What follows belongs to an exercise in optimizing a design on an open flow for small area, a short achievable clock period and few clock cycles; a production flow would make more cautious choices. In this exercise RTL edits were held to simulation tests only and were not proved equivalent to the original. Some runs may be left out. An edit can pass the tests and still lose a function that they never use.

==> run.sh <==
#!/bin/bash
# synth_recipe.tcl (not shown) runs the flow's synth.tcl, then flattens the netlist and writes it again
# the make line also repeats each setting of config.mk as NAME=value (left out here)
make -C /OpenROAD-flow-scripts/flow DESIGN_CONFIG=/design/flow/config.mk WORK_HOME=/design/flow/orfs CLKGATE_MAP_FILE= SYNTH_SCRIPT=/design/flow/synth_recipe.tcl finish
==> config.mk <==
export PLATFORM = sky130hd
export DESIGN_NAME = systolic_array
export DESIGN_NICKNAME = systolic_array
export VERILOG_FILES = /design/flow/design.v
export SDC_FILE = /design/flow/constraint.sdc
export NUM_CORES = 4
export LEC_CHECK = 0
export CAP_MARGIN = 20
export CORE_MARGIN = 2
export CORE_UTILIZATION = 40
export SLEW_MARGIN = 20
==> constraint.sdc <==
create_clock -name core_clock -period 10.0 [get_ports {clk}]
set_input_delay 2.0000 -clock core_clock [delete_from_list [all_inputs] [get_ports {clk}]]
set_output_delay 2.0000 -clock core_clock [all_outputs]
set_load 0.01 [all_outputs]
==> design.v <==
module pe #(parameter DATAWIDTH = 16) (
    input wire clk,
    input wire rst_n,
    input wire valid_in,
    input wire [DATAWIDTH-1:0] a_in,
    input wire [DATAWIDTH-1:0] b_in,
    output reg valid_out,
    output reg [DATAWIDTH-1:0] a_out,
    output reg [DATAWIDTH-1:0] b_out,
    output reg [2*DATAWIDTH-1:0] c_out
);
    always @(posedge clk or negedge rst_n) begin
        if (!rst_n) begin
            a_out <= 0;
            b_out <= 0;
            c_out <= 0;
            valid_out <=0;
        end 
        else if (valid_in) begin
            a_out <= a_in;
            b_out <= b_in;
            c_out <= c_out + a_in*b_in;
            valid_out <= 1;
        end
        else if(!valid_in) valid_out <=0;  
    end
endmodule
module pipe_reg #(parameter DATAWIDTH = 16) (
    input wire clk,
    input wire rst_n,
    input wire valid_in,
    input wire [DATAWIDTH-1:0] in,
    output reg [DATAWIDTH-1:0] out
);
    always_ff @(posedge clk or negedge rst_n) begin
        if (!rst_n)
            out <= 0;
        else if (valid_in)
            out <= in;
    end
endmodule 
module counter #(
    parameter N_SIZE = 5  
)(
    input  wire clk,
    input  wire rst_n,
    input wire valid_out_enable,  
    output wire [$clog2(N_SIZE)-1:0] count
);
    reg [$clog2(N_SIZE)-1:0] count_reg;
    always @(posedge clk or negedge rst_n ) begin
        if (!rst_n)
            count_reg <= '0;
        else if (!(valid_out_enable))
            count_reg <= '0;
        else if (valid_out_enable) begin
            if (count_reg == N_SIZE - 1)
                count_reg <= '0;   
            else
                count_reg <= count_reg + 1;
        end
    end
    assign count = count_reg;
endmodule
module mux #(
    parameter DATAWIDTH = 16,  
    parameter N_INPUTS = 8,       
    parameter SELWIDTH = 3        
) (
    input wire [N_INPUTS*DATAWIDTH - 1 : 0 ] in_array,  
    input wire [SELWIDTH-1:0] sel,                                
    output wire [DATAWIDTH - 1 : 0 ] out 
);
    assign out = in_array[sel*DATAWIDTH +: DATAWIDTH];
endmodule
module systolic_array #(
    parameter DATAWIDTH = 16,
    parameter N_SIZE = 5
)(
    input wire clk,
    input wire rst_n,
    input wire valid_in,
    input wire [N_SIZE*DATAWIDTH-1:0] matrix_a_in,
    input wire [N_SIZE*DATAWIDTH-1:0] matrix_b_in,
    output wire valid_out,
    output wire [N_SIZE*2*DATAWIDTH-1:0] matrix_c_out
);
    wire [DATAWIDTH-1:0] a_pipelined_data [N_SIZE*(N_SIZE+1)-1:0];
    wire [DATAWIDTH-1:0] b_pipelined_data [(N_SIZE+1)*N_SIZE-1:0];
    genvar i, j;
    generate
        for (i = 0; i < N_SIZE; i++) begin : input_pipeline_gen
            for (j = 0; j < i; j++) begin : a_pipe_reg_inst
                pipe_reg #(DATAWIDTH) pipe_reg_a_inst (
                    .clk(clk),
                    .rst_n(rst_n),
                    .valid_in(1'b1),
                    .in(a_pipelined_data[i*(N_SIZE+1)+j]),
                    .out(a_pipelined_data[i*(N_SIZE+1)+j+1])
                );
            end
            for (j = 0; j < i; j++) begin : b_pipe_reg_inst
                pipe_reg #(DATAWIDTH) pipe_reg_b_inst (
                    .clk(clk),
                    .rst_n(rst_n),
                    .valid_in(1'b1),
                    .in(b_pipelined_data[j*N_SIZE+i]),
                    .out(b_pipelined_data[(j+1)*N_SIZE+i])
                );
            end
        end
    endgenerate
    genvar idx;
    generate
        for (idx = 0; idx < N_SIZE; idx++) begin : connect_inputs_to_pipeline_start
            assign a_pipelined_data[idx*(N_SIZE+1)] = matrix_a_in[idx*DATAWIDTH +: DATAWIDTH];
            assign b_pipelined_data[idx] = matrix_b_in[idx*DATAWIDTH +: DATAWIDTH];
        end
    endgenerate
    wire [DATAWIDTH-1:0] a_in_pe [N_SIZE*N_SIZE-1:0];
    wire [DATAWIDTH-1:0] b_in_pe [N_SIZE*N_SIZE-1:0];
    wire valid_in_pe [N_SIZE*N_SIZE-1:0];
    wire [DATAWIDTH-1:0] a_out_pe [N_SIZE*N_SIZE-1:0];
    wire [DATAWIDTH-1:0] b_out_pe [N_SIZE*N_SIZE-1:0];
    wire [2*DATAWIDTH-1:0] c_out_pe [N_SIZE*N_SIZE-1:0];
    wire valid_out_pe [N_SIZE*N_SIZE-1:0];
    genvar raw, col; 
    generate
        for (raw = 0; raw < N_SIZE; raw++) begin : pe_row_gen
            for (col = 0; col < N_SIZE; col++) begin : pe_col_gen
                pe #(DATAWIDTH) pe_inst (
                    .clk(clk),
                    .rst_n(rst_n),
                    .valid_in(valid_in_pe[raw*N_SIZE+col]),
                    .a_in(a_in_pe[raw*N_SIZE+col]),
                    .b_in(b_in_pe[raw*N_SIZE+col]),
                    .valid_out(valid_out_pe[raw*N_SIZE+col]),
                    .a_out(a_out_pe[raw*N_SIZE+col]),
                    .b_out(b_out_pe[raw*N_SIZE+col]),
                    .c_out(c_out_pe[raw*N_SIZE+col])
                );
            end
        end
    endgenerate
    genvar row_idx, col_idx;
    generate
        for (row_idx = 0; row_idx < N_SIZE; row_idx++) begin : pe_input_connections_row
            for (col_idx = 0; col_idx < N_SIZE; col_idx++) begin : pe_input_connections_col
                if (col_idx == 0) begin : a_from_pipe
                    assign a_in_pe[row_idx*N_SIZE+col_idx] = a_pipelined_data[row_idx*(N_SIZE+1)+row_idx];
                end else begin : a_from_left
                    assign a_in_pe[row_idx*N_SIZE+col_idx] = a_out_pe[row_idx*N_SIZE+col_idx-1];
                end
                if (row_idx == 0) begin : b_from_pipe
                    assign b_in_pe[row_idx*N_SIZE+col_idx] = b_pipelined_data[col_idx*N_SIZE+col_idx];
                end else begin : b_from_above
                    assign b_in_pe[row_idx*N_SIZE+col_idx] = b_out_pe[(row_idx-1)*N_SIZE+col_idx];
                end
                if (row_idx == 0 && col_idx == 0) begin : v_first
                    assign valid_in_pe[row_idx*N_SIZE+col_idx] = valid_in;
                end else if (row_idx == 0) begin : v_row0
                    assign valid_in_pe[row_idx*N_SIZE+col_idx] = valid_out_pe[row_idx*N_SIZE+col_idx-1];
                end else if (col_idx == 0) begin : v_col0
                    assign valid_in_pe[row_idx*N_SIZE+col_idx] = valid_out_pe[(row_idx-1)*N_SIZE+col_idx];
                end else begin : v_inner
                    assign valid_in_pe[row_idx*N_SIZE+col_idx] =
                        valid_out_pe[(row_idx-1)*N_SIZE+col_idx] && valid_out_pe[row_idx*N_SIZE+col_idx-1];
                end
            end
        end
    endgenerate
    wire [N_SIZE*2*DATAWIDTH-1:0] c_pe_column_data [N_SIZE-1:0];
    genvar r_reorder, c_reorder;
    generate
        for (c_reorder = 0; c_reorder < N_SIZE; c_reorder++) begin : reorder_col
            for (r_reorder = 0; r_reorder < N_SIZE; r_reorder++) begin : reorder_row
                assign c_pe_column_data[c_reorder][r_reorder*2*DATAWIDTH +: 2*DATAWIDTH] = c_out_pe[r_reorder*N_SIZE+c_reorder];
            end
        end
    endgenerate
    wire [$clog2(N_SIZE) - 1 : 0] output_row_select;
    counter #(
        .N_SIZE(N_SIZE)
    ) output_row_counter (
        .clk(clk),
        .rst_n(rst_n),
        .valid_out_enable(valid_out),
        .count(output_row_select)
    );
    genvar mux_col_idx;
    generate
        for (mux_col_idx = 0; mux_col_idx < N_SIZE; mux_col_idx++) begin : c_output_mux_gen
            mux #(
                .N_INPUTS(N_SIZE),
                .DATAWIDTH(2*DATAWIDTH),
                .SELWIDTH($clog2(N_SIZE))
            ) c_output_mux_col(
                .in_array(c_pe_column_data[mux_col_idx]),
                .sel(output_row_select),
                .out(matrix_c_out[mux_col_idx*2*DATAWIDTH +: 2*DATAWIDTH])
            );
        end
    endgenerate
    assign valid_out = valid_out_pe[N_SIZE*N_SIZE - 1];
endmodule
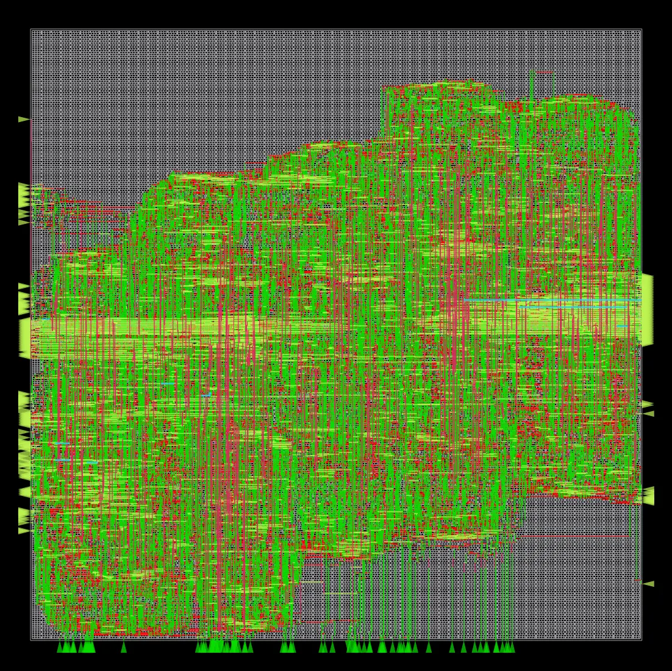
Figure 1: run 1, routing view.
GR Util All Layers: 23.6%
uppermost layer routed: met5

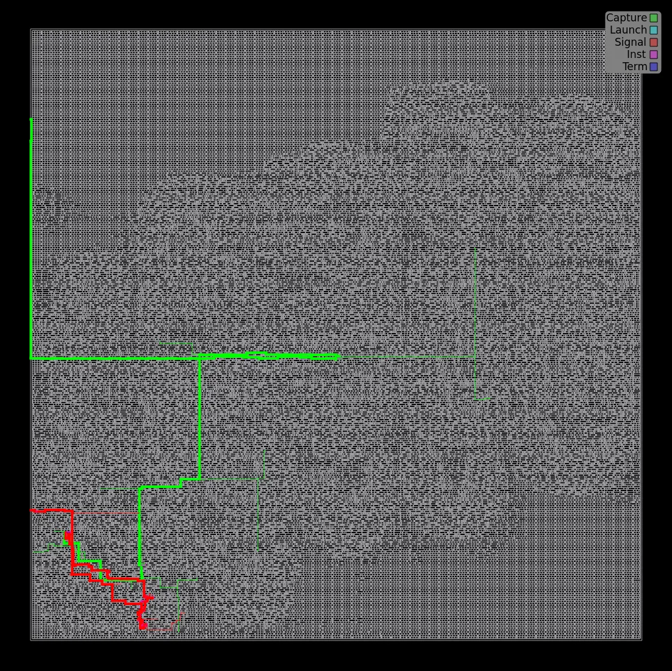
Figure 2: run 1, path with the least slack.
final cell count without fillers: 42159
setup ws final: 1880 ps
setup total negative slack: 0 ps
final core occ: 43.1%

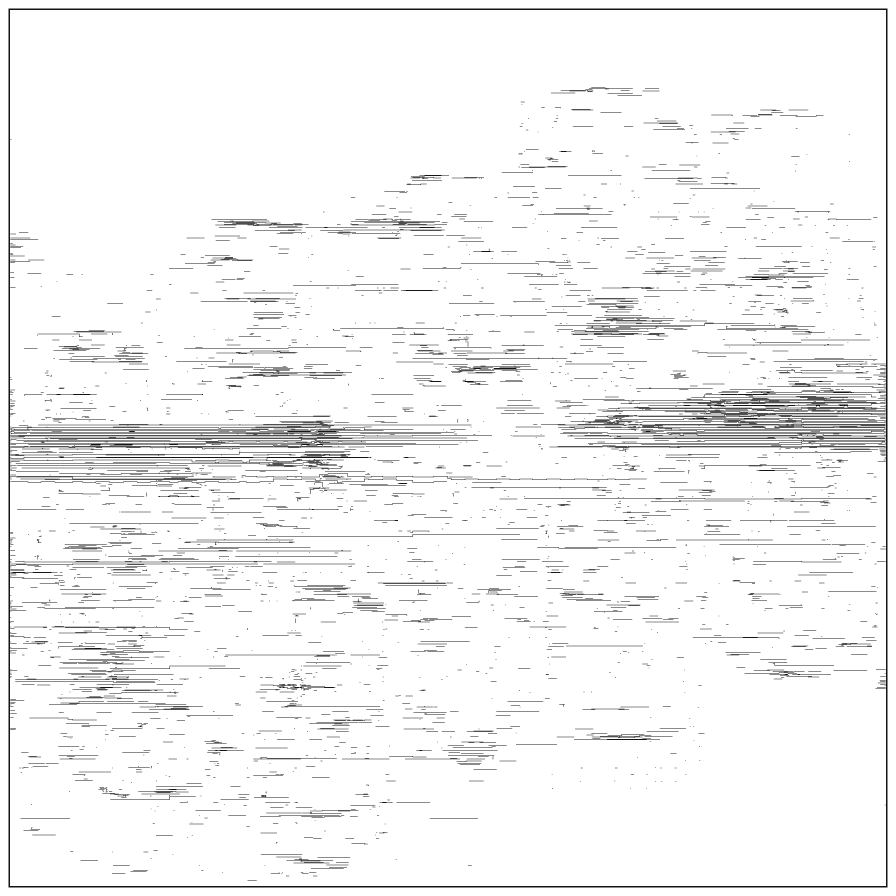
Figure 3: run 1, signal wires on met3.
wire length on this layer: 60.8 mm
nets with wire on the layer: 1830

==> run 1: through the flow <==
| step | area [um^2] | utilization, % | hold WS [ps] | cells |
|---|---|---|---|---|
| finish | 322000 | 43.1 | 338 | 42159 |
| floorplan | 300000 | - | 331 | 32392 |
| CTS | 322000 | 43.1 | 327 | 42150 |
| detailed placement | 314000 | 41.9 | 335 | 41715 |
| global route | 322000 | 43.1 | 342 | 42154 |
| global placement | 314000 | 41.9 | 332 | 41711 |
==> run 1: critical path, delay by kind of cell <==
kind | cells | cell delay, ps
buf+inv | 5 | 1560
compound gates | 7 | 1820
mux | 1 | 90
xor+xnor | 1 | 150
simple gates | 1 | 90
fa+ha+maj | 7 | 3210
==> run 1: path summary, 6_finish.rpt <==
kind                                                                            from                                                         to
setup / recovery                                                      matrix_b_in[1]  pe_row_gen[0].pe_col_gen[0].pe_inst.c_out[30]$_DFFE_PN0P_
hold / removal                                                                  flop                                                       flop
setup reg to reg           pe_row_gen[4].pe_col_gen[2].pe_inst.a_out[10]$_DFFE_PN0P_  pe_row_gen[4].pe_col_gen[3].pe_inst.c_out[31]$_DFFE_PN0P_
hold reg to reg                                                                 flop                                                       flop
max in group asynchronous                                                      rst_n    pe_row_gen[2].pe_col_gen[4].pe_inst.valid_out$_DFF_PN0_
min in group asynchronous                                                      rst_n                                                  async pin
==> run 1: cells in the mapped netlist (196+ instances only) <==
cell         n  share of area (%)
a21o_1     326               0.82
a21oi_1    665                1.1
mux2_2     920                3.5
xor2_1     196               0.57
clkbuf_1  1208                1.5
fa_1      5625                 38
nand2_1   4090                5.1
mux2i_1    322                1.1
nor2_1     453               0.57
xnor2_1    460                1.3
inv_1     8440                 11
o21ai_0    874                1.5
dfrtp_1   1772                 15
and2_1    3018                6.3
ha_1      2477                 10
==> run 1: final cells by class <==
class | count | area [um^2]
sequential | 1772 | 44400
tap | 9920 | 12400
antenna | 8 | 20.0
clock inverter | 157 | 2130
fill | 73198 | 426000
inverter | 8441 | 31700
timing repair buffer | 668 | 6050
clock buffer | 278 | 6320
multi-input combinational | 20915 | 219000
==> qor.csv, run 1 <==
metric,value,unit
Reg2Reg Setup Slack,2060,ps
DR vias/cell,5.09,
worst skew pair latency,1040,ps
largest family of logic cells by synthesized area,adder cells,
met2 wire len,423000,um
wire per inst,20.9,um
Syn. warnings,4,
CP max stage cell,clkdlybuf4s50_1,
clk sinks,1772,
number of synthesized flops with an enable pin,0,
crit-path max cell delay,1070,ps
XOR/XNOR Fraction of Synth Area,1.91,%
M2 GR Usage,40.1,%
die area,757000,um^2
first-pass GRT wire length,1390000,um
remaining global-route overflow,0,
Most used DFF post-synth,dfrtp_1,
Die Y,870,um
CP Class,in2reg,
clock slew at reported path FFs,70,ps
met3 wire len,60800,um
Slew Limit Fails,0,
period utilization,81.2,%
outcome,timing/DRC/antenna clean,
Final setup violation count,0,
cts bufs inserted,233,
# IOs,324,
Resized cells post-CTS,0,
synth-to-layout area growth,7.42,%
Regs by FF count,"pe_row_gen.pe_col_gen.pe_inst.c_out: 800 flops, pe_row_gen.pe_col_gen.pe_inst.a_out: 320 flops, pe_row_gen.pe_col_gen.pe_inst.b_out: 320 flops",
Simple-Gate Fraction of Synth Area,13.4,%
initial antenna violation count,45,
# nets final,40296,
Testbench counts for the RTL of run 1, summed over its fixed seeds: cycles 1,460.
--- run 2 (changed files replaced; the others as in run 1) ---
removed: run.sh
==> design.v <==
module pe (
    input  wire        clk,
    input  wire        rst_n,
    input  wire [24:0] e_in,
    input  wire [15:0] b_in,
    output reg  [31:0] cs,
    output wire [31:0] cc
);
    reg [24:0] e;
    reg [15:0] b;
    always @(posedge clk) begin
        e <= e_in;
        b <= b_in;
    end
    reg  [31:0] cc_r;
    wire [31:0] cs_n, cc_n;
    wire t0 = e[2] ^ cs[0] ^ (((e[0] & b[0])) ^ e[2]);
    wire t1 = (e[2] & cs[0]) | ((((e[0] & b[0])) ^ e[2]) & (e[2] ^ cs[0]));
    wire t2 = cs[1] ^ cc[1] ^ (((e[0] & b[1]) | (e[1] & b[0])) ^ e[2]);
    wire t3 = (cs[1] & cc[1]) | ((((e[0] & b[1]) | (e[1] & b[0])) ^ e[2]) & (cs[1] ^ cc[1]));
    wire t4 = e[5] ^ cs[2] ^ cc[2];
    wire t5 = (e[5] & cs[2]) | (cc[2] & (e[5] ^ cs[2]));
    wire t6 = cs[3] ^ cc[3] ^ (((e[0] & b[3]) | (e[1] & b[2])) ^ e[2]);
    wire t7 = (cs[3] & cc[3]) | ((((e[0] & b[3]) | (e[1] & b[2])) ^ e[2]) & (cs[3] ^ cc[3]));
    wire t8 = e[8] ^ cs[4] ^ cc[4];
    wire t9 = (e[8] & cs[4]) | (cc[4] & (e[8] ^ cs[4]));
    wire t10 = (((e[0] & b[4]) | (e[1] & b[3])) ^ e[2]) ^ (((e[3] & b[2]) | (e[4] & b[1])) ^ e[5]) ^ (((e[6] & b[0])) ^ e[8]);
    wire t11 = ((((e[0] & b[4]) | (e[1] & b[3])) ^ e[2]) & (((e[3] & b[2]) | (e[4] & b[1])) ^ e[5])) | ((((e[6] & b[0])) ^ e[8]) & ((((e[0] & b[4]) | (e[1] & b[3])) ^ e[2]) ^ (((e[3] & b[2]) | (e[4] & b[1])) ^ e[5])));
    wire t12 = cs[5] ^ cc[5] ^ (((e[0] & b[5]) | (e[1] & b[4])) ^ e[2]);
    wire t13 = (cs[5] & cc[5]) | ((((e[0] & b[5]) | (e[1] & b[4])) ^ e[2]) & (cs[5] ^ cc[5]));
    wire t14 = e[11] ^ cs[6] ^ cc[6];
    wire t15 = (e[11] & cs[6]) | (cc[6] & (e[11] ^ cs[6]));
    wire t16 = (((e[0] & b[6]) | (e[1] & b[5])) ^ e[2]) ^ (((e[3] & b[4]) | (e[4] & b[3])) ^ e[5]) ^ (((e[6] & b[2]) | (e[7] & b[1])) ^ e[8]);
    wire t17 = ((((e[0] & b[6]) | (e[1] & b[5])) ^ e[2]) & (((e[3] & b[4]) | (e[4] & b[3])) ^ e[5])) | ((((e[6] & b[2]) | (e[7] & b[1])) ^ e[8]) & ((((e[0] & b[6]) | (e[1] & b[5])) ^ e[2]) ^ (((e[3] & b[4]) | (e[4] & b[3])) ^ e[5])));
    wire t18 = cs[7] ^ cc[7] ^ (((e[0] & b[7]) | (e[1] & b[6])) ^ e[2]);
    wire t19 = (cs[7] & cc[7]) | ((((e[0] & b[7]) | (e[1] & b[6])) ^ e[2]) & (cs[7] ^ cc[7]));
    wire t20 = (((e[3] & b[5]) | (e[4] & b[4])) ^ e[5]) ^ (((e[6] & b[3]) | (e[7] & b[2])) ^ e[8]) ^ (((e[9] & b[1]) | (e[10] & b[0])) ^ e[11]);
    wire t21 = ((((e[3] & b[5]) | (e[4] & b[4])) ^ e[5]) & (((e[6] & b[3]) | (e[7] & b[2])) ^ e[8])) | ((((e[9] & b[1]) | (e[10] & b[0])) ^ e[11]) & ((((e[3] & b[5]) | (e[4] & b[4])) ^ e[5]) ^ (((e[6] & b[3]) | (e[7] & b[2])) ^ e[8])));
    wire t22 = e[14] ^ cs[8] ^ cc[8];
    wire t23 = (e[14] & cs[8]) | (cc[8] & (e[14] ^ cs[8]));
    wire t24 = (((e[0] & b[8]) | (e[1] & b[7])) ^ e[2]) ^ (((e[3] & b[6]) | (e[4] & b[5])) ^ e[5]) ^ (((e[6] & b[4]) | (e[7] & b[3])) ^ e[8]);
    wire t25 = ((((e[0] & b[8]) | (e[1] & b[7])) ^ e[2]) & (((e[3] & b[6]) | (e[4] & b[5])) ^ e[5])) | ((((e[6] & b[4]) | (e[7] & b[3])) ^ e[8]) & ((((e[0] & b[8]) | (e[1] & b[7])) ^ e[2]) ^ (((e[3] & b[6]) | (e[4] & b[5])) ^ e[5])));
    wire t26 = cs[9] ^ cc[9] ^ (((e[0] & b[9]) | (e[1] & b[8])) ^ e[2]);
    wire t27 = (cs[9] & cc[9]) | ((((e[0] & b[9]) | (e[1] & b[8])) ^ e[2]) & (cs[9] ^ cc[9]));
    wire t28 = (((e[3] & b[7]) | (e[4] & b[6])) ^ e[5]) ^ (((e[6] & b[5]) | (e[7] & b[4])) ^ e[8]) ^ (((e[9] & b[3]) | (e[10] & b[2])) ^ e[11]);
    wire t29 = ((((e[3] & b[7]) | (e[4] & b[6])) ^ e[5]) & (((e[6] & b[5]) | (e[7] & b[4])) ^ e[8])) | ((((e[9] & b[3]) | (e[10] & b[2])) ^ e[11]) & ((((e[3] & b[7]) | (e[4] & b[6])) ^ e[5]) ^ (((e[6] & b[5]) | (e[7] & b[4])) ^ e[8])));
    wire t30 = e[17] ^ cs[10] ^ cc[10];
    wire t31 = (e[17] & cs[10]) | (cc[10] & (e[17] ^ cs[10]));
    wire t32 = (((e[0] & b[10]) | (e[1] & b[9])) ^ e[2]) ^ (((e[3] & b[8]) | (e[4] & b[7])) ^ e[5]) ^ (((e[6] & b[6]) | (e[7] & b[5])) ^ e[8]);
    wire t33 = ((((e[0] & b[10]) | (e[1] & b[9])) ^ e[2]) & (((e[3] & b[8]) | (e[4] & b[7])) ^ e[5])) | ((((e[6] & b[6]) | (e[7] & b[5])) ^ e[8]) & ((((e[0] & b[10]) | (e[1] & b[9])) ^ e[2]) ^ (((e[3] & b[8]) | (e[4] & b[7])) ^ e[5])));
    wire t34 = (((e[9] & b[4]) | (e[10] & b[3])) ^ e[11]) ^ (((e[12] & b[2]) | (e[13] & b[1])) ^ e[14]) ^ (((e[15] & b[0])) ^ e[17]);
    wire t35 = ((((e[9] & b[4]) | (e[10] & b[3])) ^ e[11]) & (((e[12] & b[2]) | (e[13] & b[1])) ^ e[14])) | ((((e[15] & b[0])) ^ e[17]) & ((((e[9] & b[4]) | (e[10] & b[3])) ^ e[11]) ^ (((e[12] & b[2]) | (e[13] & b[1])) ^ e[14])));
    wire t36 = cs[11] ^ cc[11] ^ (((e[0] & b[11]) | (e[1] & b[10])) ^ e[2]);
    wire t37 = (cs[11] & cc[11]) | ((((e[0] & b[11]) | (e[1] & b[10])) ^ e[2]) & (cs[11] ^ cc[11]));
    wire t38 = (((e[3] & b[9]) | (e[4] & b[8])) ^ e[5]) ^ (((e[6] & b[7]) | (e[7] & b[6])) ^ e[8]) ^ (((e[9] & b[5]) | (e[10] & b[4])) ^ e[11]);
    wire t39 = ((((e[3] & b[9]) | (e[4] & b[8])) ^ e[5]) & (((e[6] & b[7]) | (e[7] & b[6])) ^ e[8])) | ((((e[9] & b[5]) | (e[10] & b[4])) ^ e[11]) & ((((e[3] & b[9]) | (e[4] & b[8])) ^ e[5]) ^ (((e[6] & b[7]) | (e[7] & b[6])) ^ e[8])));
    wire t40 = e[20] ^ cs[12] ^ cc[12];
    wire t41 = (e[20] & cs[12]) | (cc[12] & (e[20] ^ cs[12]));
    wire t42 = (((e[0] & b[12]) | (e[1] & b[11])) ^ e[2]) ^ (((e[3] & b[10]) | (e[4] & b[9])) ^ e[5]) ^ (((e[6] & b[8]) | (e[7] & b[7])) ^ e[8]);
    wire t43 = ((((e[0] & b[12]) | (e[1] & b[11])) ^ e[2]) & (((e[3] & b[10]) | (e[4] & b[9])) ^ e[5])) | ((((e[6] & b[8]) | (e[7] & b[7])) ^ e[8]) & ((((e[0] & b[12]) | (e[1] & b[11])) ^ e[2]) ^ (((e[3] & b[10]) | (e[4] & b[9])) ^ e[5])));
    wire t44 = (((e[9] & b[6]) | (e[10] & b[5])) ^ e[11]) ^ (((e[12] & b[4]) | (e[13] & b[3])) ^ e[14]) ^ (((e[15] & b[2]) | (e[16] & b[1])) ^ e[17]);
    wire t45 = ((((e[9] & b[6]) | (e[10] & b[5])) ^ e[11]) & (((e[12] & b[4]) | (e[13] & b[3])) ^ e[14])) | ((((e[15] & b[2]) | (e[16] & b[1])) ^ e[17]) & ((((e[9] & b[6]) | (e[10] & b[5])) ^ e[11]) ^ (((e[12] & b[4]) | (e[13] & b[3])) ^ e[14])));
    wire t46 = cs[13] ^ cc[13] ^ (((e[0] & b[13]) | (e[1] & b[12])) ^ e[2]);
    wire t47 = (cs[13] & cc[13]) | ((((e[0] & b[13]) | (e[1] & b[12])) ^ e[2]) & (cs[13] ^ cc[13]));
    wire t48 = (((e[3] & b[11]) | (e[4] & b[10])) ^ e[5]) ^ (((e[6] & b[9]) | (e[7] & b[8])) ^ e[8]) ^ (((e[9] & b[7]) | (e[10] & b[6])) ^ e[11]);
    wire t49 = ((((e[3] & b[11]) | (e[4] & b[10])) ^ e[5]) & (((e[6] & b[9]) | (e[7] & b[8])) ^ e[8])) | ((((e[9] & b[7]) | (e[10] & b[6])) ^ e[11]) & ((((e[3] & b[11]) | (e[4] & b[10])) ^ e[5]) ^ (((e[6] & b[9]) | (e[7] & b[8])) ^ e[8])));
    wire t50 = (((e[12] & b[5]) | (e[13] & b[4])) ^ e[14]) ^ (((e[15] & b[3]) | (e[16] & b[2])) ^ e[17]) ^ (((e[18] & b[1]) | (e[19] & b[0])) ^ e[20]);
    wire t51 = ((((e[12] & b[5]) | (e[13] & b[4])) ^ e[14]) & (((e[15] & b[3]) | (e[16] & b[2])) ^ e[17])) | ((((e[18] & b[1]) | (e[19] & b[0])) ^ e[20]) & ((((e[12] & b[5]) | (e[13] & b[4])) ^ e[14]) ^ (((e[15] & b[3]) | (e[16] & b[2])) ^ e[17])));
    wire t52 = e[23] ^ cs[14] ^ cc[14];
    wire t53 = (e[23] & cs[14]) | (cc[14] & (e[23] ^ cs[14]));
    wire t54 = (((e[0] & b[14]) | (e[1] & b[13])) ^ e[2]) ^ (((e[3] & b[12]) | (e[4] & b[11])) ^ e[5]) ^ (((e[6] & b[10]) | (e[7] & b[9])) ^ e[8]);
    wire t55 = ((((e[0] & b[14]) | (e[1] & b[13])) ^ e[2]) & (((e[3] & b[12]) | (e[4] & b[11])) ^ e[5])) | ((((e[6] & b[10]) | (e[7] & b[9])) ^ e[8]) & ((((e[0] & b[14]) | (e[1] & b[13])) ^ e[2]) ^ (((e[3] & b[12]) | (e[4] & b[11])) ^ e[5])));
    wire t56 = (((e[9] & b[8]) | (e[10] & b[7])) ^ e[11]) ^ (((e[12] & b[6]) | (e[13] & b[5])) ^ e[14]) ^ (((e[15] & b[4]) | (e[16] & b[3])) ^ e[17]);
    wire t57 = ((((e[9] & b[8]) | (e[10] & b[7])) ^ e[11]) & (((e[12] & b[6]) | (e[13] & b[5])) ^ e[14])) | ((((e[15] & b[4]) | (e[16] & b[3])) ^ e[17]) & ((((e[9] & b[8]) | (e[10] & b[7])) ^ e[11]) ^ (((e[12] & b[6]) | (e[13] & b[5])) ^ e[14])));
    wire t58 = cs[15] ^ cc[15] ^ (((e[0] & b[15]) | (e[1] & b[14])) ^ e[2]);
    wire t59 = (cs[15] & cc[15]) | ((((e[0] & b[15]) | (e[1] & b[14])) ^ e[2]) & (cs[15] ^ cc[15]));
    wire t60 = (((e[3] & b[13]) | (e[4] & b[12])) ^ e[5]) ^ (((e[6] & b[11]) | (e[7] & b[10])) ^ e[8]) ^ (((e[9] & b[9]) | (e[10] & b[8])) ^ e[11]);
    wire t61 = ((((e[3] & b[13]) | (e[4] & b[12])) ^ e[5]) & (((e[6] & b[11]) | (e[7] & b[10])) ^ e[8])) | ((((e[9] & b[9]) | (e[10] & b[8])) ^ e[11]) & ((((e[3] & b[13]) | (e[4] & b[12])) ^ e[5]) ^ (((e[6] & b[11]) | (e[7] & b[10])) ^ e[8])));
    wire t62 = (((e[12] & b[7]) | (e[13] & b[6])) ^ e[14]) ^ (((e[15] & b[5]) | (e[16] & b[4])) ^ e[17]) ^ (((e[18] & b[3]) | (e[19] & b[2])) ^ e[20]);
    wire t63 = ((((e[12] & b[7]) | (e[13] & b[6])) ^ e[14]) & (((e[15] & b[5]) | (e[16] & b[4])) ^ e[17])) | ((((e[18] & b[3]) | (e[19] & b[2])) ^ e[20]) & ((((e[12] & b[7]) | (e[13] & b[6])) ^ e[14]) ^ (((e[15] & b[5]) | (e[16] & b[4])) ^ e[17])));
    wire t64 = cs[16] ^ cc[16] ^ (e[24] & b[0]);
    wire t65 = (cs[16] & cc[16]) | ((e[24] & b[0]) & (cs[16] ^ cc[16]));
    wire t66 = (((e[1] & b[15])) ^ e[2]) ^ (((e[3] & b[14]) | (e[4] & b[13])) ^ e[5]) ^ (((e[6] & b[12]) | (e[7] & b[11])) ^ e[8]);
    wire t67 = ((((e[1] & b[15])) ^ e[2]) & (((e[3] & b[14]) | (e[4] & b[13])) ^ e[5])) | ((((e[6] & b[12]) | (e[7] & b[11])) ^ e[8]) & ((((e[1] & b[15])) ^ e[2]) ^ (((e[3] & b[14]) | (e[4] & b[13])) ^ e[5])));
    wire t68 = (((e[9] & b[10]) | (e[10] & b[9])) ^ e[11]) ^ (((e[12] & b[8]) | (e[13] & b[7])) ^ e[14]) ^ (((e[15] & b[6]) | (e[16] & b[5])) ^ e[17]);
    wire t69 = ((((e[9] & b[10]) | (e[10] & b[9])) ^ e[11]) & (((e[12] & b[8]) | (e[13] & b[7])) ^ e[14])) | ((((e[15] & b[6]) | (e[16] & b[5])) ^ e[17]) & ((((e[9] & b[10]) | (e[10] & b[9])) ^ e[11]) ^ (((e[12] & b[8]) | (e[13] & b[7])) ^ e[14])));
    wire t70 = ~(cs[17] ^ cc[17]);
    wire t71 = cs[17] | cc[17];
    wire t72 = ~e[2] ^ (e[24] & b[1]) ^ (((e[3] & b[15]) | (e[4] & b[14])) ^ e[5]);
    wire t73 = (~e[2] & (e[24] & b[1])) | ((((e[3] & b[15]) | (e[4] & b[14])) ^ e[5]) & (~e[2] ^ (e[24] & b[1])));
    wire t74 = (((e[6] & b[13]) | (e[7] & b[12])) ^ e[8]) ^ (((e[9] & b[11]) | (e[10] & b[10])) ^ e[11]) ^ (((e[12] & b[9]) | (e[13] & b[8])) ^ e[14]);
    wire t75 = ((((e[6] & b[13]) | (e[7] & b[12])) ^ e[8]) & (((e[9] & b[11]) | (e[10] & b[10])) ^ e[11])) | ((((e[12] & b[9]) | (e[13] & b[8])) ^ e[14]) & ((((e[6] & b[13]) | (e[7] & b[12])) ^ e[8]) ^ (((e[9] & b[11]) | (e[10] & b[10])) ^ e[11])));
    wire t76 = (((e[15] & b[7]) | (e[16] & b[6])) ^ e[17]) ^ (((e[18] & b[5]) | (e[19] & b[4])) ^ e[20]) ^ (((e[21] & b[3]) | (e[22] & b[2])) ^ e[23]);
    wire t77 = ((((e[15] & b[7]) | (e[16] & b[6])) ^ e[17]) & (((e[18] & b[5]) | (e[19] & b[4])) ^ e[20])) | ((((e[21] & b[3]) | (e[22] & b[2])) ^ e[23]) & ((((e[15] & b[7]) | (e[16] & b[6])) ^ e[17]) ^ (((e[18] & b[5]) | (e[19] & b[4])) ^ e[20])));
    wire t78 = ~(cs[18] ^ cc[18]);
    wire t79 = cs[18] | cc[18];
    wire t80 = (e[24] & b[2]) ^ (((e[4] & b[15])) ^ e[5]) ^ (((e[6] & b[14]) | (e[7] & b[13])) ^ e[8]);
    wire t81 = ((e[24] & b[2]) & (((e[4] & b[15])) ^ e[5])) | ((((e[6] & b[14]) | (e[7] & b[13])) ^ e[8]) & ((e[24] & b[2]) ^ (((e[4] & b[15])) ^ e[5])));
    wire t82 = (((e[9] & b[12]) | (e[10] & b[11])) ^ e[11]) ^ (((e[12] & b[10]) | (e[13] & b[9])) ^ e[14]) ^ (((e[15] & b[8]) | (e[16] & b[7])) ^ e[17]);
    wire t83 = ((((e[9] & b[12]) | (e[10] & b[11])) ^ e[11]) & (((e[12] & b[10]) | (e[13] & b[9])) ^ e[14])) | ((((e[15] & b[8]) | (e[16] & b[7])) ^ e[17]) & ((((e[9] & b[12]) | (e[10] & b[11])) ^ e[11]) ^ (((e[12] & b[10]) | (e[13] & b[9])) ^ e[14])));
    wire t84 = cs[19] ^ cc[19] ^ ~e[5];
    wire t85 = (cs[19] & cc[19]) | (~e[5] & (cs[19] ^ cc[19]));
    wire t86 = (e[24] & b[3]) ^ (((e[6] & b[15]) | (e[7] & b[14])) ^ e[8]) ^ (((e[9] & b[13]) | (e[10] & b[12])) ^ e[11]);
    wire t87 = ((e[24] & b[3]) & (((e[6] & b[15]) | (e[7] & b[14])) ^ e[8])) | ((((e[9] & b[13]) | (e[10] & b[12])) ^ e[11]) & ((e[24] & b[3]) ^ (((e[6] & b[15]) | (e[7] & b[14])) ^ e[8])));
    wire t88 = (((e[12] & b[11]) | (e[13] & b[10])) ^ e[14]) ^ (((e[15] & b[9]) | (e[16] & b[8])) ^ e[17]) ^ (((e[18] & b[7]) | (e[19] & b[6])) ^ e[20]);
    wire t89 = ((((e[12] & b[11]) | (e[13] & b[10])) ^ e[14]) & (((e[15] & b[9]) | (e[16] & b[8])) ^ e[17])) | ((((e[18] & b[7]) | (e[19] & b[6])) ^ e[20]) & ((((e[12] & b[11]) | (e[13] & b[10])) ^ e[14]) ^ (((e[15] & b[9]) | (e[16] & b[8])) ^ e[17])));
    wire t90 = ~(cs[20] ^ cc[20]);
    wire t91 = cs[20] | cc[20];
    wire t92 = (e[24] & b[4]) ^ (((e[7] & b[15])) ^ e[8]) ^ (((e[9] & b[14]) | (e[10] & b[13])) ^ e[11]);
    wire t93 = ((e[24] & b[4]) & (((e[7] & b[15])) ^ e[8])) | ((((e[9] & b[14]) | (e[10] & b[13])) ^ e[11]) & ((e[24] & b[4]) ^ (((e[7] & b[15])) ^ e[8])));
    wire t94 = (((e[12] & b[12]) | (e[13] & b[11])) ^ e[14]) ^ (((e[15] & b[10]) | (e[16] & b[9])) ^ e[17]) ^ (((e[18] & b[8]) | (e[19] & b[7])) ^ e[20]);
    wire t95 = ((((e[12] & b[12]) | (e[13] & b[11])) ^ e[14]) & (((e[15] & b[10]) | (e[16] & b[9])) ^ e[17])) | ((((e[18] & b[8]) | (e[19] & b[7])) ^ e[20]) & ((((e[12] & b[12]) | (e[13] & b[11])) ^ e[14]) ^ (((e[15] & b[10]) | (e[16] & b[9])) ^ e[17])));
    wire t96 = cs[21] ^ cc[21] ^ ~e[8];
    wire t97 = (cs[21] & cc[21]) | (~e[8] & (cs[21] ^ cc[21]));
    wire t98 = (e[24] & b[5]) ^ (((e[9] & b[15]) | (e[10] & b[14])) ^ e[11]) ^ (((e[12] & b[13]) | (e[13] & b[12])) ^ e[14]);
    wire t99 = ((e[24] & b[5]) & (((e[9] & b[15]) | (e[10] & b[14])) ^ e[11])) | ((((e[12] & b[13]) | (e[13] & b[12])) ^ e[14]) & ((e[24] & b[5]) ^ (((e[9] & b[15]) | (e[10] & b[14])) ^ e[11])));
    wire t100 = (((e[15] & b[11]) | (e[16] & b[10])) ^ e[17]) ^ (((e[18] & b[9]) | (e[19] & b[8])) ^ e[20]) ^ (((e[21] & b[7]) | (e[22] & b[6])) ^ e[23]);
    wire t101 = ((((e[15] & b[11]) | (e[16] & b[10])) ^ e[17]) & (((e[18] & b[9]) | (e[19] & b[8])) ^ e[20])) | ((((e[21] & b[7]) | (e[22] & b[6])) ^ e[23]) & ((((e[15] & b[11]) | (e[16] & b[10])) ^ e[17]) ^ (((e[18] & b[9]) | (e[19] & b[8])) ^ e[20])));
    wire t102 = ~(cs[22] ^ cc[22]);
    wire t103 = cs[22] | cc[22];
    wire t104 = (e[24] & b[6]) ^ (((e[10] & b[15])) ^ e[11]) ^ (((e[12] & b[14]) | (e[13] & b[13])) ^ e[14]);
    wire t105 = ((e[24] & b[6]) & (((e[10] & b[15])) ^ e[11])) | ((((e[12] & b[14]) | (e[13] & b[13])) ^ e[14]) & ((e[24] & b[6]) ^ (((e[10] & b[15])) ^ e[11])));
    wire t106 = (((e[15] & b[12]) | (e[16] & b[11])) ^ e[17]) ^ (((e[18] & b[10]) | (e[19] & b[9])) ^ e[20]) ^ (((e[21] & b[8]) | (e[22] & b[7])) ^ e[23]);
    wire t107 = ((((e[15] & b[12]) | (e[16] & b[11])) ^ e[17]) & (((e[18] & b[10]) | (e[19] & b[9])) ^ e[20])) | ((((e[21] & b[8]) | (e[22] & b[7])) ^ e[23]) & ((((e[15] & b[12]) | (e[16] & b[11])) ^ e[17]) ^ (((e[18] & b[10]) | (e[19] & b[9])) ^ e[20])));
    wire t108 = cs[23] ^ cc[23] ^ ~e[11];
    wire t109 = (cs[23] & cc[23]) | (~e[11] & (cs[23] ^ cc[23]));
    wire t110 = (e[24] & b[7]) ^ (((e[12] & b[15]) | (e[13] & b[14])) ^ e[14]) ^ (((e[15] & b[13]) | (e[16] & b[12])) ^ e[17]);
    wire t111 = ((e[24] & b[7]) & (((e[12] & b[15]) | (e[13] & b[14])) ^ e[14])) | ((((e[15] & b[13]) | (e[16] & b[12])) ^ e[17]) & ((e[24] & b[7]) ^ (((e[12] & b[15]) | (e[13] & b[14])) ^ e[14])));
    wire t112 = ~(cs[24] ^ cc[24]);
    wire t113 = cs[24] | cc[24];
    wire t114 = (e[24] & b[8]) ^ (((e[13] & b[15])) ^ e[14]) ^ (((e[15] & b[14]) | (e[16] & b[13])) ^ e[17]);
    wire t115 = ((e[24] & b[8]) & (((e[13] & b[15])) ^ e[14])) | ((((e[15] & b[14]) | (e[16] & b[13])) ^ e[17]) & ((e[24] & b[8]) ^ (((e[13] & b[15])) ^ e[14])));
    wire t116 = cs[25] ^ cc[25] ^ ~e[14];
    wire t117 = (cs[25] & cc[25]) | (~e[14] & (cs[25] ^ cc[25]));
    wire t118 = (e[24] & b[9]) ^ (((e[15] & b[15]) | (e[16] & b[14])) ^ e[17]) ^ (((e[18] & b[13]) | (e[19] & b[12])) ^ e[20]);
    wire t119 = ((e[24] & b[9]) & (((e[15] & b[15]) | (e[16] & b[14])) ^ e[17])) | ((((e[18] & b[13]) | (e[19] & b[12])) ^ e[20]) & ((e[24] & b[9]) ^ (((e[15] & b[15]) | (e[16] & b[14])) ^ e[17])));
    wire t120 = ~(cs[26] ^ cc[26]);
    wire t121 = cs[26] | cc[26];
    wire t122 = (e[24] & b[10]) ^ (((e[16] & b[15])) ^ e[17]) ^ (((e[18] & b[14]) | (e[19] & b[13])) ^ e[20]);
    wire t123 = ((e[24] & b[10]) & (((e[16] & b[15])) ^ e[17])) | ((((e[18] & b[14]) | (e[19] & b[13])) ^ e[20]) & ((e[24] & b[10]) ^ (((e[16] & b[15])) ^ e[17])));
    wire t124 = cs[27] ^ cc[27] ^ ~e[17];
    wire t125 = (cs[27] & cc[27]) | (~e[17] & (cs[27] ^ cc[27]));
    wire t126 = (e[24] & b[11]) ^ (((e[18] & b[15]) | (e[19] & b[14])) ^ e[20]) ^ (((e[21] & b[13]) | (e[22] & b[12])) ^ e[23]);
    wire t127 = ((e[24] & b[11]) & (((e[18] & b[15]) | (e[19] & b[14])) ^ e[20])) | ((((e[21] & b[13]) | (e[22] & b[12])) ^ e[23]) & ((e[24] & b[11]) ^ (((e[18] & b[15]) | (e[19] & b[14])) ^ e[20])));
    wire t128 = ~(cs[28] ^ cc[28]);
    wire t129 = cs[28] | cc[28];
    wire t130 = (e[24] & b[12]) ^ (((e[19] & b[15])) ^ e[20]) ^ (((e[21] & b[14]) | (e[22] & b[13])) ^ e[23]);
    wire t131 = ((e[24] & b[12]) & (((e[19] & b[15])) ^ e[20])) | ((((e[21] & b[14]) | (e[22] & b[13])) ^ e[23]) & ((e[24] & b[12]) ^ (((e[19] & b[15])) ^ e[20])));
    wire t132 = cs[29] ^ cc[29] ^ ~e[20];
    wire t133 = (cs[29] & cc[29]) | (~e[20] & (cs[29] ^ cc[29]));
    wire t134 = ~(cs[30] ^ cc[30]);
    wire t135 = cs[30] | cc[30];
    wire t136 = cs[31] ^ cc[31] ^ ~e[23];
    wire t137 = (((e[0] & b[2]) | (e[1] & b[1])) ^ e[2]) ^ (((e[3] & b[0])) ^ e[5]) ^ t4;
    wire t138 = ((((e[0] & b[2]) | (e[1] & b[1])) ^ e[2]) & (((e[3] & b[0])) ^ e[5])) | (t4 & ((((e[0] & b[2]) | (e[1] & b[1])) ^ e[2]) ^ (((e[3] & b[0])) ^ e[5])));
    wire t139 = (((e[3] & b[1]) | (e[4] & b[0])) ^ e[5]) ^ t5 ^ t6;
    wire t140 = ((((e[3] & b[1]) | (e[4] & b[0])) ^ e[5]) & t5) | (t6 & ((((e[3] & b[1]) | (e[4] & b[0])) ^ e[5]) ^ t5));
    wire t141 = t8 ^ t7 ^ t10;
    wire t142 = (t8 & t7) | (t10 & (t8 ^ t7));
    wire t143 = (((e[3] & b[3]) | (e[4] & b[2])) ^ e[5]) ^ (((e[6] & b[1]) | (e[7] & b[0])) ^ e[8]) ^ t9;
    wire t144 = ((((e[3] & b[3]) | (e[4] & b[2])) ^ e[5]) & (((e[6] & b[1]) | (e[7] & b[0])) ^ e[8])) | (t9 & ((((e[3] & b[3]) | (e[4] & b[2])) ^ e[5]) ^ (((e[6] & b[1]) | (e[7] & b[0])) ^ e[8])));
    wire t145 = (((e[9] & b[0])) ^ e[11]) ^ t14 ^ t13;
    wire t146 = ((((e[9] & b[0])) ^ e[11]) & t14) | (t13 & ((((e[9] & b[0])) ^ e[11]) ^ t14));
    wire t147 = t15 ^ t17 ^ t18;
    wire t148 = (t15 & t17) | (t18 & (t15 ^ t17));
    wire t149 = (((e[9] & b[2]) | (e[10] & b[1])) ^ e[11]) ^ (((e[12] & b[0])) ^ e[14]) ^ t22;
    wire t150 = ((((e[9] & b[2]) | (e[10] & b[1])) ^ e[11]) & (((e[12] & b[0])) ^ e[14])) | (t22 & ((((e[9] & b[2]) | (e[10] & b[1])) ^ e[11]) ^ (((e[12] & b[0])) ^ e[14])));
    wire t151 = t19 ^ t21 ^ t24;
    wire t152 = (t19 & t21) | (t24 & (t19 ^ t21));
    wire t153 = (((e[12] & b[1]) | (e[13] & b[0])) ^ e[14]) ^ t23 ^ t25;
    wire t154 = ((((e[12] & b[1]) | (e[13] & b[0])) ^ e[14]) & t23) | (t25 & ((((e[12] & b[1]) | (e[13] & b[0])) ^ e[14]) ^ t23));
    wire t155 = t30 ^ t27 ^ t29;
    wire t156 = (t30 & t27) | (t29 & (t30 ^ t27));
    wire t157 = (((e[12] & b[3]) | (e[13] & b[2])) ^ e[14]) ^ (((e[15] & b[1]) | (e[16] & b[0])) ^ e[17]) ^ t31;
    wire t158 = ((((e[12] & b[3]) | (e[13] & b[2])) ^ e[14]) & (((e[15] & b[1]) | (e[16] & b[0])) ^ e[17])) | (t31 & ((((e[12] & b[3]) | (e[13] & b[2])) ^ e[14]) ^ (((e[15] & b[1]) | (e[16] & b[0])) ^ e[17])));
    wire t159 = t33 ^ t35 ^ t36;
    wire t160 = (t33 & t35) | (t36 & (t33 ^ t35));
    wire t161 = (((e[18] & b[0])) ^ e[20]) ^ t40 ^ t37;
    wire t162 = ((((e[18] & b[0])) ^ e[20]) & t40) | (t37 & ((((e[18] & b[0])) ^ e[20]) ^ t40));
    wire t163 = t39 ^ t42 ^ t44;
    wire t164 = (t39 & t42) | (t44 & (t39 ^ t42));
    wire t165 = t41 ^ t43 ^ t45;
    wire t166 = (t41 & t43) | (t45 & (t41 ^ t43));
    wire t167 = t46 ^ t48 ^ t50;
    wire t168 = (t46 & t48) | (t50 & (t46 ^ t48));
    wire t169 = (((e[18] & b[2]) | (e[19] & b[1])) ^ e[20]) ^ (((e[21] & b[0])) ^ e[23]) ^ t52;
    wire t170 = ((((e[18] & b[2]) | (e[19] & b[1])) ^ e[20]) & (((e[21] & b[0])) ^ e[23])) | (t52 & ((((e[18] & b[2]) | (e[19] & b[1])) ^ e[20]) ^ (((e[21] & b[0])) ^ e[23])));
    wire t171 = t47 ^ t49 ^ t51;
    wire t172 = (t47 & t49) | (t51 & (t47 ^ t49));
    wire t173 = (((e[21] & b[1]) | (e[22] & b[0])) ^ e[23]) ^ t53 ^ t55;
    wire t174 = ((((e[21] & b[1]) | (e[22] & b[0])) ^ e[23]) & t53) | (t55 & ((((e[21] & b[1]) | (e[22] & b[0])) ^ e[23]) ^ t53));
    wire t175 = t57 ^ t58 ^ t60;
    wire t176 = (t57 & t58) | (t60 & (t57 ^ t58));
    wire t177 = (((e[18] & b[4]) | (e[19] & b[3])) ^ e[20]) ^ (((e[21] & b[2]) | (e[22] & b[1])) ^ e[23]) ^ t64;
    wire t178 = ((((e[18] & b[4]) | (e[19] & b[3])) ^ e[20]) & (((e[21] & b[2]) | (e[22] & b[1])) ^ e[23])) | (t64 & ((((e[18] & b[4]) | (e[19] & b[3])) ^ e[20]) ^ (((e[21] & b[2]) | (e[22] & b[1])) ^ e[23])));
    wire t179 = t59 ^ t61 ^ t63;
    wire t180 = (t59 & t61) | (t63 & (t59 ^ t61));
    wire t181 = t70 ^ t65 ^ t67;
    wire t182 = (t70 & t65) | (t67 & (t70 ^ t65));
    wire t183 = t69 ^ t72 ^ t74;
    wire t184 = (t69 & t72) | (t74 & (t69 ^ t72));
    wire t185 = t71 ^ t78 ^ (((e[18] & b[6]) | (e[19] & b[5])) ^ e[20]);
    wire t186 = (t71 & t78) | ((((e[18] & b[6]) | (e[19] & b[5])) ^ e[20]) & (t71 ^ t78));
    wire t187 = (((e[21] & b[4]) | (e[22] & b[3])) ^ e[23]) ^ t73 ^ t75;
    wire t188 = ((((e[21] & b[4]) | (e[22] & b[3])) ^ e[23]) & t73) | (t75 & ((((e[21] & b[4]) | (e[22] & b[3])) ^ e[23]) ^ t73));
    wire t189 = t77 ^ t80 ^ t82;
    wire t190 = (t77 & t80) | (t82 & (t77 ^ t80));
    wire t191 = t79 ^ (((e[21] & b[5]) | (e[22] & b[4])) ^ e[23]) ^ t84;
    wire t192 = (t79 & (((e[21] & b[5]) | (e[22] & b[4])) ^ e[23])) | (t84 & (t79 ^ (((e[21] & b[5]) | (e[22] & b[4])) ^ e[23])));
    wire t193 = t81 ^ t83 ^ t86;
    wire t194 = (t81 & t83) | (t86 & (t81 ^ t83));
    wire t195 = t90 ^ (((e[21] & b[6]) | (e[22] & b[5])) ^ e[23]) ^ t85;
    wire t196 = (t90 & (((e[21] & b[6]) | (e[22] & b[5])) ^ e[23])) | (t85 & (t90 ^ (((e[21] & b[6]) | (e[22] & b[5])) ^ e[23])));
    wire t197 = t87 ^ t89 ^ t92;
    wire t198 = (t87 & t89) | (t92 & (t87 ^ t89));
    wire t199 = t91 ^ t96 ^ t93;
    wire t200 = (t91 & t96) | (t93 & (t91 ^ t96));
    wire t201 = t95 ^ t98 ^ t100;
    wire t202 = (t95 & t98) | (t100 & (t95 ^ t98));
    wire t203 = t102 ^ t97 ^ t99;
    wire t204 = (t102 & t97) | (t99 & (t102 ^ t97));
    wire t205 = t101 ^ t104 ^ t106;
    wire t206 = (t101 & t104) | (t106 & (t101 ^ t104));
    wire t207 = t103 ^ (((e[18] & b[11]) | (e[19] & b[10])) ^ e[20]) ^ (((e[21] & b[9]) | (e[22] & b[8])) ^ e[23]);
    wire t208 = (t103 & (((e[18] & b[11]) | (e[19] & b[10])) ^ e[20])) | ((((e[21] & b[9]) | (e[22] & b[8])) ^ e[23]) & (t103 ^ (((e[18] & b[11]) | (e[19] & b[10])) ^ e[20])));
    wire t209 = t108 ^ t105 ^ t107;
    wire t210 = (t108 & t105) | (t107 & (t108 ^ t105));
    wire t211 = t112 ^ (((e[18] & b[12]) | (e[19] & b[11])) ^ e[20]) ^ (((e[21] & b[10]) | (e[22] & b[9])) ^ e[23]);
    wire t212 = (t112 & (((e[18] & b[12]) | (e[19] & b[11])) ^ e[20])) | ((((e[21] & b[10]) | (e[22] & b[9])) ^ e[23]) & (t112 ^ (((e[18] & b[12]) | (e[19] & b[11])) ^ e[20])));
    wire t213 = t109 ^ t111 ^ t114;
    wire t214 = (t109 & t111) | (t114 & (t109 ^ t111));
    wire t215 = t113 ^ (((e[21] & b[11]) | (e[22] & b[10])) ^ e[23]) ^ t116;
    wire t216 = (t113 & (((e[21] & b[11]) | (e[22] & b[10])) ^ e[23])) | (t116 & (t113 ^ (((e[21] & b[11]) | (e[22] & b[10])) ^ e[23])));
    wire t217 = t120 ^ (((e[21] & b[12]) | (e[22] & b[11])) ^ e[23]) ^ t117;
    wire t218 = (t120 & (((e[21] & b[12]) | (e[22] & b[11])) ^ e[23])) | (t117 & (t120 ^ (((e[21] & b[12]) | (e[22] & b[11])) ^ e[23])));
    wire t219 = t121 ^ t124 ^ t123;
    wire t220 = (t121 & t124) | (t123 & (t121 ^ t124));
    wire t221 = t128 ^ t125 ^ t127;
    wire t222 = (t128 & t125) | (t127 & (t128 ^ t125));
    wire t223 = (e[24] & b[13]) ^ t129 ^ (((e[21] & b[15]) | (e[22] & b[14])) ^ e[23]);
    wire t224 = ((e[24] & b[13]) & t129) | ((((e[21] & b[15]) | (e[22] & b[14])) ^ e[23]) & ((e[24] & b[13]) ^ t129));
    wire t225 = (e[24] & b[14]) ^ t134 ^ (((e[22] & b[15])) ^ e[23]);
    wire t226 = ((e[24] & b[14]) & t134) | ((((e[22] & b[15])) ^ e[23]) & ((e[24] & b[14]) ^ t134));
    wire t227 = (e[24] & b[15]) ^ t135 ^ t136;
    wire t228 = t11 ^ t12 ^ t143;
    wire t229 = (t11 & t12) | (t143 & (t11 ^ t12));
    wire t230 = t144 ^ t16 ^ t145;
    wire t231 = (t144 & t16) | (t145 & (t144 ^ t16));
    wire t232 = t20 ^ t146 ^ t147;
    wire t233 = (t20 & t146) | (t147 & (t20 ^ t146));
    wire t234 = t149 ^ t148 ^ t151;
    wire t235 = (t149 & t148) | (t151 & (t149 ^ t148));
    wire t236 = t26 ^ t28 ^ t150;
    wire t237 = (t26 & t28) | (t150 & (t26 ^ t28));
    wire t238 = t32 ^ t34 ^ t154;
    wire t239 = (t32 & t34) | (t154 & (t32 ^ t34));
    wire t240 = t38 ^ t157 ^ t156;
    wire t241 = (t38 & t157) | (t156 & (t38 ^ t157));
    wire t242 = t158 ^ t161 ^ t160;
    wire t243 = (t158 & t161) | (t160 & (t158 ^ t161));
    wire t244 = t162 ^ t165 ^ t164;
    wire t245 = (t162 & t165) | (t164 & (t162 ^ t165));
    wire t246 = t54 ^ t56 ^ t169;
    wire t247 = (t54 & t56) | (t169 & (t54 ^ t56));
    wire t248 = t166 ^ t171 ^ t168;
    wire t249 = (t166 & t171) | (t168 & (t166 ^ t171));
    wire t250 = t62 ^ t170 ^ t172;
    wire t251 = (t62 & t170) | (t172 & (t62 ^ t170));
    wire t252 = t173 ^ t175;
    wire t253 = t173 & t175;
    wire t254 = t66 ^ t68 ^ t177;
    wire t255 = (t66 & t68) | (t177 & (t66 ^ t68));
    wire t256 = t174 ^ t179 ^ t176;
    wire t257 = (t174 & t179) | (t176 & (t174 ^ t179));
    wire t258 = t76 ^ t178 ^ t180;
    wire t259 = (t76 & t178) | (t180 & (t76 ^ t178));
    wire t260 = t181 ^ t183;
    wire t261 = t181 & t183;
    wire t262 = t185 ^ t182 ^ t187;
    wire t263 = (t185 & t182) | (t187 & (t185 ^ t182));
    wire t264 = t184 ^ t189;
    wire t265 = t184 & t189;
    wire t266 = t186 ^ t88 ^ t191;
    wire t267 = (t186 & t88) | (t191 & (t186 ^ t88));
    wire t268 = t188 ^ t190 ^ t193;
    wire t269 = (t188 & t190) | (t193 & (t188 ^ t190));
    wire t270 = t94 ^ t192 ^ t195;
    wire t271 = (t94 & t192) | (t195 & (t94 ^ t192));
    wire t272 = t194 ^ t197;
    wire t273 = t194 & t197;
    wire t274 = t196 ^ t199 ^ t198;
    wire t275 = (t196 & t199) | (t198 & (t196 ^ t199));
    wire t276 = t200 ^ t203 ^ t202;
    wire t277 = (t200 & t203) | (t202 & (t200 ^ t203));
    wire t278 = t207 ^ t110 ^ t204;
    wire t279 = (t207 & t110) | (t204 & (t207 ^ t110));
    wire t280 = t208 ^ t211 ^ t210;
    wire t281 = (t208 & t211) | (t210 & (t208 ^ t211));
    wire t282 = t212 ^ t115 ^ t118;
    wire t283 = (t212 & t115) | (t118 & (t212 ^ t115));
    wire t284 = t119 ^ t122 ^ t216;
    wire t285 = (t119 & t122) | (t216 & (t119 ^ t122));
    wire t286 = t126 ^ t218 ^ t219;
    wire t287 = (t126 & t218) | (t219 & (t126 ^ t218));
    wire t288 = t130 ^ t220 ^ t221;
    wire t289 = (t130 & t220) | (t221 & (t130 ^ t220));
    wire t290 = t132 ^ t131 ^ t223;
    wire t291 = (t132 & t131) | (t223 & (t132 ^ t131));
    wire t292 = t133 ^ t224 ^ t225;
    wire t293 = (t133 & t224) | (t225 & (t133 ^ t224));
    wire t294 = t153 ^ t152 ^ t236;
    wire t295 = (t153 & t152) | (t236 & (t153 ^ t152));
    wire t296 = t155 ^ t237 ^ t238;
    wire t297 = (t155 & t237) | (t238 & (t155 ^ t237));
    wire t298 = t159 ^ t239 ^ t240;
    wire t299 = (t159 & t239) | (t240 & (t159 ^ t239));
    wire t300 = t163 ^ t241 ^ t242;
    wire t301 = (t163 & t241) | (t242 & (t163 ^ t241));
    wire t302 = t167 ^ t243 ^ t244;
    wire t303 = (t167 & t243) | (t244 & (t167 ^ t243));
    wire t304 = t246 ^ t245 ^ t248;
    wire t305 = (t246 & t245) | (t248 & (t246 ^ t245));
    wire t306 = t247 ^ t252 ^ t250;
    wire t307 = (t247 & t252) | (t250 & (t247 ^ t252));
    wire t308 = t254 ^ t251 ^ t253;
    wire t309 = (t254 & t251) | (t253 & (t254 ^ t251));
    wire t310 = t255 ^ t260 ^ t258;
    wire t311 = (t255 & t260) | (t258 & (t255 ^ t260));
    wire t312 = t259 ^ t261 ^ t264;
    wire t313 = (t259 & t261) | (t264 & (t259 ^ t261));
    wire t314 = t266 ^ t265 ^ t263;
    wire t315 = (t266 & t265) | (t263 & (t266 ^ t265));
    wire t316 = t267 ^ t270 ^ t272;
    wire t317 = (t267 & t270) | (t272 & (t267 ^ t270));
    wire t318 = t201 ^ t271 ^ t273;
    wire t319 = (t201 & t271) | (t273 & (t201 ^ t271));
    wire t320 = t205 ^ t275 ^ t276;
    wire t321 = (t205 & t275) | (t276 & (t205 ^ t275));
    wire t322 = t209 ^ t206 ^ t278;
    wire t323 = (t209 & t206) | (t278 & (t209 ^ t206));
    wire t324 = t213 ^ t279 ^ t280;
    wire t325 = (t213 & t279) | (t280 & (t213 ^ t279));
    wire t326 = t215 ^ t214 ^ t282;
    wire t327 = (t215 & t214) | (t282 & (t215 ^ t214));
    wire t328 = t217 ^ t283 ^ t284;
    wire t329 = (t217 & t283) | (t284 & (t217 ^ t283));
    wire t330 = t222 ^ t290 ^ t289;
    wire t331 = (t222 & t290) | (t289 & (t222 ^ t290));
    wire t332 = t226 ^ t227 ^ t293;
    wire t333 = t249 ^ t306 ^ t305;
    wire t334 = (t249 & t306) | (t305 & (t249 ^ t306));
    wire t335 = t256 ^ t307 ^ t308;
    wire t336 = (t256 & t307) | (t308 & (t256 ^ t307));
    wire t337 = t257 ^ t309 ^ t310;
    wire t338 = (t257 & t309) | (t310 & (t257 ^ t309));
    wire t339 = t262 ^ t311 ^ t312;
    wire t340 = (t262 & t311) | (t312 & (t262 ^ t311));
    wire t341 = t268 ^ t313 ^ t314;
    wire t342 = (t268 & t313) | (t314 & (t268 ^ t313));
    wire t343 = t269 ^ t315 ^ t316;
    wire t344 = (t269 & t315) | (t316 & (t269 ^ t315));
    wire t345 = t274 ^ t317 ^ t318;
    wire t346 = (t274 & t317) | (t318 & (t274 ^ t317));
    wire t347 = t319 ^ t320;
    wire t348 = t319 & t320;
    wire t349 = t277 ^ t322 ^ t321;
    wire t350 = (t277 & t322) | (t321 & (t277 ^ t322));
    wire t351 = t323 ^ t324;
    wire t352 = t323 & t324;
    wire t353 = t281 ^ t326 ^ t325;
    wire t354 = (t281 & t326) | (t325 & (t281 ^ t326));
    wire t355 = t327 ^ t328;
    wire t356 = t327 & t328;
    wire t357 = t285 ^ t286 ^ t329;
    wire t358 = (t285 & t286) | (t329 & (t285 ^ t286));
    wire t359 = t287 ^ t288;
    wire t360 = t287 & t288;
    wire t361 = t291 ^ t292 ^ t331;
    wire t362 = (t291 & t292) | (t331 & (t291 ^ t292));
    assign cs_n[0] = t0;
    assign cs_n[1] = t1;
    assign cs_n[2] = t3;
    assign cs_n[3] = t138;
    assign cs_n[4] = t140;
    assign cs_n[5] = t142;
    assign cs_n[6] = t229;
    assign cs_n[7] = t231;
    assign cs_n[8] = t233;
    assign cs_n[9] = t235;
    assign cs_n[10] = t295;
    assign cs_n[11] = t297;
    assign cs_n[12] = t299;
    assign cs_n[13] = t301;
    assign cs_n[14] = t303;
    assign cs_n[15] = t333;
    assign cs_n[16] = t334;
    assign cs_n[17] = t336;
    assign cs_n[18] = t338;
    assign cs_n[19] = t340;
    assign cs_n[20] = t342;
    assign cs_n[21] = t344;
    assign cs_n[22] = t346;
    assign cs_n[23] = t348;
    assign cs_n[24] = t350;
    assign cs_n[25] = t352;
    assign cs_n[26] = t354;
    assign cs_n[27] = t356;
    assign cs_n[28] = t358;
    assign cs_n[29] = t360;
    assign cs_n[30] = t361;
    assign cs_n[31] = t362;
    assign cc_n[0] = 1'b0;
    assign cc_n[1] = t2;
    assign cc_n[2] = t137;
    assign cc_n[3] = t139;
    assign cc_n[4] = t141;
    assign cc_n[5] = t228;
    assign cc_n[6] = t230;
    assign cc_n[7] = t232;
    assign cc_n[8] = t234;
    assign cc_n[9] = t294;
    assign cc_n[10] = t296;
    assign cc_n[11] = t298;
    assign cc_n[12] = t300;
    assign cc_n[13] = t302;
    assign cc_n[14] = t304;
    assign cc_n[15] = 1'b0;
    assign cc_n[16] = t335;
    assign cc_n[17] = t337;
    assign cc_n[18] = t339;
    assign cc_n[19] = t341;
    assign cc_n[20] = t343;
    assign cc_n[21] = t345;
    assign cc_n[22] = t347;
    assign cc_n[23] = t349;
    assign cc_n[24] = t351;
    assign cc_n[25] = t353;
    assign cc_n[26] = t355;
    assign cc_n[27] = t357;
    assign cc_n[28] = t359;
    assign cc_n[29] = t330;
    assign cc_n[30] = 1'b0;
    assign cc_n[31] = t332;
    always @(posedge clk or negedge rst_n) begin
        if (!rst_n) begin
            cs <= 32'd0;
            cc_r[1] <= 1'b0;
            cc_r[2] <= 1'b0;
            cc_r[3] <= 1'b0;
            cc_r[4] <= 1'b0;
            cc_r[5] <= 1'b0;
            cc_r[6] <= 1'b0;
            cc_r[7] <= 1'b0;
            cc_r[8] <= 1'b0;
            cc_r[9] <= 1'b0;
            cc_r[10] <= 1'b0;
            cc_r[11] <= 1'b0;
            cc_r[12] <= 1'b0;
            cc_r[13] <= 1'b0;
            cc_r[14] <= 1'b0;
            cc_r[16] <= 1'b0;
            cc_r[17] <= 1'b0;
            cc_r[18] <= 1'b0;
            cc_r[19] <= 1'b0;
            cc_r[20] <= 1'b0;
            cc_r[21] <= 1'b0;
            cc_r[22] <= 1'b0;
            cc_r[23] <= 1'b0;
            cc_r[24] <= 1'b0;
            cc_r[25] <= 1'b0;
            cc_r[26] <= 1'b0;
            cc_r[27] <= 1'b0;
            cc_r[28] <= 1'b0;
            cc_r[29] <= 1'b0;
            cc_r[31] <= 1'b0;
        end else begin
            cs <= cs_n;
            cc_r[1] <= cc_n[1];
            cc_r[2] <= cc_n[2];
            cc_r[3] <= cc_n[3];
            cc_r[4] <= cc_n[4];
            cc_r[5] <= cc_n[5];
            cc_r[6] <= cc_n[6];
            cc_r[7] <= cc_n[7];
            cc_r[8] <= cc_n[8];
            cc_r[9] <= cc_n[9];
            cc_r[10] <= cc_n[10];
            cc_r[11] <= cc_n[11];
            cc_r[12] <= cc_n[12];
            cc_r[13] <= cc_n[13];
            cc_r[14] <= cc_n[14];
            cc_r[16] <= cc_n[16];
            cc_r[17] <= cc_n[17];
            cc_r[18] <= cc_n[18];
            cc_r[19] <= cc_n[19];
            cc_r[20] <= cc_n[20];
            cc_r[21] <= cc_n[21];
            cc_r[22] <= cc_n[22];
            cc_r[23] <= cc_n[23];
            cc_r[24] <= cc_n[24];
            cc_r[25] <= cc_n[25];
            cc_r[26] <= cc_n[26];
            cc_r[27] <= cc_n[27];
            cc_r[28] <= cc_n[28];
            cc_r[29] <= cc_n[29];
            cc_r[31] <= cc_n[31];
        end
    end
    assign cc[1] = cc_r[1];
    assign cc[2] = cc_r[2];
    assign cc[3] = cc_r[3];
    assign cc[4] = cc_r[4];
    assign cc[5] = cc_r[5];
    assign cc[6] = cc_r[6];
    assign cc[7] = cc_r[7];
    assign cc[8] = cc_r[8];
    assign cc[9] = cc_r[9];
    assign cc[10] = cc_r[10];
    assign cc[11] = cc_r[11];
    assign cc[12] = cc_r[12];
    assign cc[13] = cc_r[13];
    assign cc[14] = cc_r[14];
    assign cc[16] = cc_r[16];
    assign cc[17] = cc_r[17];
    assign cc[18] = cc_r[18];
    assign cc[19] = cc_r[19];
    assign cc[20] = cc_r[20];
    assign cc[21] = cc_r[21];
    assign cc[22] = cc_r[22];
    assign cc[23] = cc_r[23];
    assign cc[24] = cc_r[24];
    assign cc[25] = cc_r[25];
    assign cc[26] = cc_r[26];
    assign cc[27] = cc_r[27];
    assign cc[28] = cc_r[28];
    assign cc[29] = cc_r[29];
    assign cc[31] = cc_r[31];
    assign cc[0] = 1'b0;
    assign cc[15] = 1'b0;
    assign cc[30] = 1'b0;
endmodule
module counter (
    input  wire clk,
    input  wire rst_n,
    input  wire valid_in,
    output reg  [4:0] sel
);
    reg [2:0] kcnt;
    reg       d1;
    always @(posedge clk or negedge rst_n) begin
        if (!rst_n) begin
            kcnt <= 3'd0;
            d1   <= 1'b0;
            sel  <= 5'd0;
        end else begin
            if (valid_in)
                kcnt <= (kcnt == 3'd4) ? 3'd0 : kcnt + 3'd1;
            d1  <= valid_in && (kcnt == 3'd4);
            sel <= {sel[3:0], d1};
        end
    end
endmodule
module mux (
    input  wire [159:0] in_array,
    input  wire [4:0]   sel,
    output wire [31:0]  out
);
    assign out = ({32{sel[0]}} & in_array[0 +: 32])
               | ({32{sel[1]}} & in_array[32 +: 32])
               | ({32{sel[2]}} & in_array[64 +: 32])
               | ({32{sel[3]}} & in_array[96 +: 32])
               | ({32{sel[4]}} & in_array[128 +: 32]);
endmodule
module systolic_array #(
    parameter DATAWIDTH = 16,
    parameter N_SIZE = 5
)(
    input  wire clk,
    input  wire rst_n,
    input  wire valid_in,
    input  wire [N_SIZE*DATAWIDTH-1:0] matrix_a_in,
    input  wire [N_SIZE*DATAWIDTH-1:0] matrix_b_in,
    output reg  valid_out,
    output reg  [N_SIZE*2*DATAWIDTH-1:0] matrix_c_out
);
    localparam EW = 25;
    wire [N_SIZE*EW-1:0] a_enc;
    genvar i, j;
    generate
        for (i = 0; i < N_SIZE; i = i + 1) begin : enc
            wire [15:0] x = matrix_a_in[i*DATAWIDTH +: DATAWIDTH];
            wire [16:0] xp = {x, 1'b0};
            for (j = 0; j < 8; j = j + 1) begin : g
                wire b2 = xp[2*j+2], b1 = xp[2*j+1], b0 = xp[2*j];
                assign a_enc[i*EW + 3*j + 0] = valid_in & (b1 ^ b0);
                assign a_enc[i*EW + 3*j + 1] = valid_in & ((b2 & ~b1 & ~b0) | (~b2 & b1 & b0));
                assign a_enc[i*EW + 3*j + 2] = valid_in & b2 & ~(b1 & b0);
            end
            assign a_enc[i*EW + 24] = valid_in & x[15];
        end
    endgenerate
    reg [EW-1:0] a3_d1, a4_d1, a4_d2;
    always @(posedge clk or negedge rst_n) begin
        if (!rst_n) begin
            a3_d1 <= '0;
            a4_d1 <= '0;
            a4_d2 <= '0;
        end else begin
            a3_d1 <= a_enc[3*EW +: EW];
            a4_d1 <= a_enc[4*EW +: EW];
            a4_d2 <= a4_d1;
        end
    end
    reg [N_SIZE*DATAWIDTH-1:0] b_d1, b_d2;
    always @(posedge clk) begin
        b_d1 <= matrix_b_in;
        b_d2 <= b_d1;
    end
    wire [31:0] cs [0:N_SIZE*N_SIZE-1];
    wire [31:0] cc [0:N_SIZE*N_SIZE-1];
    generate
        for (i = 0; i < N_SIZE; i = i + 1) begin : row
            wire [EW-1:0] ar = (i == 4) ? a4_d2 : (i == 3) ? a3_d1 : a_enc[i*EW +: EW];
            wire [N_SIZE*DATAWIDTH-1:0] br = (i == 4) ? b_d2 : (i == 3) ? b_d1 : matrix_b_in;
            for (j = 0; j < N_SIZE; j = j + 1) begin : col
                pe u_pe (
                    .clk(clk), .rst_n(rst_n),
                    .e_in(ar), .b_in(br[j*DATAWIDTH +: DATAWIDTH]),
                    .cs(cs[i*N_SIZE+j]), .cc(cc[i*N_SIZE+j])
                );
            end
        end
    endgenerate
    wire [N_SIZE-1:0] sel;
    counter u_ctl (
        .clk(clk), .rst_n(rst_n), .valid_in(valid_in),
        .sel(sel)
    );
    generate
        for (j = 0; j < N_SIZE; j = j + 1) begin : ocol
            wire [31:0] s_sel, c_sel;
            mux u_ms (
                .in_array({cs[4*N_SIZE+j], cs[3*N_SIZE+j], cs[2*N_SIZE+j], cs[1*N_SIZE+j], cs[j]}),
                .sel(sel), .out(s_sel)
            );
            mux u_mc (
                .in_array({cc[4*N_SIZE+j], cc[3*N_SIZE+j], cc[2*N_SIZE+j], cc[1*N_SIZE+j], cc[j]}),
                .sel(sel), .out(c_sel)
            );
            always @(posedge clk)
                matrix_c_out[j*32 +: 32] <= s_sel + c_sel;
        end
    endgenerate
    always @(posedge clk or negedge rst_n) begin
        if (!rst_n)
            valid_out <= 1'b0;
        else
            valid_out <= |sel;
    end
endmodule
==> flow/run.sh <==
#!/bin/bash
set -euo pipefail
bash standard.sh SETUP_SLACK_MARGIN=6.5 finish > standard_flow.log 2>&1
==> standard.sh <==
#!/bin/bash
# synth_recipe.tcl (not shown) runs the flow's synth.tcl, then flattens the netlist and writes it again
# the make line also repeats each setting of config.mk as NAME=value (left out here)
make -C /OpenROAD-flow-scripts/flow DESIGN_CONFIG=/design/flow/config.mk WORK_HOME=/design/flow/orfs CLKGATE_MAP_FILE= SYNTH_SCRIPT=/design/flow/synth_recipe.tcl "${@:-finish}"
==> config.mk <==
export PLATFORM = sky130hd
export DESIGN_NAME = systolic_array
export DESIGN_NICKNAME = systolic_array
export VERILOG_FILES = /design/flow/design.v
export SDC_FILE = /design/flow/constraint.sdc
export NUM_CORES = 4
export LEC_CHECK = 0
export ABC_CLOCK_PERIOD_IN_PS = 3000
export CAP_MARGIN = 20
export CORE_MARGIN = 2
export CORE_UTILIZATION = 50
export SLEW_MARGIN = 20
export TNS_END_PERCENT = 0
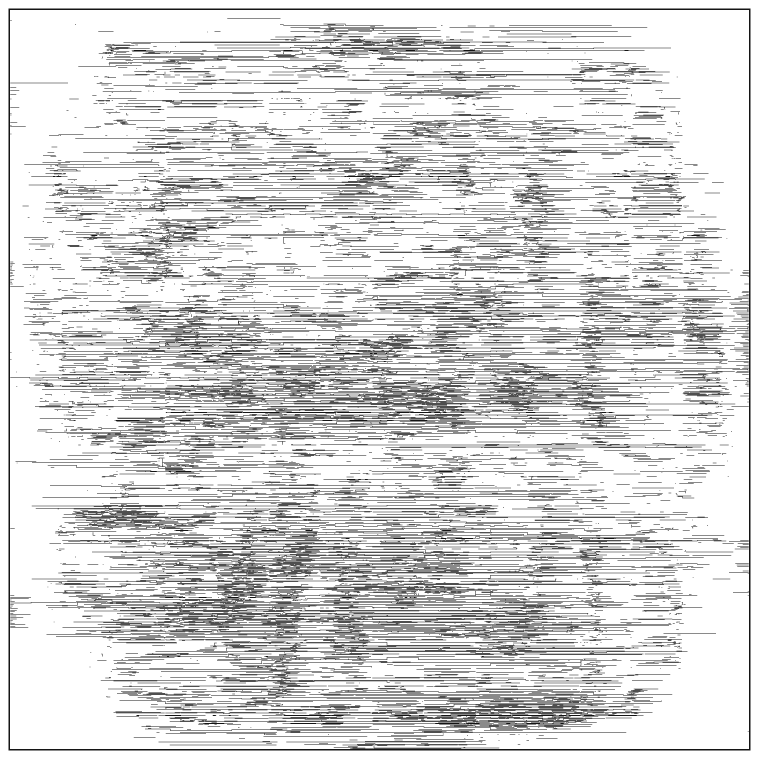
Figure 4: run 2, signal wires on met3.
longest straight run: 338 um
wire length on this layer: 172 mm

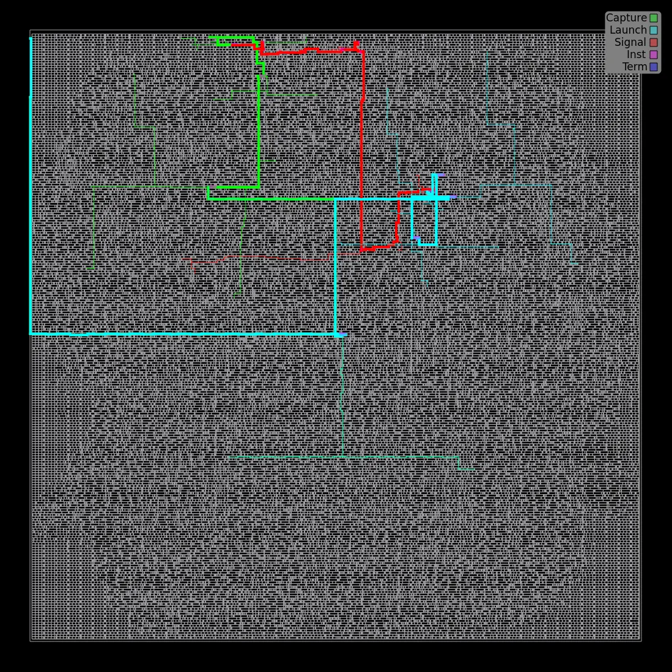
Figure 5: run 2, path with the least slack.
final cell count without fillers: 28857
post-route minimum period: 4360 ps
setup ws final: 5640 ps
final core occ: 55.4%

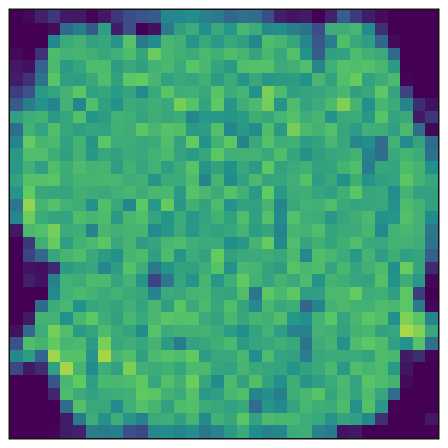
Figure 6: run 2, local utilization.
The die is cut into 34 by 34 equal tiles; dark purple is low, yellow is high, 0 to 100% covered.
tiles over 75% full: 3.0%
fullest tile: 87%
mean over tiles: 53%
nearly empty tiles: 7.3%

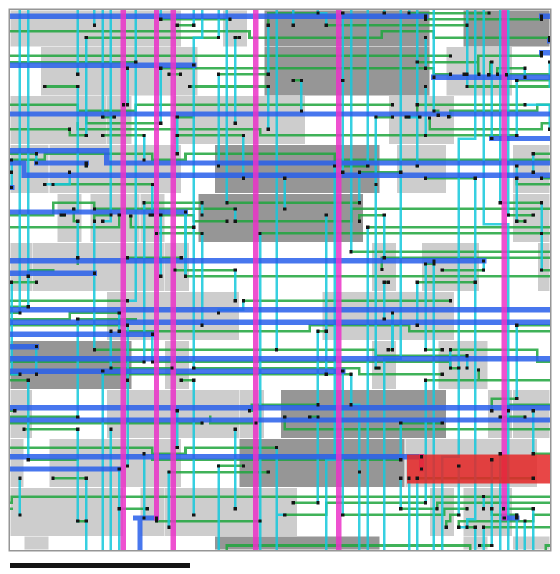
Figure 7: run 2, a small window of the routed layout.
Bar = 10 um. Window x 502 to 532, y 157 to 187 um. Cells in gray, sequential cells in the stronger gray; small squares are vias.
| layer | color |
|---|---|
| metal 5 | red |
| metal 3 | blue |
| metal 1 | green |
| metal 4 | magenta |
| metal 2 | cyan |
netlist names of flops here include: row.col.u_pe.cs (4), row.col.u_pe.cc_r (3)
sequential cells in the window: 8
most frequent: inv_1 (13), fa_1 (12), dfrtp_1 (7)
cells with their middle in the window: 46

==> run 2 against run 1 <==
  * Count of clock-buffer cells in the layout increased by 127
  * Critical path depth decreased by 10
  * Maximum frequency increased by 86%
  * Final cell count decreased by 32%
  * Global-route usage increased by 21 points
  * Final area decreased by 20%
  * Non-clock buffer count increased by 399
  * Largest cell class unchanged
  * Highest routed layer unchanged
==> qor.csv, run 2 <==
metric,value,unit
outcome,timing/DRC/antenna clean,
CP Class,reg2reg,
number of synthesized flops with an enable pin,0,
# nets final,26956,
Regs by FF count,"row.col.u_pe.cs: 800 flops, row.col.u_pe.cc_r: 725 flops, row.col.u_pe.b: 232 flops",
setup total negative slack,0,ps
worst setup path startpoint,u_ctl.sel[4]$_DFF_PN0_,
Worst Setup Start Kind,flop,
Synth area leader,fa_1,
synth top area cells,"fa_1 35%, dfrtp_1 17%, xnor2_1 13%, a22oi_1 11%, inv_1 7.6%",
cts bufs inserted,287,
DR vias/cell,6.43,
cell with the most instances after synthesis,inv_1,
die area,476000,um^2
FILL cells,40955,
global-route met1 utilization,53.4,%
crit-path max cell delay,1100,ps
clock slew at reported path FFs,60,ps
synth-to-layout area growth,10.3,%
"most common cell after layout, fill and taps aside",inv_1,
Final setup violation count,0,
Die Y,690,um
first-pass GRT wire length,1470000,um
initial antenna violation count,123,
post-synth top area share,34.5,%
worst skew pair latency,1070,ps
period utilization,43.6,%
Detailed Routing Iterations Pass 1,12,
smallest hold slack,334,ps
Worst path top cell family by delay,compound AO/OA/AOI/OAI gates,
reg-to-reg startpoint,u_ctl.sel[4]$_DFF_PN0_,
M2 GR Usage,60.2,%
Most used DFF post-synth,dfrtp_1,
# IOs,324,
Syn. warnings,3,
CP bufs+invs,3,
most common library cells after synthesis,"4740 x inv_1, 4055 x fa_1, 3400 x xnor2_1",
GR Util All Layers,44.2,%
Testbench counts for the RTL of run 2, summed over its fixed seeds: cycles 1,140.
-- run 2: cell count changes in the layout (fill, tap and decap cells not counted), sizes merged, moves of 895 or more --
| cell | change |
|---|---|
| xnor2 | +2940 |
| a22oi | +3301 |
| ha | -1900 |
| and2 | -2809 |
| nand2 | -3063 |
| fa | -1570 |
| inv | -3688 |
| mux2 | -895 |
-- run 2: cell type report --
cell class / count / area [um^2] / share of cell area [%]
Timing Repair Buffer: 1067 / 12400 / 4.80
Inverter: 4770 / 18200 / 7.03
Multi-Input combinational cell: 13900 / 159000 / 61.3
Tap cell: 6198 / 7750 / 2.99
Clock inverter: 117 / 1480 / 0.569
Antenna cell: 265 / 663 / 0.256
Clock buffer: 405 / 8310 / 3.20
Sequential cell: 2135 / 51400 / 19.8
-- run 2: stage by stage --
step / setup WS (ps) / instance area, um^2
6_report: 5640 / 259000
5_1_grt: 5700 / 259000
4_1_cts: 5840 / 258000
3_5_place_dp: 4770 / 243000
3_3_place_gp: 4820 / 243000
2_1_floorplan: 6210 / 236000
-- run 2: cell families after synthesis --
group           share of synthesized area, %
fa+ha+maj                               37.6
compound gates                          13.0
simple gates                            2.95
mux                                    0.124
flops                                   21.6
buf+inv                                 11.0
xor+xnor                                13.7
-- run 2: timing repair --
action | CTS | global route
gates cloned | 16 | 1
pin swaps | 66 | 54
setup endpoints to repair | 1428 | 1245
buffers inserted | 188 | 60
resized for setup | 423 | 102
-- run 2: worst paths after layout --
path	endpoint	slack, ps	depth (start not counted)
max	matrix_c_out[57]$_DFF_P_	5640	12
min	row[4].col[0].u_pe.e[20]$_DFF_P_	330	0
max reg2reg	matrix_c_out[57]$_DFF_P_	5640	12
min reg2reg	row[4].col[0].u_pe.e[20]$_DFF_P_	330	0
max in group asynchronous	row[3].col[2].u_pe.cs[18]$_DFF_PN0_	6920	4
min in group asynchronous	a4_d1[16]$_DFF_PN0_	900	1
-- run 2: layer usage --
metal / up-vias / wire (um)
li1: 70426 / -
met1: 95400 / 358000
met2: 15607 / 424000
met3: 4083 / 172000
met4: 82 / 97200
met5: - / 1040
==> inputs of run 3 (changes only) <==
==> flow/run.sh (replaced) <==
#!/bin/bash
set -euo pipefail
WORK=$(cd "$(dirname "$0")/.." && pwd)
cd "$WORK"
RES="$WORK/orfs/results/${FLOW_PLATFORM:-sky130hd}/systolic_array/base"
bash standard.sh "$RES/1_2_yosys.v" > synth_flow.log 2>&1
cp "$RES/1_2_yosys.v" "$WORK/1_2_yosys.standard.v"
python3 flow/polarity.py "$WORK/1_2_yosys.standard.v" "$RES/1_2_yosys.v" > polarity.log 2>&1
bash standard.sh SETUP_SLACK_MARGIN=6.5 finish > standard_flow.log 2>&1
==> flow/polarity.py (new file) <==
#!/usr/bin/env python3
"""Remove inverters from a flat Yosys gate netlist by choosing the polarity of
self-dual and complementary cells.

A full adder is self-dual: FA(~a, ~b, ~c) = (~sum, ~cout). So an FA may be
"flipped": its inputs take the complements of their signals and its outputs
then carry complemented values. An xnor2 may likewise become an xor2 (same
area) to complement its output. This script picks flips greedily so as to
need as few inverters as possible, then writes the netlist back with one
inverter per signal whose complement is still needed.

Registers and ports are untouched (same instance names, cells and nets).

usage: polarity.py IN.v OUT.v
"""
import re
import sys
from collections import defaultdict

OUT_PINS = {"X", "Y", "Q", "Q_N", "SUM", "COUT", "HI", "LO", "GCLK"}
INV = {"sky130_fd_sc_hd__inv_1", "sky130_fd_sc_hd__inv_2", "sky130_fd_sc_hd__clkinv_1"}
FA = {"sky130_fd_sc_hd__fa_1"}
SWAP = {"sky130_fd_sc_hd__xnor2_1": "sky130_fd_sc_hd__xor2_1",
        "sky130_fd_sc_hd__xor2_1": "sky130_fd_sc_hd__xnor2_1"}

USE_SWAP = True
ANNEAL = 300
cell_re = re.compile(r"^\s*(sky130_fd_sc_hd__\w+)\s+(\S+)\s*\((.*?)\);", re.S | re.M)
pin_re = re.compile(r"\.(\w+)\(([^()]*)\)")


def esc(net):
    return net + " " if net.startswith("\\") else net


def main():
    src, dst = sys.argv[1], sys.argv[2]
    text = open(src).read()
    mstart = text.index("module ")
    mend = text.rindex("endmodule")
    body = text[mstart:mend]

    cells = []      # [type, name, {pin: net}, span]
    for m in cell_re.finditer(body):
        pins = {p: n.strip() for p, n in pin_re.findall(m.group(3))}
        cells.append([m.group(1), m.group(2), pins, m.span()])

    # port nets (never renamed, drivers fixed)
    hdr = body[: body.index(";")]
    ports = set()
    for m in re.finditer(r"^\s*(input|output)\s+(\[\d+:\d+\]\s*)?(\S+);", body, re.M):
        ports.add(m.group(3))

    def base(net):
        return net.split("[")[0].strip()

    # assigns would complicate the net model: refuse them
    assigns = re.findall(r"^\s*assign\s+(.*?);", body, re.M)

    driver = {}     # net -> cell index
    for i, (t, n, pins, _) in enumerate(cells):
        for p, net in pins.items():
            if p in OUT_PINS:
                driver[net] = i

    inv_cells = [i for i, c in enumerate(cells) if c[0] in INV]
    inv_in = {cells[i][2]["Y"]: cells[i][2]["A"] for i in inv_cells}

    def root(net):
        par = 0
        seen = 0
        while net in inv_in:
            net = inv_in[net]
            par ^= 1
            seen += 1
            if seen > 50:
                raise SystemExit("inverter loop")
        return net, par

    # sinks: (cell index or None for port/assign, pin, root, parity)
    sinks = defaultdict(list)   # root -> list of [cell, pin, parity]
    for i, (t, n, pins, _) in enumerate(cells):
        if t in INV:
            continue
        for p, net in pins.items():
            if p in OUT_PINS:
                continue
            if net.startswith("1'b") or net == "":
                continue
            r, par = root(net)
            sinks[r].append([i, p, par])
    # nets used by assigns or ports are fixed-polarity sinks
    fixed_sink_nets = []
    for a in assigns:
        for net in re.findall(r"[\\\w$.\[\]]+(?:\s*\[\d+\])?", a):
            pass
    for m in re.finditer(r"^\s*assign\s+(.*?)\s*=\s*(.*?);", body, re.M):
        rhs = m.group(2).strip()
        if rhs.startswith("{") or "'" in rhs:
            continue
        r, par = root(rhs)
        sinks[r].append([None, rhs, par])
    for net in list(inv_in.keys()) + [c[2].get(p) for c in cells for p in c[2] if p in OUT_PINS]:
        if net is None:
            continue
        if base(net) in ports:
            r, par = root(net)
            if (r, par) != (net, 0):
                sinks[r].append([None, net, par])

    flippable = {}  # cell index -> kind
    for i, c in enumerate(cells):
        if any(base(c[2][p]) in ports for p in c[2] if p in OUT_PINS):
            continue
        if c[0] in FA:
            flippable[i] = "fa"
        elif c[0] in SWAP and USE_SWAP:
            flippable[i] = "swap"
    flip = defaultdict(int)

    # for each cell, the roots of its outputs and of its inputs
    out_roots = defaultdict(list)
    in_roots = defaultdict(set)
    for r, lst in sinks.items():
        for s in lst:
            if s[0] is not None:
                in_roots[s[0]].add(r)
    for i, c in enumerate(cells):
        for p, net in c[2].items():
            if p in OUT_PINS and c[0] not in INV:
                out_roots[i].append(net)

    def drv_flip(r):
        d = driver.get(r)
        return flip[d] if d is not None else 0

    def need(r):
        fd = drv_flip(r)
        for ci, p, par in sinks.get(r, ()):
            fs = flip[ci] if (ci is not None and flippable.get(ci) == "fa") else 0
            if par ^ fs ^ fd:
                return 1
        return 0

    def local_cost(i):
        rs = set(out_roots[i]) | (in_roots[i] if flippable[i] == "fa" else set())
        return sum(need(r) for r in rs)

    before = sum(need(r) for r in sinks)
    for it in range(20):
        changed = 0
        for i in flippable:
            c0 = local_cost(i)
            flip[i] ^= 1
            c1 = local_cost(i)
            if c1 < c0:
                changed += 1
            else:
                flip[i] ^= 1
        if not changed:
            break
    # simulated annealing on top of the greedy result
    import random, math
    rng = random.Random(1)
    fl = list(flippable)
    cur = sum(need(r) for r in sinks)
    best = cur
    best_flip = {i: flip[i] for i in fl}
    n_iter = ANNEAL * len(fl)
    for step in range(n_iter):
        T = 0.6 * (1 - step / n_iter) + 0.01
        i = fl[rng.randrange(len(fl))]
        c0 = local_cost(i)
        flip[i] ^= 1
        c1 = local_cost(i)
        d = c1 - c0
        if d <= 0 or rng.random() < math.exp(-d / T):
            cur += d
            if cur < best:
                best = cur
                best_flip = {j: flip[j] for j in fl}
        else:
            flip[i] ^= 1
    for j in fl:
        flip[j] = best_flip[j]
    after = sum(need(r) for r in sinks)
    print(f"inverters: {len(inv_cells)} cells, {before} needed before flips, {after} after;"
          f" flipped {sum(flip[i] for i in flippable)} of {len(flippable)}", file=sys.stderr)

    # rewrite
    newnet = {}
    extra = []
    k = 0
    for r in sinks:
        if need(r):
            nm = f"_pinv{k}_"
            k += 1
            newnet[r] = nm
            fd = drv_flip(r)
            phys = r
            extra.append(f"  wire {nm};\n  sky130_fd_sc_hd__inv_1 pinv{k}_ (\n    .A({esc(phys)}),\n    .Y({nm})\n  );\n")
    # new connections per cell pin
    conn = defaultdict(dict)
    for r, lst in sinks.items():
        fd = drv_flip(r)
        for ci, p, par in lst:
            fs = flip[ci] if (ci is not None and flippable.get(ci) == "fa") else 0
            net = newnet[r] if (par ^ fs ^ fd) else r
            if ci is None:
                conn[None][p] = net
            else:
                conn[ci][p] = net
    out = []
    pos = 0
    for i, (t, n, pins, span) in enumerate(cells):
        out.append(body[pos:span[0]])
        pos = span[1]
        if t in INV:
            continue
        swapped = flippable.get(i) == "swap" and flip[i]
        tt = SWAP[t] if swapped else t
        pl = []
        for p, net in pins.items():
            if p not in OUT_PINS and i in conn and p in conn[i]:
                net = conn[i][p]
            if swapped and p in ("X", "Y"):
                p = "X" if p == "Y" else "Y"
            pl.append(f"    .{p}({esc(net)})")
        out.append(f"{tt} {n} (\n" + ",\n".join(pl) + "\n  );")
    out.append(body[pos:])
    nb = "".join(out)
    # ports / assigns that read a complemented signal
    tail = []
    for key, net in conn[None].items():
        if net != key and not key.startswith("assign"):
            r = root(key)[0]
            # key is a port net or assign rhs that used to be an inverter output;
            # drive it from a fresh inverter of the root's physical net
            pass
    # port nets that were inverter outputs: keep an inverter driving them
    for y, a in inv_in.items():
        if base(y) in ports:
            r, par = root(y)
            fd = drv_flip(r)
            if par ^ fd:
                tail.append(f"  sky130_fd_sc_hd__inv_1 pport{len(tail)}_ (\n    .A({esc(r)}),\n    .Y({esc(y)})\n  );\n")
            else:
                tail.append(f"  sky130_fd_sc_hd__buf_1 pport{len(tail)}_ (\n    .A({esc(r)}),\n    .X({esc(y)})\n  );\n")
    # assign rhs that were inverter outputs
    def fix_assign(m):
        lhs, rhs = m.group(1), m.group(2).strip()
        if rhs in inv_in:
            r, par = root(rhs)
            fd = drv_flip(r)
            if par ^ fd:
                return f"assign {lhs} = {newnet[r]};"
            return f"assign {lhs} = {r};"
        return m.group(0)
    nb = re.sub(r"assign\s+(.*?)\s*=\s*(.*?);", fix_assign, nb)
    nb = nb + "".join(extra) + "".join(tail)
    open(dst, "w").write(text[:mstart] + nb + text[mend:])


if __name__ == "__main__":
    main()
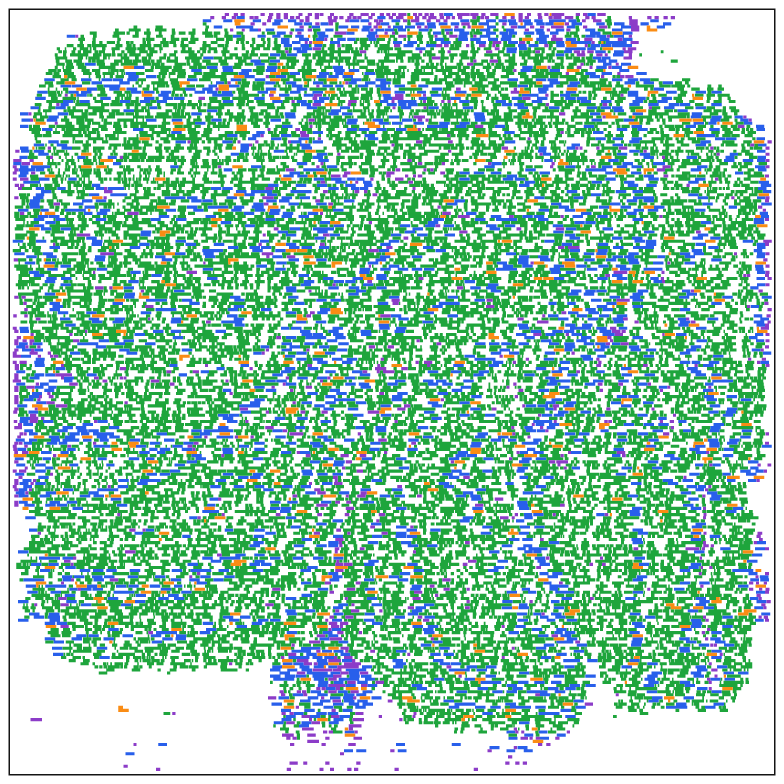
Figure 8: run 3, cells colored by class.
| class | color | cells | share of their area |
|---|---|---|---|
| clock drivers and dummy loads | orange | 511 | 4.1% |
| combinational and other logic | green | 14904 | 69% |
| sequential cells | blue | 2135 | 22% |
| remaining buffers and delay cells | purple | 1038 | 4.9% |

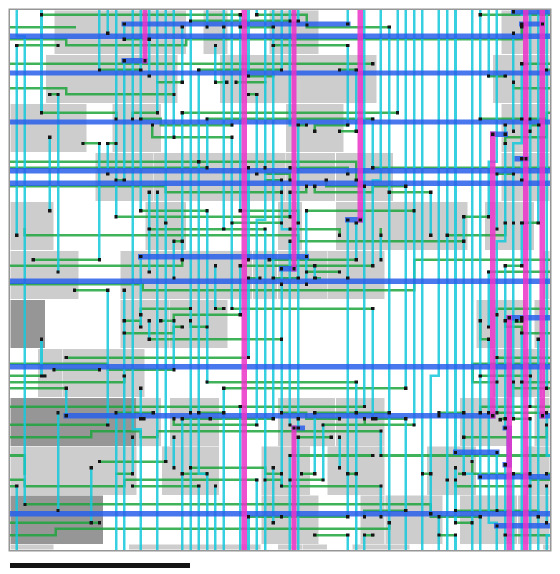
Figure 9: run 3, a small window of the routed layout.
Bar = 10 um. Window x 487 to 517, y 152 to 182 um. Cells in gray, sequential cells in the stronger gray; small squares are vias.
| layer | color |
|---|---|
| metal 4 | magenta |
| metal 3 | blue |
| metal 2 | cyan |
| metal 1 | green |
most frequent: a22oi_1 (14), fa_1 (8)
netlist names of flops here include: row.col.u_pe.cc_r (1), row.col.u_pe.cs (1)
sequential cells in the window: 2
cells with their middle in the window: 50

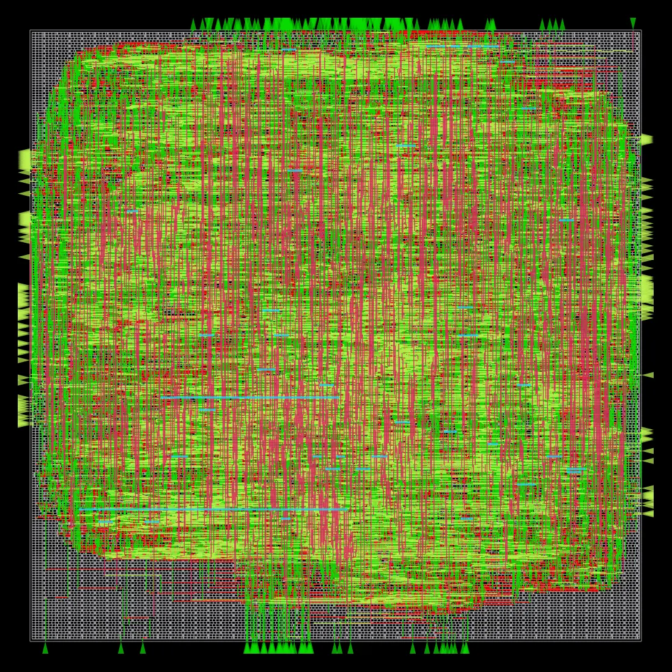
Figure 10: run 3, routing view.
DRT Wirelength: 992000 um
GR Util All Layers: 44.5%
via count: 170258
met2 wire len: 409000 um

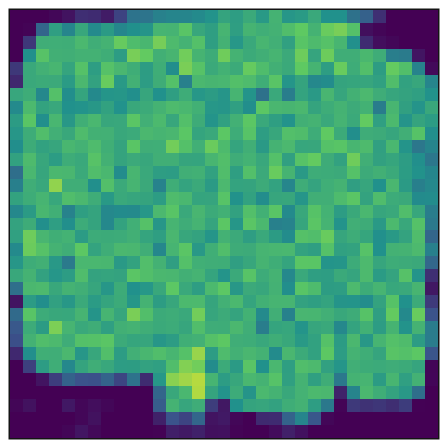
Figure 11: run 3, local utilization.
The die is cut into 33 by 33 equal tiles; dark purple is low, yellow is high, 0 to 100% covered.
emptiest ninth of the die: bottom left
nearly empty tiles: 8.6%
mean over tiles: 53%

==> run 3 against run 2 <==
  * Still clean on timing, DRC and antenna
  * Area after synthesis down 6.0%
  * Clock skew down 55 ps
  * Synthesized cell count down 16%
  * Count of clock-buffer cells in the layout down 20
  * Wire length down 5.7%
  * Flip-flop and latch count unchanged
  * Die area down 6.0%
  * First-iteration DRC count down 8.1%
  * Via count down 8.3%
  * Final cell count down 14%
  * Final area down 6.0%
  * Critical endpoint is now matrix_c_out[127]$_DFF_P_
  * Largest cell class unchanged
  * Highest routed layer unchanged
==> qor.csv, run 3 <==
metric,value,unit
CP Class,reg2reg,
post-route minimum period,4280,ps
period utilization,42.8,%
Die Y,669,um
first-pass GRT wire length,1400000,um
CP max stage cell,a222oi_1,
Placed Area,229000,um^2
Syn. warnings,3,
die area,448000,um^2
"most common cell after layout, fill and taps aside",fa_1,
post-layout instance area,244000,um^2
Worst Setup Start Kind,flop,
remaining global-route overflow,0,
clock slew at reported path FFs,60,ps
Slew Limit Fails,0,
outcome,timing/DRC/antenna clean,
Final setup violation count,0,
placed insts,23776,
# IOs,324,
worst skew pair latency,1010,ps
CP bufs+invs,2,
synth-to-layout area growth,10.3,%
DR vias/cell,6.90,
Regs by FF count,"row.col.u_pe.cs: 800 flops, row.col.u_pe.cc_r: 725 flops, row.col.u_pe.b: 232 flops",
Detailed Routing Iterations Pass 1,13,
crit-path max cell delay,1130,ps
Worst path top cell family by delay,compound AO/OA/AOI/OAI gates,
# nets final,23154,
initial antenna violation count,107,
==> run 3: repair_timing <==
action | 4_1_cts | 5_1_grt
gates cloned | 6 | 4
endpoints found under the hold margin | 0 | 0
pin swaps | 65 | 48
setup endpoints to repair | 1540 | 1390
resized for setup | 470 | 76
buffers inserted | 152 | 36
==> run 3: final timing paths <==
| check | end | slack (ps) | startpoint | depth (start not counted) |
|---|---|---|---|---|
| worst max-delay path | matrix_c_out[127]$_DFF_P_ | 5720 | u_ctl.sel[1]$_DFF_PN0_ | 11 |
| worst min-delay path | a4_d2[8]$_DFF_PN0_ | 320 | a4_d1[8]$_DFF_PN0_ | 0 |
| worst max register to register | matrix_c_out[127]$_DFF_P_ | 5720 | u_ctl.sel[1]$_DFF_PN0_ | 11 |
| worst min register to register | a4_d2[8]$_DFF_PN0_ | 320 | a4_d1[8]$_DFF_PN0_ | 0 |
| max in group asynchronous | row[2].col[1].u_pe.cc_r[4]$_DFF_PN0_ | 6650 | rst_n | 3 |
| min in group asynchronous | row[4].col[2].u_pe.cs[28]$_DFF_PN0_ | 940 | rst_n | 1 |
==> run 3: area by class of cell <==
class | instances | area, um^2
Multi-Input combinational cell | 13900 | 159000
Tap cell | 5904 | 7390
Sequential cell | 2135 | 51400
Clock inverter | 126 | 1680
Clock buffer | 385 | 8080
Antenna cell | 200 | 500
Fill cell | 37583 | 197000
Inverter | 1004 | 4000
Timing Repair Buffer | 1038 | 11600
==> run 3: through the flow <==
step | setup WS, ps | util (%) | hold slack, ps
global route | 5750 | 55.2 | 337
detailed placement | 4560 | 51.8 | 327
CTS | 5920 | 55.0 | 325
floorplan | 6210 | - | 324
finish | 5720 | 55.3 | 324
global placement | 4460 | 51.8 | 324
==> run 3: per-layer routing <==
layer  wire, um  GRT usage [%]  vias to the layer above
met5        992          0.451                        -
met4     111000           39.0                       79
met3     145000           18.8                     4479
met2     409000           62.6                    14546
met1     326000           52.0                    88445
li1           -              -                    62709
==> inputs of run 4 (changes only) <==
--- a/design.v
+++ b/design.v
@@ -3,4 +3,4 @@
     input  wire        rst_n,
-    input  wire [24:0] e_in,
-    input  wire [15:0] b_in,
+    input  wire [24:0] e,
+    input  wire [15:0] b,
     output reg  [31:0] cs,
@@ -8,8 +8,2 @@
 );
-    reg [24:0] e;
-    reg [15:0] b;
-    always @(posedge clk) begin
-        e <= e_in;
-        b <= b_in;
-    end
     reg  [31:0] cc_r;
@@ -541,2 +535,18 @@
 endmodule
+module booth_enc (
+    input  wire [15:0] x,
+    output wire [24:0] e
+);
+    wire [16:0] xp = {x, 1'b0};
+    genvar g;
+    generate
+        for (g = 0; g < 8; g = g + 1) begin : d
+            wire b2 = xp[2*g+2], b1 = xp[2*g+1], b0 = xp[2*g];
+            assign e[3*g + 0] = b1 ^ b0;
+            assign e[3*g + 1] = (b2 & ~b1 & ~b0) | (~b2 & b1 & b0);
+            assign e[3*g + 2] = b2 & ~(b1 & b0);
+        end
+    endgenerate
+    assign e[24] = x[15];
+endmodule
 module counter (
@@ -563,4 +573,4 @@
 module mux (
-    input  wire [159:0] in_array,
-    input  wire [4:0]   sel,
+    input  wire [127:0] in_array,
+    input  wire [3:0]   sel,
     output wire [31:0]  out
@@ -570,4 +580,3 @@
                | ({32{sel[2]}} & in_array[64 +: 32])
-               | ({32{sel[3]}} & in_array[96 +: 32])
-               | ({32{sel[4]}} & in_array[128 +: 32]);
+               | ({32{sel[3]}} & in_array[96 +: 32]);
 endmodule
@@ -586,33 +595,35 @@
     localparam EW = 25;
-    wire [N_SIZE*EW-1:0] a_enc;
     genvar i, j;
+    wire [N_SIZE*DATAWIDTH-1:0] a_g = valid_in ? matrix_a_in : '0;
+    wire [N_SIZE*EW-1:0] a_e, b_e;
     generate
         for (i = 0; i < N_SIZE; i = i + 1) begin : enc
-            wire [15:0] x = matrix_a_in[i*DATAWIDTH +: DATAWIDTH];
-            wire [16:0] xp = {x, 1'b0};
-            for (j = 0; j < 8; j = j + 1) begin : g
-                wire b2 = xp[2*j+2], b1 = xp[2*j+1], b0 = xp[2*j];
-                assign a_enc[i*EW + 3*j + 0] = valid_in & (b1 ^ b0);
-                assign a_enc[i*EW + 3*j + 1] = valid_in & ((b2 & ~b1 & ~b0) | (~b2 & b1 & b0));
-                assign a_enc[i*EW + 3*j + 2] = valid_in & b2 & ~(b1 & b0);
-            end
-            assign a_enc[i*EW + 24] = valid_in & x[15];
+            booth_enc u_ea (.x(a_g[i*DATAWIDTH +: DATAWIDTH]), .e(a_e[i*EW +: EW]));
+            booth_enc u_eb (.x(matrix_b_in[i*DATAWIDTH +: DATAWIDTH]), .e(b_e[i*EW +: EW]));
         end
     endgenerate
-    reg [EW-1:0] a3_d1, a4_d1, a4_d2;
+    reg [N_SIZE*DATAWIDTH-1:0] a_r, b_r;
+    reg [N_SIZE*EW-1:0]        a_er, b_er;
+    always @(posedge clk) begin
+        a_r  <= a_g;
+        a_er <= a_e;
+        b_r  <= matrix_b_in;
+        b_er <= b_e;
+    end
+    reg [DATAWIDTH-1:0]        a4_r;
+    reg [EW-1:0]               a4_er;
+    reg [N_SIZE*DATAWIDTH-1:0] b4_r;
+    reg [N_SIZE*EW-1:0]        b4_er;
     always @(posedge clk or negedge rst_n) begin
         if (!rst_n) begin
-            a3_d1 <= '0;
-            a4_d1 <= '0;
-            a4_d2 <= '0;
+            a4_r  <= '0;
+            a4_er <= '0;
         end else begin
-            a3_d1 <= a_enc[3*EW +: EW];
-            a4_d1 <= a_enc[4*EW +: EW];
-            a4_d2 <= a4_d1;
+            a4_r  <= a_r[4*DATAWIDTH +: DATAWIDTH];
+            a4_er <= a_er[4*EW +: EW];
         end
     end
-    reg [N_SIZE*DATAWIDTH-1:0] b_d1, b_d2;
     always @(posedge clk) begin
-        b_d1 <= matrix_b_in;
-        b_d2 <= b_d1;
+        b4_r  <= b_r;
+        b4_er <= b_er;
     end
@@ -622,10 +633,20 @@
         for (i = 0; i < N_SIZE; i = i + 1) begin : row
-            wire [EW-1:0] ar = (i == 4) ? a4_d2 : (i == 3) ? a3_d1 : a_enc[i*EW +: EW];
-            wire [N_SIZE*DATAWIDTH-1:0] br = (i == 4) ? b_d2 : (i == 3) ? b_d1 : matrix_b_in;
+            wire [DATAWIDTH-1:0]        ar  = (i == 4) ? a4_r  : a_r[i*DATAWIDTH +: DATAWIDTH];
+            wire [EW-1:0]               aer = (i == 4) ? a4_er : a_er[i*EW +: EW];
+            wire [N_SIZE*DATAWIDTH-1:0] br  = (i == 4) ? b4_r  : b_r;
+            wire [N_SIZE*EW-1:0]        ber = (i == 4) ? b4_er : b_er;
             for (j = 0; j < N_SIZE; j = j + 1) begin : col
-                pe u_pe (
-                    .clk(clk), .rst_n(rst_n),
-                    .e_in(ar), .b_in(br[j*DATAWIDTH +: DATAWIDTH]),
-                    .cs(cs[i*N_SIZE+j]), .cc(cc[i*N_SIZE+j])
-                );
+                if ((i + j) % 2 == 0) begin : ea
+                    pe u_pe (
+                        .clk(clk), .rst_n(rst_n),
+                        .e(aer), .b(br[j*DATAWIDTH +: DATAWIDTH]),
+                        .cs(cs[i*N_SIZE+j]), .cc(cc[i*N_SIZE+j])
+                    );
+                end else begin : eb
+                    pe u_pe (
+                        .clk(clk), .rst_n(rst_n),
+                        .e(ber[j*EW +: EW]), .b(ar),
+                        .cs(cs[i*N_SIZE+j]), .cc(cc[i*N_SIZE+j])
+                    );
+                end
             end
@@ -640,13 +661,20 @@
         for (j = 0; j < N_SIZE; j = j + 1) begin : ocol
-            wire [31:0] s_sel, c_sel;
+            wire [31:0] s_nxt, c_nxt;
             mux u_ms (
-                .in_array({cs[4*N_SIZE+j], cs[3*N_SIZE+j], cs[2*N_SIZE+j], cs[1*N_SIZE+j], cs[j]}),
-                .sel(sel), .out(s_sel)
+                .in_array({cs[4*N_SIZE+j], cs[3*N_SIZE+j], cs[2*N_SIZE+j], cs[1*N_SIZE+j]}),
+                .sel(sel[3:0]), .out(s_nxt)
             );
             mux u_mc (
-                .in_array({cc[4*N_SIZE+j], cc[3*N_SIZE+j], cc[2*N_SIZE+j], cc[1*N_SIZE+j], cc[j]}),
-                .sel(sel), .out(c_sel)
+                .in_array({cc[4*N_SIZE+j], cc[3*N_SIZE+j], cc[2*N_SIZE+j], cc[1*N_SIZE+j]}),
+                .sel(sel[3:0]), .out(c_nxt)
             );
+            reg [31:0] hs, hc;
+            always @(posedge clk) begin
+                hs <= s_nxt;
+                hc <= c_nxt;
+            end
+            wire [31:0] s_o = sel[0] ? cs[j] : hs;
+            wire [31:0] c_o = sel[0] ? cc[j] : hc;
             always @(posedge clk)
-                matrix_c_out[j*32 +: 32] <= s_sel + c_sel;
+                matrix_c_out[j*32 +: 32] <= s_o + c_o;
         end
--- a/flow/run.sh
+++ b/flow/run.sh
@@ -8,2 +8,2 @@
 python3 flow/polarity.py "$WORK/1_2_yosys.standard.v" "$RES/1_2_yosys.v" > polarity.log 2>&1
-bash standard.sh SETUP_SLACK_MARGIN=6.5 finish > standard_flow.log 2>&1
+bash standard.sh SETUP_SLACK_MARGIN=6.5 "BUFFER_PORTS_ARGS=-buffer_cell sky130_fd_sc_hd__buf_4" finish > standard_flow.log 2>&1
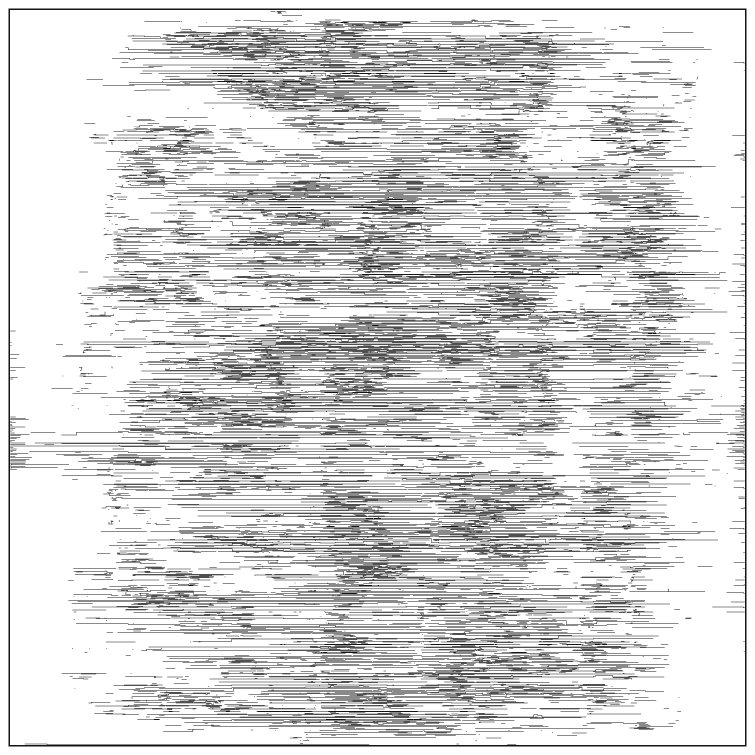
Figure 12: run 4, signal wires on met3.
longest straight run: 307 um
main direction: horizontal
wire length on this layer: 176 mm
share of all routed wire: 19%

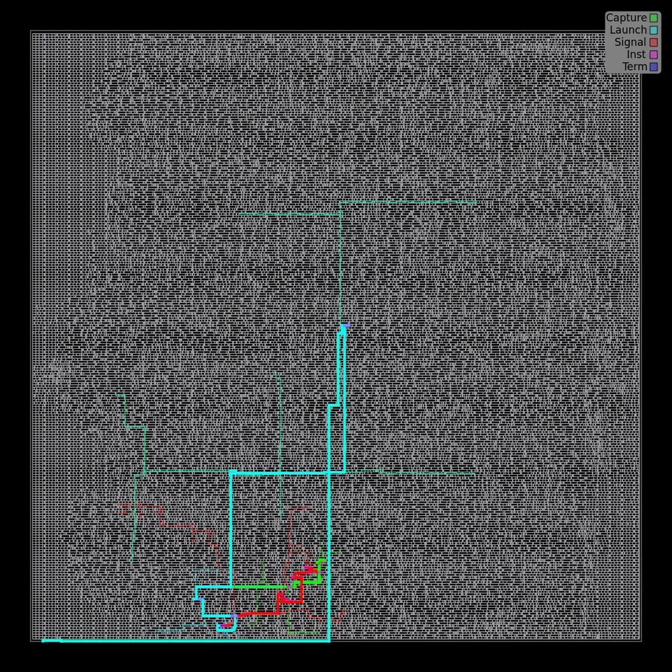
Figure 13: run 4, path with the least slack.
setup ws final: 6300 ps
final core occ: 56.0%

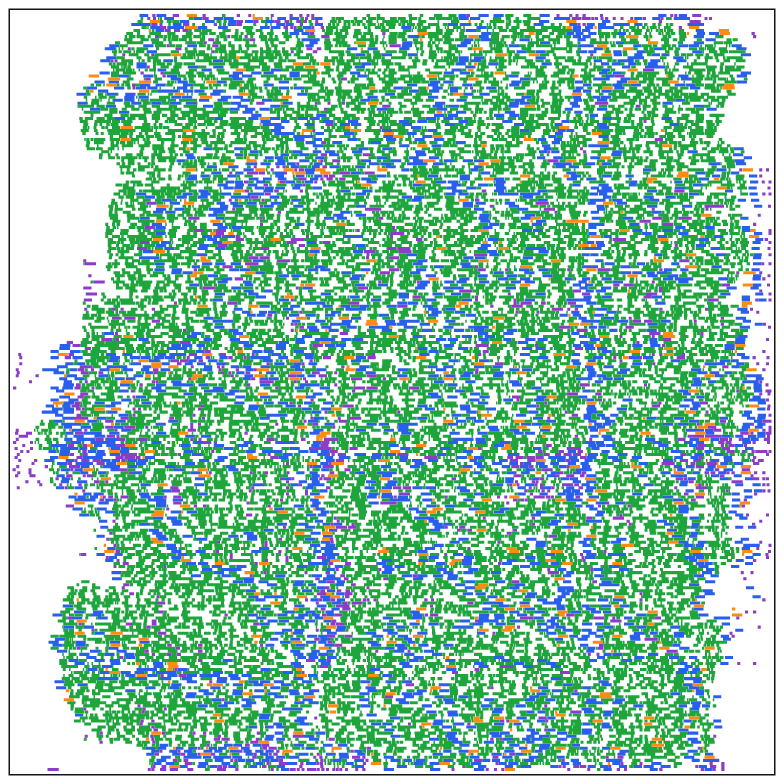
Figure 14: run 4, cells colored by class.
| class | color | cells | share of their area |
|---|---|---|---|
| sequential cells | blue | 2516 | 23% |
| combinational and other logic | green | 15658 | 67% |
| clock drivers and dummy loads | orange | 577 | 4.4% |
| remaining buffers and delay cells | purple | 1197 | 5.6% |

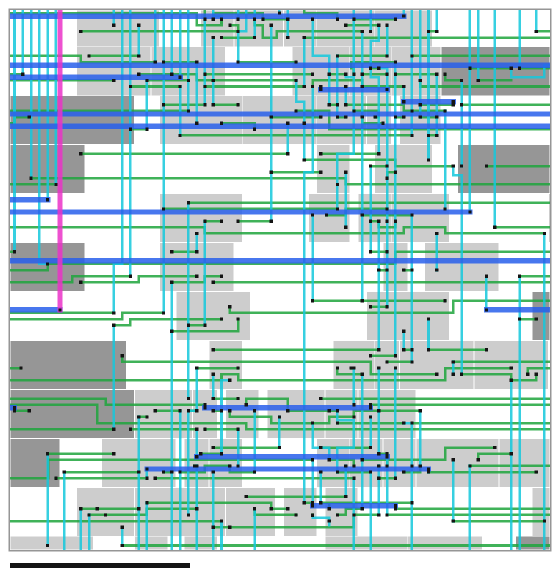
Figure 15: run 4, a small window of the routed layout.
Bar = 10 um. Window x 500 to 530, y 157 to 187 um. Cells in gray, sequential cells in the stronger gray; small squares are vias.
| layer | color |
|---|---|
| metal 1 | green |
| metal 3 | blue |
| metal 2 | cyan |
| metal 4 | magenta |
sequential cells in the window: 7
cells with their middle in the window: 58
netlist names of flops here include: ocol.hc (4), row.col.eb.u_pe.cs (2)
most frequent: mux2_2 (9), xnor2_1 (7), a21oi_1 (6)

==> run 4 against run 3 <==
  * The layout now fails its checks (max-slew violations)
  * Final cell count up 6.1%
  * First-iteration DRC count down 7.3%
  * Count of clock-buffer cells in the layout up 61
  * Critical endpoint is now row[1].col[3].ea.u_pe.cc_r[18]$_DFF_PN0_
==> qor.csv, run 4 <==
metric,value,unit
wire per inst,35.1,um
placed insts,25149,
period utilization,37.0,%
worst skew pair latency,1060,ps
Failing Checks,max-slew violations,
DRT Wirelength,920000,um
# IOs,324,
"most common cell after layout, fill and taps aside",fa_1,
HP Class,reg2reg,
outcome,failed layout checks,
setup bufs post-CTS,193,
# nets final,24515,
synth-to-layout area growth,11.5,%
r2r endpoint,row[1].col[3].ea.u_pe.cc_r[18]$_DFF_PN0_,
reg-to-reg startpoint,b_r[55]$_DFF_P_,
Resized cells post-CTS,812,
via count,168962,
die area,471000,um^2
Worst Setup Start Kind,flop,
DR vias/cell,6.45,
FILL cells,38777,
dpl ws,4910,ps
Regs by FF count,"row.col.ea.u_pe.cs: 416 flops, row.col.eb.u_pe.cs: 384 flops, row.col.ea.u_pe.cc_r: 377 flops",
clock slew at reported path FFs,60,ps
Syn. warnings,3,
Detailed Routing Iterations Pass 1,9,
setup total negative slack,0,ps
final cell count without fillers,26188,
CP Class,reg2reg,
Final setup violation count,0,
Slew Limit Fails,1,
Worst Reg2Reg Path Length in Cells,8,
cts bufs inserted,312,
number of global-route vias before repair,176313,
remaining global-route overflow,0,
Die Y,686,um
clk sinks,2516,
Reg2Reg Setup Slack,6300,ps
worst setup path startpoint,b_r[55]$_DFF_P_,
first-pass GRT wire length,1310000,um
initial antenna violation count,134,
GR Util All Layers,38.6,%
Testbench counts for the RTL of run 4, summed over its fixed seeds: cycles 1,140.
-- run 4: metal layers --
metal | vias to the layer above | GRT usage [%] | share of wire, %
met4 | 88 | 14.0 | 4.3
met2 | 12607 | 49.2 | 39
met5 | - | 1.52 | 0.23
li1 | 66070 | - | -
met3 | 2150 | 25.1 | 19
met1 | 88047 | 51.7 | 38
-- run 4: metrics by stage --
step / hold slack [ps] / util [%] / cell area [um^2]
2_1_floorplan: 314 / - / 233000
3_3_place_gp: 314 / 51.6 / 239000
3_5_place_dp: 316 / 51.6 / 239000
4_1_cts: 325 / 55.3 / 256000
5_1_grt: 325 / 56.0 / 259000
6_report: 321 / 56.0 / 260000
-- run 4: how the worst min path moves through the flow --
| stage | start | to | slack [ps] | depth (start not counted) |
|---|---|---|---|---|
| after floorplan | a_er[105]$_DFF_P_ | a4_er[5]$_DFF_PN0_ | 310 | 0 |
| after global placement | a_er[123]$_DFF_P_ | a4_er[23]$_DFF_PN0_ | 310 | 0 |
| after detailed placement | a_er[100]$_DFF_P_ | a4_er[0]$_DFF_PN0_ | 320 | 0 |
| after CTS | a_er[113]$_DFF_P_ | a4_er[13]$_DFF_PN0_ | 320 | 0 |
| after global routing | a_er[112]$_DFF_P_ | a4_er[12]$_DFF_PN0_ | 320 | 0 |
| final | a_r[79]$_DFF_P_ | a4_r[15]$_DFF_PN0_ | 320 | 0 |
-- run 4: layout make-up --
cell class,instances,area [um^2],share of cell area [%]
tap,6174,7720,2.98
inverter,1092,4360,1.68
multi-input combinational,14559,163000,62.9
clock buffer,446,9230,3.56
timing repair inverter,7,52.6,0.0202
antenna,66,165,0.0636
clock inverter,131,1730,0.665
sequential,2516,58900,22.7
timing repair buffer,1197,14100,5.41
-- run 4: critical path: stages, from the launching register on --
cell	delay, ps
dfxtp_1	300
buf_4	500
a22oi_1	200
xor2_1	200
fa_1	460
fa_1	450
fa_1	440
fa_1	570
fa_1	420
==> inputs of run 5 (changes only) <==
--- a/config.mk
+++ b/config.mk
@@ -8,6 +8,6 @@
 export ABC_CLOCK_PERIOD_IN_PS = 3000
-export CAP_MARGIN = 20
+export CAP_MARGIN = 30
 export CORE_MARGIN = 2
 export CORE_UTILIZATION = 50
-export SLEW_MARGIN = 20
+export SLEW_MARGIN = 40
 export TNS_END_PERCENT = 0
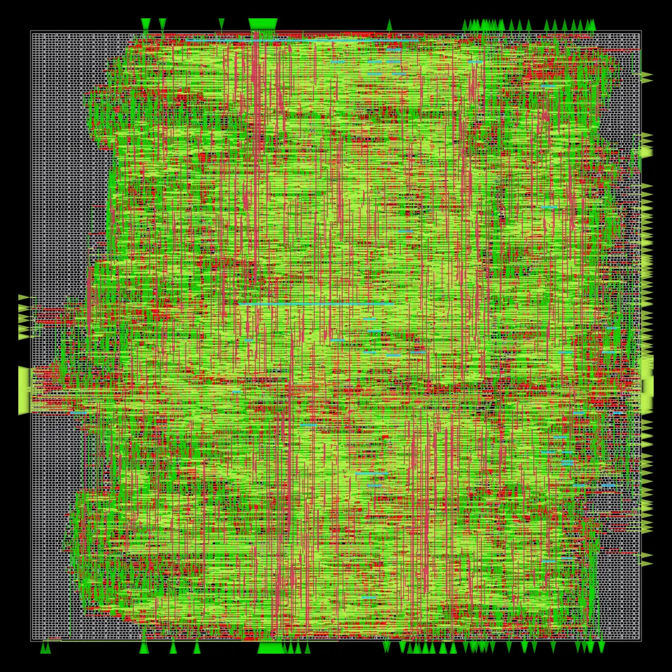
Figure 16: run 5, routing view.
GR Util All Layers: 39.0%
met3 wire len: 173000 um
met2 wire len: 350000 um

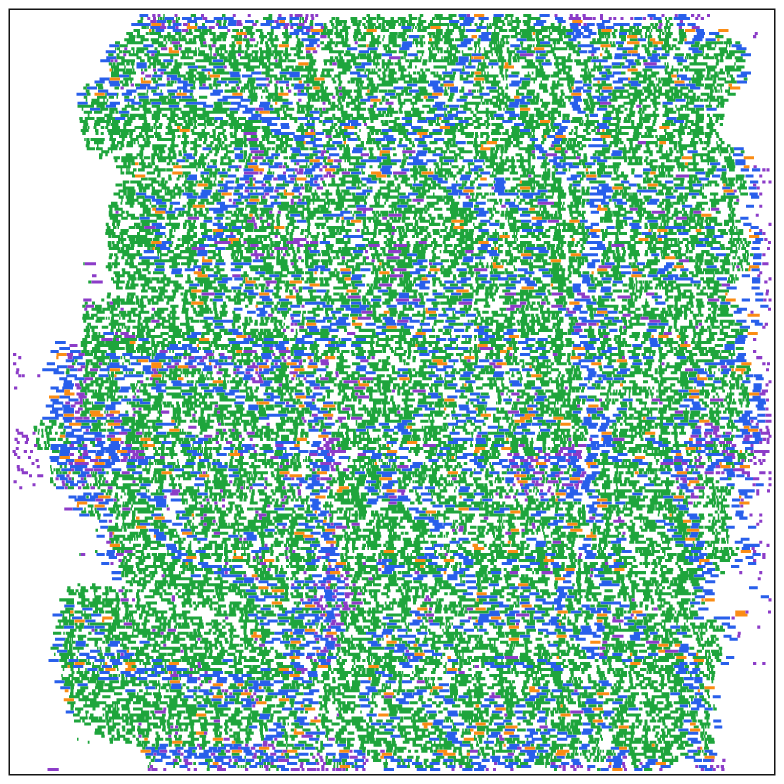
Figure 17: run 5, cells colored by class.
| class | color | cells | share of their area |
|---|---|---|---|
| sequential cells | blue | 2516 | 23% |
| clock drivers and dummy loads | orange | 582 | 4.3% |
| combinational and other logic | green | 15658 | 67% |
| remaining buffers and delay cells | purple | 1180 | 5.5% |

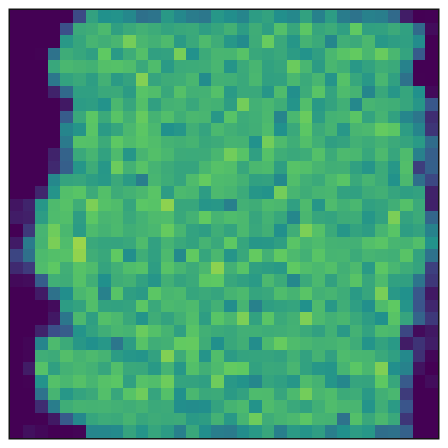
Figure 18: run 5, local utilization.
The die is cut into 34 by 34 equal tiles; dark purple is low, yellow is high, 0 to 100% covered.
mean over tiles: 53%
nearly empty tiles: 8.7%
fullest tile: 85%
tiles over 75% full: 4.2%

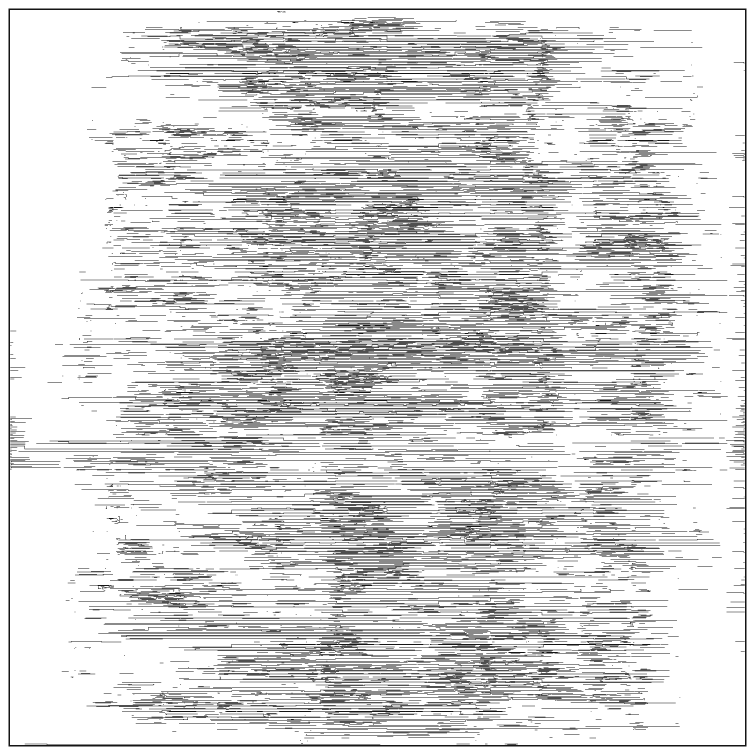
Figure 19: run 5, signal wires on met3.
longest straight run: 311 um
nets with wire on the layer: 2655
main direction: horizontal
wire length on this layer: 173 mm

==> run 5 against run 4 <==
  * The run now finishes clean
  * Maximum frequency down 0.41%
  * Sequential share of layout area up 0.068 points
  * Critical endpoint is now row[2].col[3].eb.u_pe.cc_r[17]$_DFF_PN0_
==> qor.csv, run 5 <==
metric,value,unit
outcome,timing/DRC/antenna clean,
# nets final,24500,
clk sinks,2516,
Slew Limit Fails,0,
final cell count without fillers,26186,
DR vias/cell,6.46,
setup ws final,6280,ps
placed insts,25214,
count of input and output buffers,323,
Placed Area,240000,um^2
worst skew pair latency,1050,ps
clock slew at reported path FFs,70,ps
Die Y,686,um
Syn. warnings,3,
WHS Endpoint,a4_er[23]$_DFF_PN0_,
remaining global-route overflow,0,
initial antenna violation count,131,
FILL cells,38797,
wire per inst,34.9,um
dpl ws,5090,ps
DRT iter0 DRCs,21965,
DRT Wirelength,915000,um
CP Class,reg2reg,
Regs by FF count,"row.col.ea.u_pe.cs: 416 flops, row.col.eb.u_pe.cs: 384 flops, row.col.ea.u_pe.cc_r: 377 flops",
period utilization,37.2,%
via count,169184,
number of global-route vias before repair,176653,
hold path cells,0,
Detailed Routing Iterations Pass 1,10,
reg-to-reg startpoint,b_er[82]$_DFF_P_,
synth-to-layout area growth,11.2,%
first-pass GRT wire length,1320000,um
min-delay src,a_er[123]$_DFF_P_,
Worst Reg2Reg Path Length in Cells,8,
r2r endpoint,row[2].col[3].eb.u_pe.cc_r[17]$_DFF_PN0_,
post-layout instance area,259000,um^2
setup total negative slack,0,ps
Worst Setup Start Kind,flop,
max reg flops,416,
largest register by flop count,row.col.ea.u_pe.cs,
-- run 5: changes by cell type in the layout (fill, tap and decap cells not counted), sizes merged --
cell,change
bufbuf,+22
clkinv,+26
diode,+10
bufinv,-9
clkbuf,-38
buf,-12
clkinvlp,-13
inv,+12
-- run 5: area by class of cell --
| cell class | instances | area, um^2 | share of cell area, % |
|---|---|---|---|
| tap | 6174 | 7720 | 2.99 |
| timing repair buffer | 1180 | 13700 | 5.29 |
| inverter | 1092 | 4330 | 1.67 |
| clock buffer | 435 | 9040 | 3.49 |
| timing repair inverter | 7 | 52.6 | 0.0203 |
| clock inverter | 147 | 1660 | 0.641 |
| antenna | 76 | 190 | 0.0735 |
| sequential | 2516 | 58900 | 22.8 |
| multi-input combinational | 14559 | 163000 | 63.1 |
-- run 5: worst max-delay path by stage --
stage | depth (start not counted) | to | slack, ps
after CTS | 1 | matrix_c_out[33] | 6390
after floorplan | 10 | row[3].col[3].ea.u_pe.cc_r[23]$_DFF_PN0_ | 6420
after global routing | 14 | matrix_c_out[89]$_DFF_P_ | 6200
after global placement | 13 | matrix_c_out[61]$_DFF_P_ | 4910
final | 8 | row[2].col[3].eb.u_pe.cc_r[17]$_DFF_PN0_ | 6280
after detailed placement | 13 | matrix_c_out[89]$_DFF_P_ | 5090
-- run 5: layer usage --
metal	share of wire (%)	track usage [%]	wire [um]
met1	38	52.4	349000
met2	38	49.6	350000
met3	19	24.7	173000
met4	4.6	15.1	42400
met5	0.10	0.755	920
-- run 5: what timing repair did --
item | 4_1_cts | 5_1_grt
hold buffers | 0 | 0
gates cloned | 56 | 1
pin swaps | 17 | 4
setup buffers | 206 | 6
endpoints found under the setup margin | 1420 | 629
gates resized for setup | 926 | 12
endpoints found under the hold margin | 0 | 0
-- run 5: critical path, stage by stage, from the launching register on --
cell	delay [ps]
dfxtp_1	310
buf_4	480
a22oi_1	210
xor2_1	200
fa_1	580
fa_1	440
ha_1	310
fa_1	560
fa_1	410

-- separate check: timing with driven ports --
The results above use ideal ports. As a check the final layouts listed here were re-extracted and re-timed, cells and wires unchanged. Step 1, drivers: a clkbuf_16 drives clk and a buf_2 each remaining input, both assumed. Step 2 also shifts input and output timing later by t, the mid clock arrival at the registers, as if the neighbouring blocks saw the same clock. Three values: ideal, step 1, step 2; two values: the first two.
| run | t (ns) | setup slack, ns | worst hold slack (ns) | clock arrival spread, ns | slew at the worst register clock pin (ns) |
|---|---|---|---|---|---|
| run 1 | 1.139 | 1.881 / 1.997 / 0.858 | 0.338 / 0.338 / 0.338 | 0.082 / 0.082 | 0.08 / 0.08 |
| run 2 | 1.149 | 5.642 / 5.642 / 5.622 | 0.334 / 0.334 / 0.334 | 0.105 / 0.105 | 0.07 / 0.07 |
| run 3 | 1.110 | 5.720 / 5.720 / 5.564 | 0.324 / 0.324 / 0.324 | 0.052 / 0.052 | 0.07 / 0.07 |
| run 4 | 1.135 | 6.298 / 6.258 / 5.683 | 0.321 / 0.321 / 0.321 | 0.086 / 0.087 | 0.07 / 0.07 |
| run 5 | 1.132 | 6.283 / 6.283 / 5.674 | 0.322 / 0.322 / 0.322 | 0.072 / 0.072 | 0.08 / 0.08 |
For run 1, which loses most, drivers alone change the setup slack by +0.116 ns; drivers and shift together by -1.023 ns. The worst setup slack also covers recovery checks on asynchronous resets.
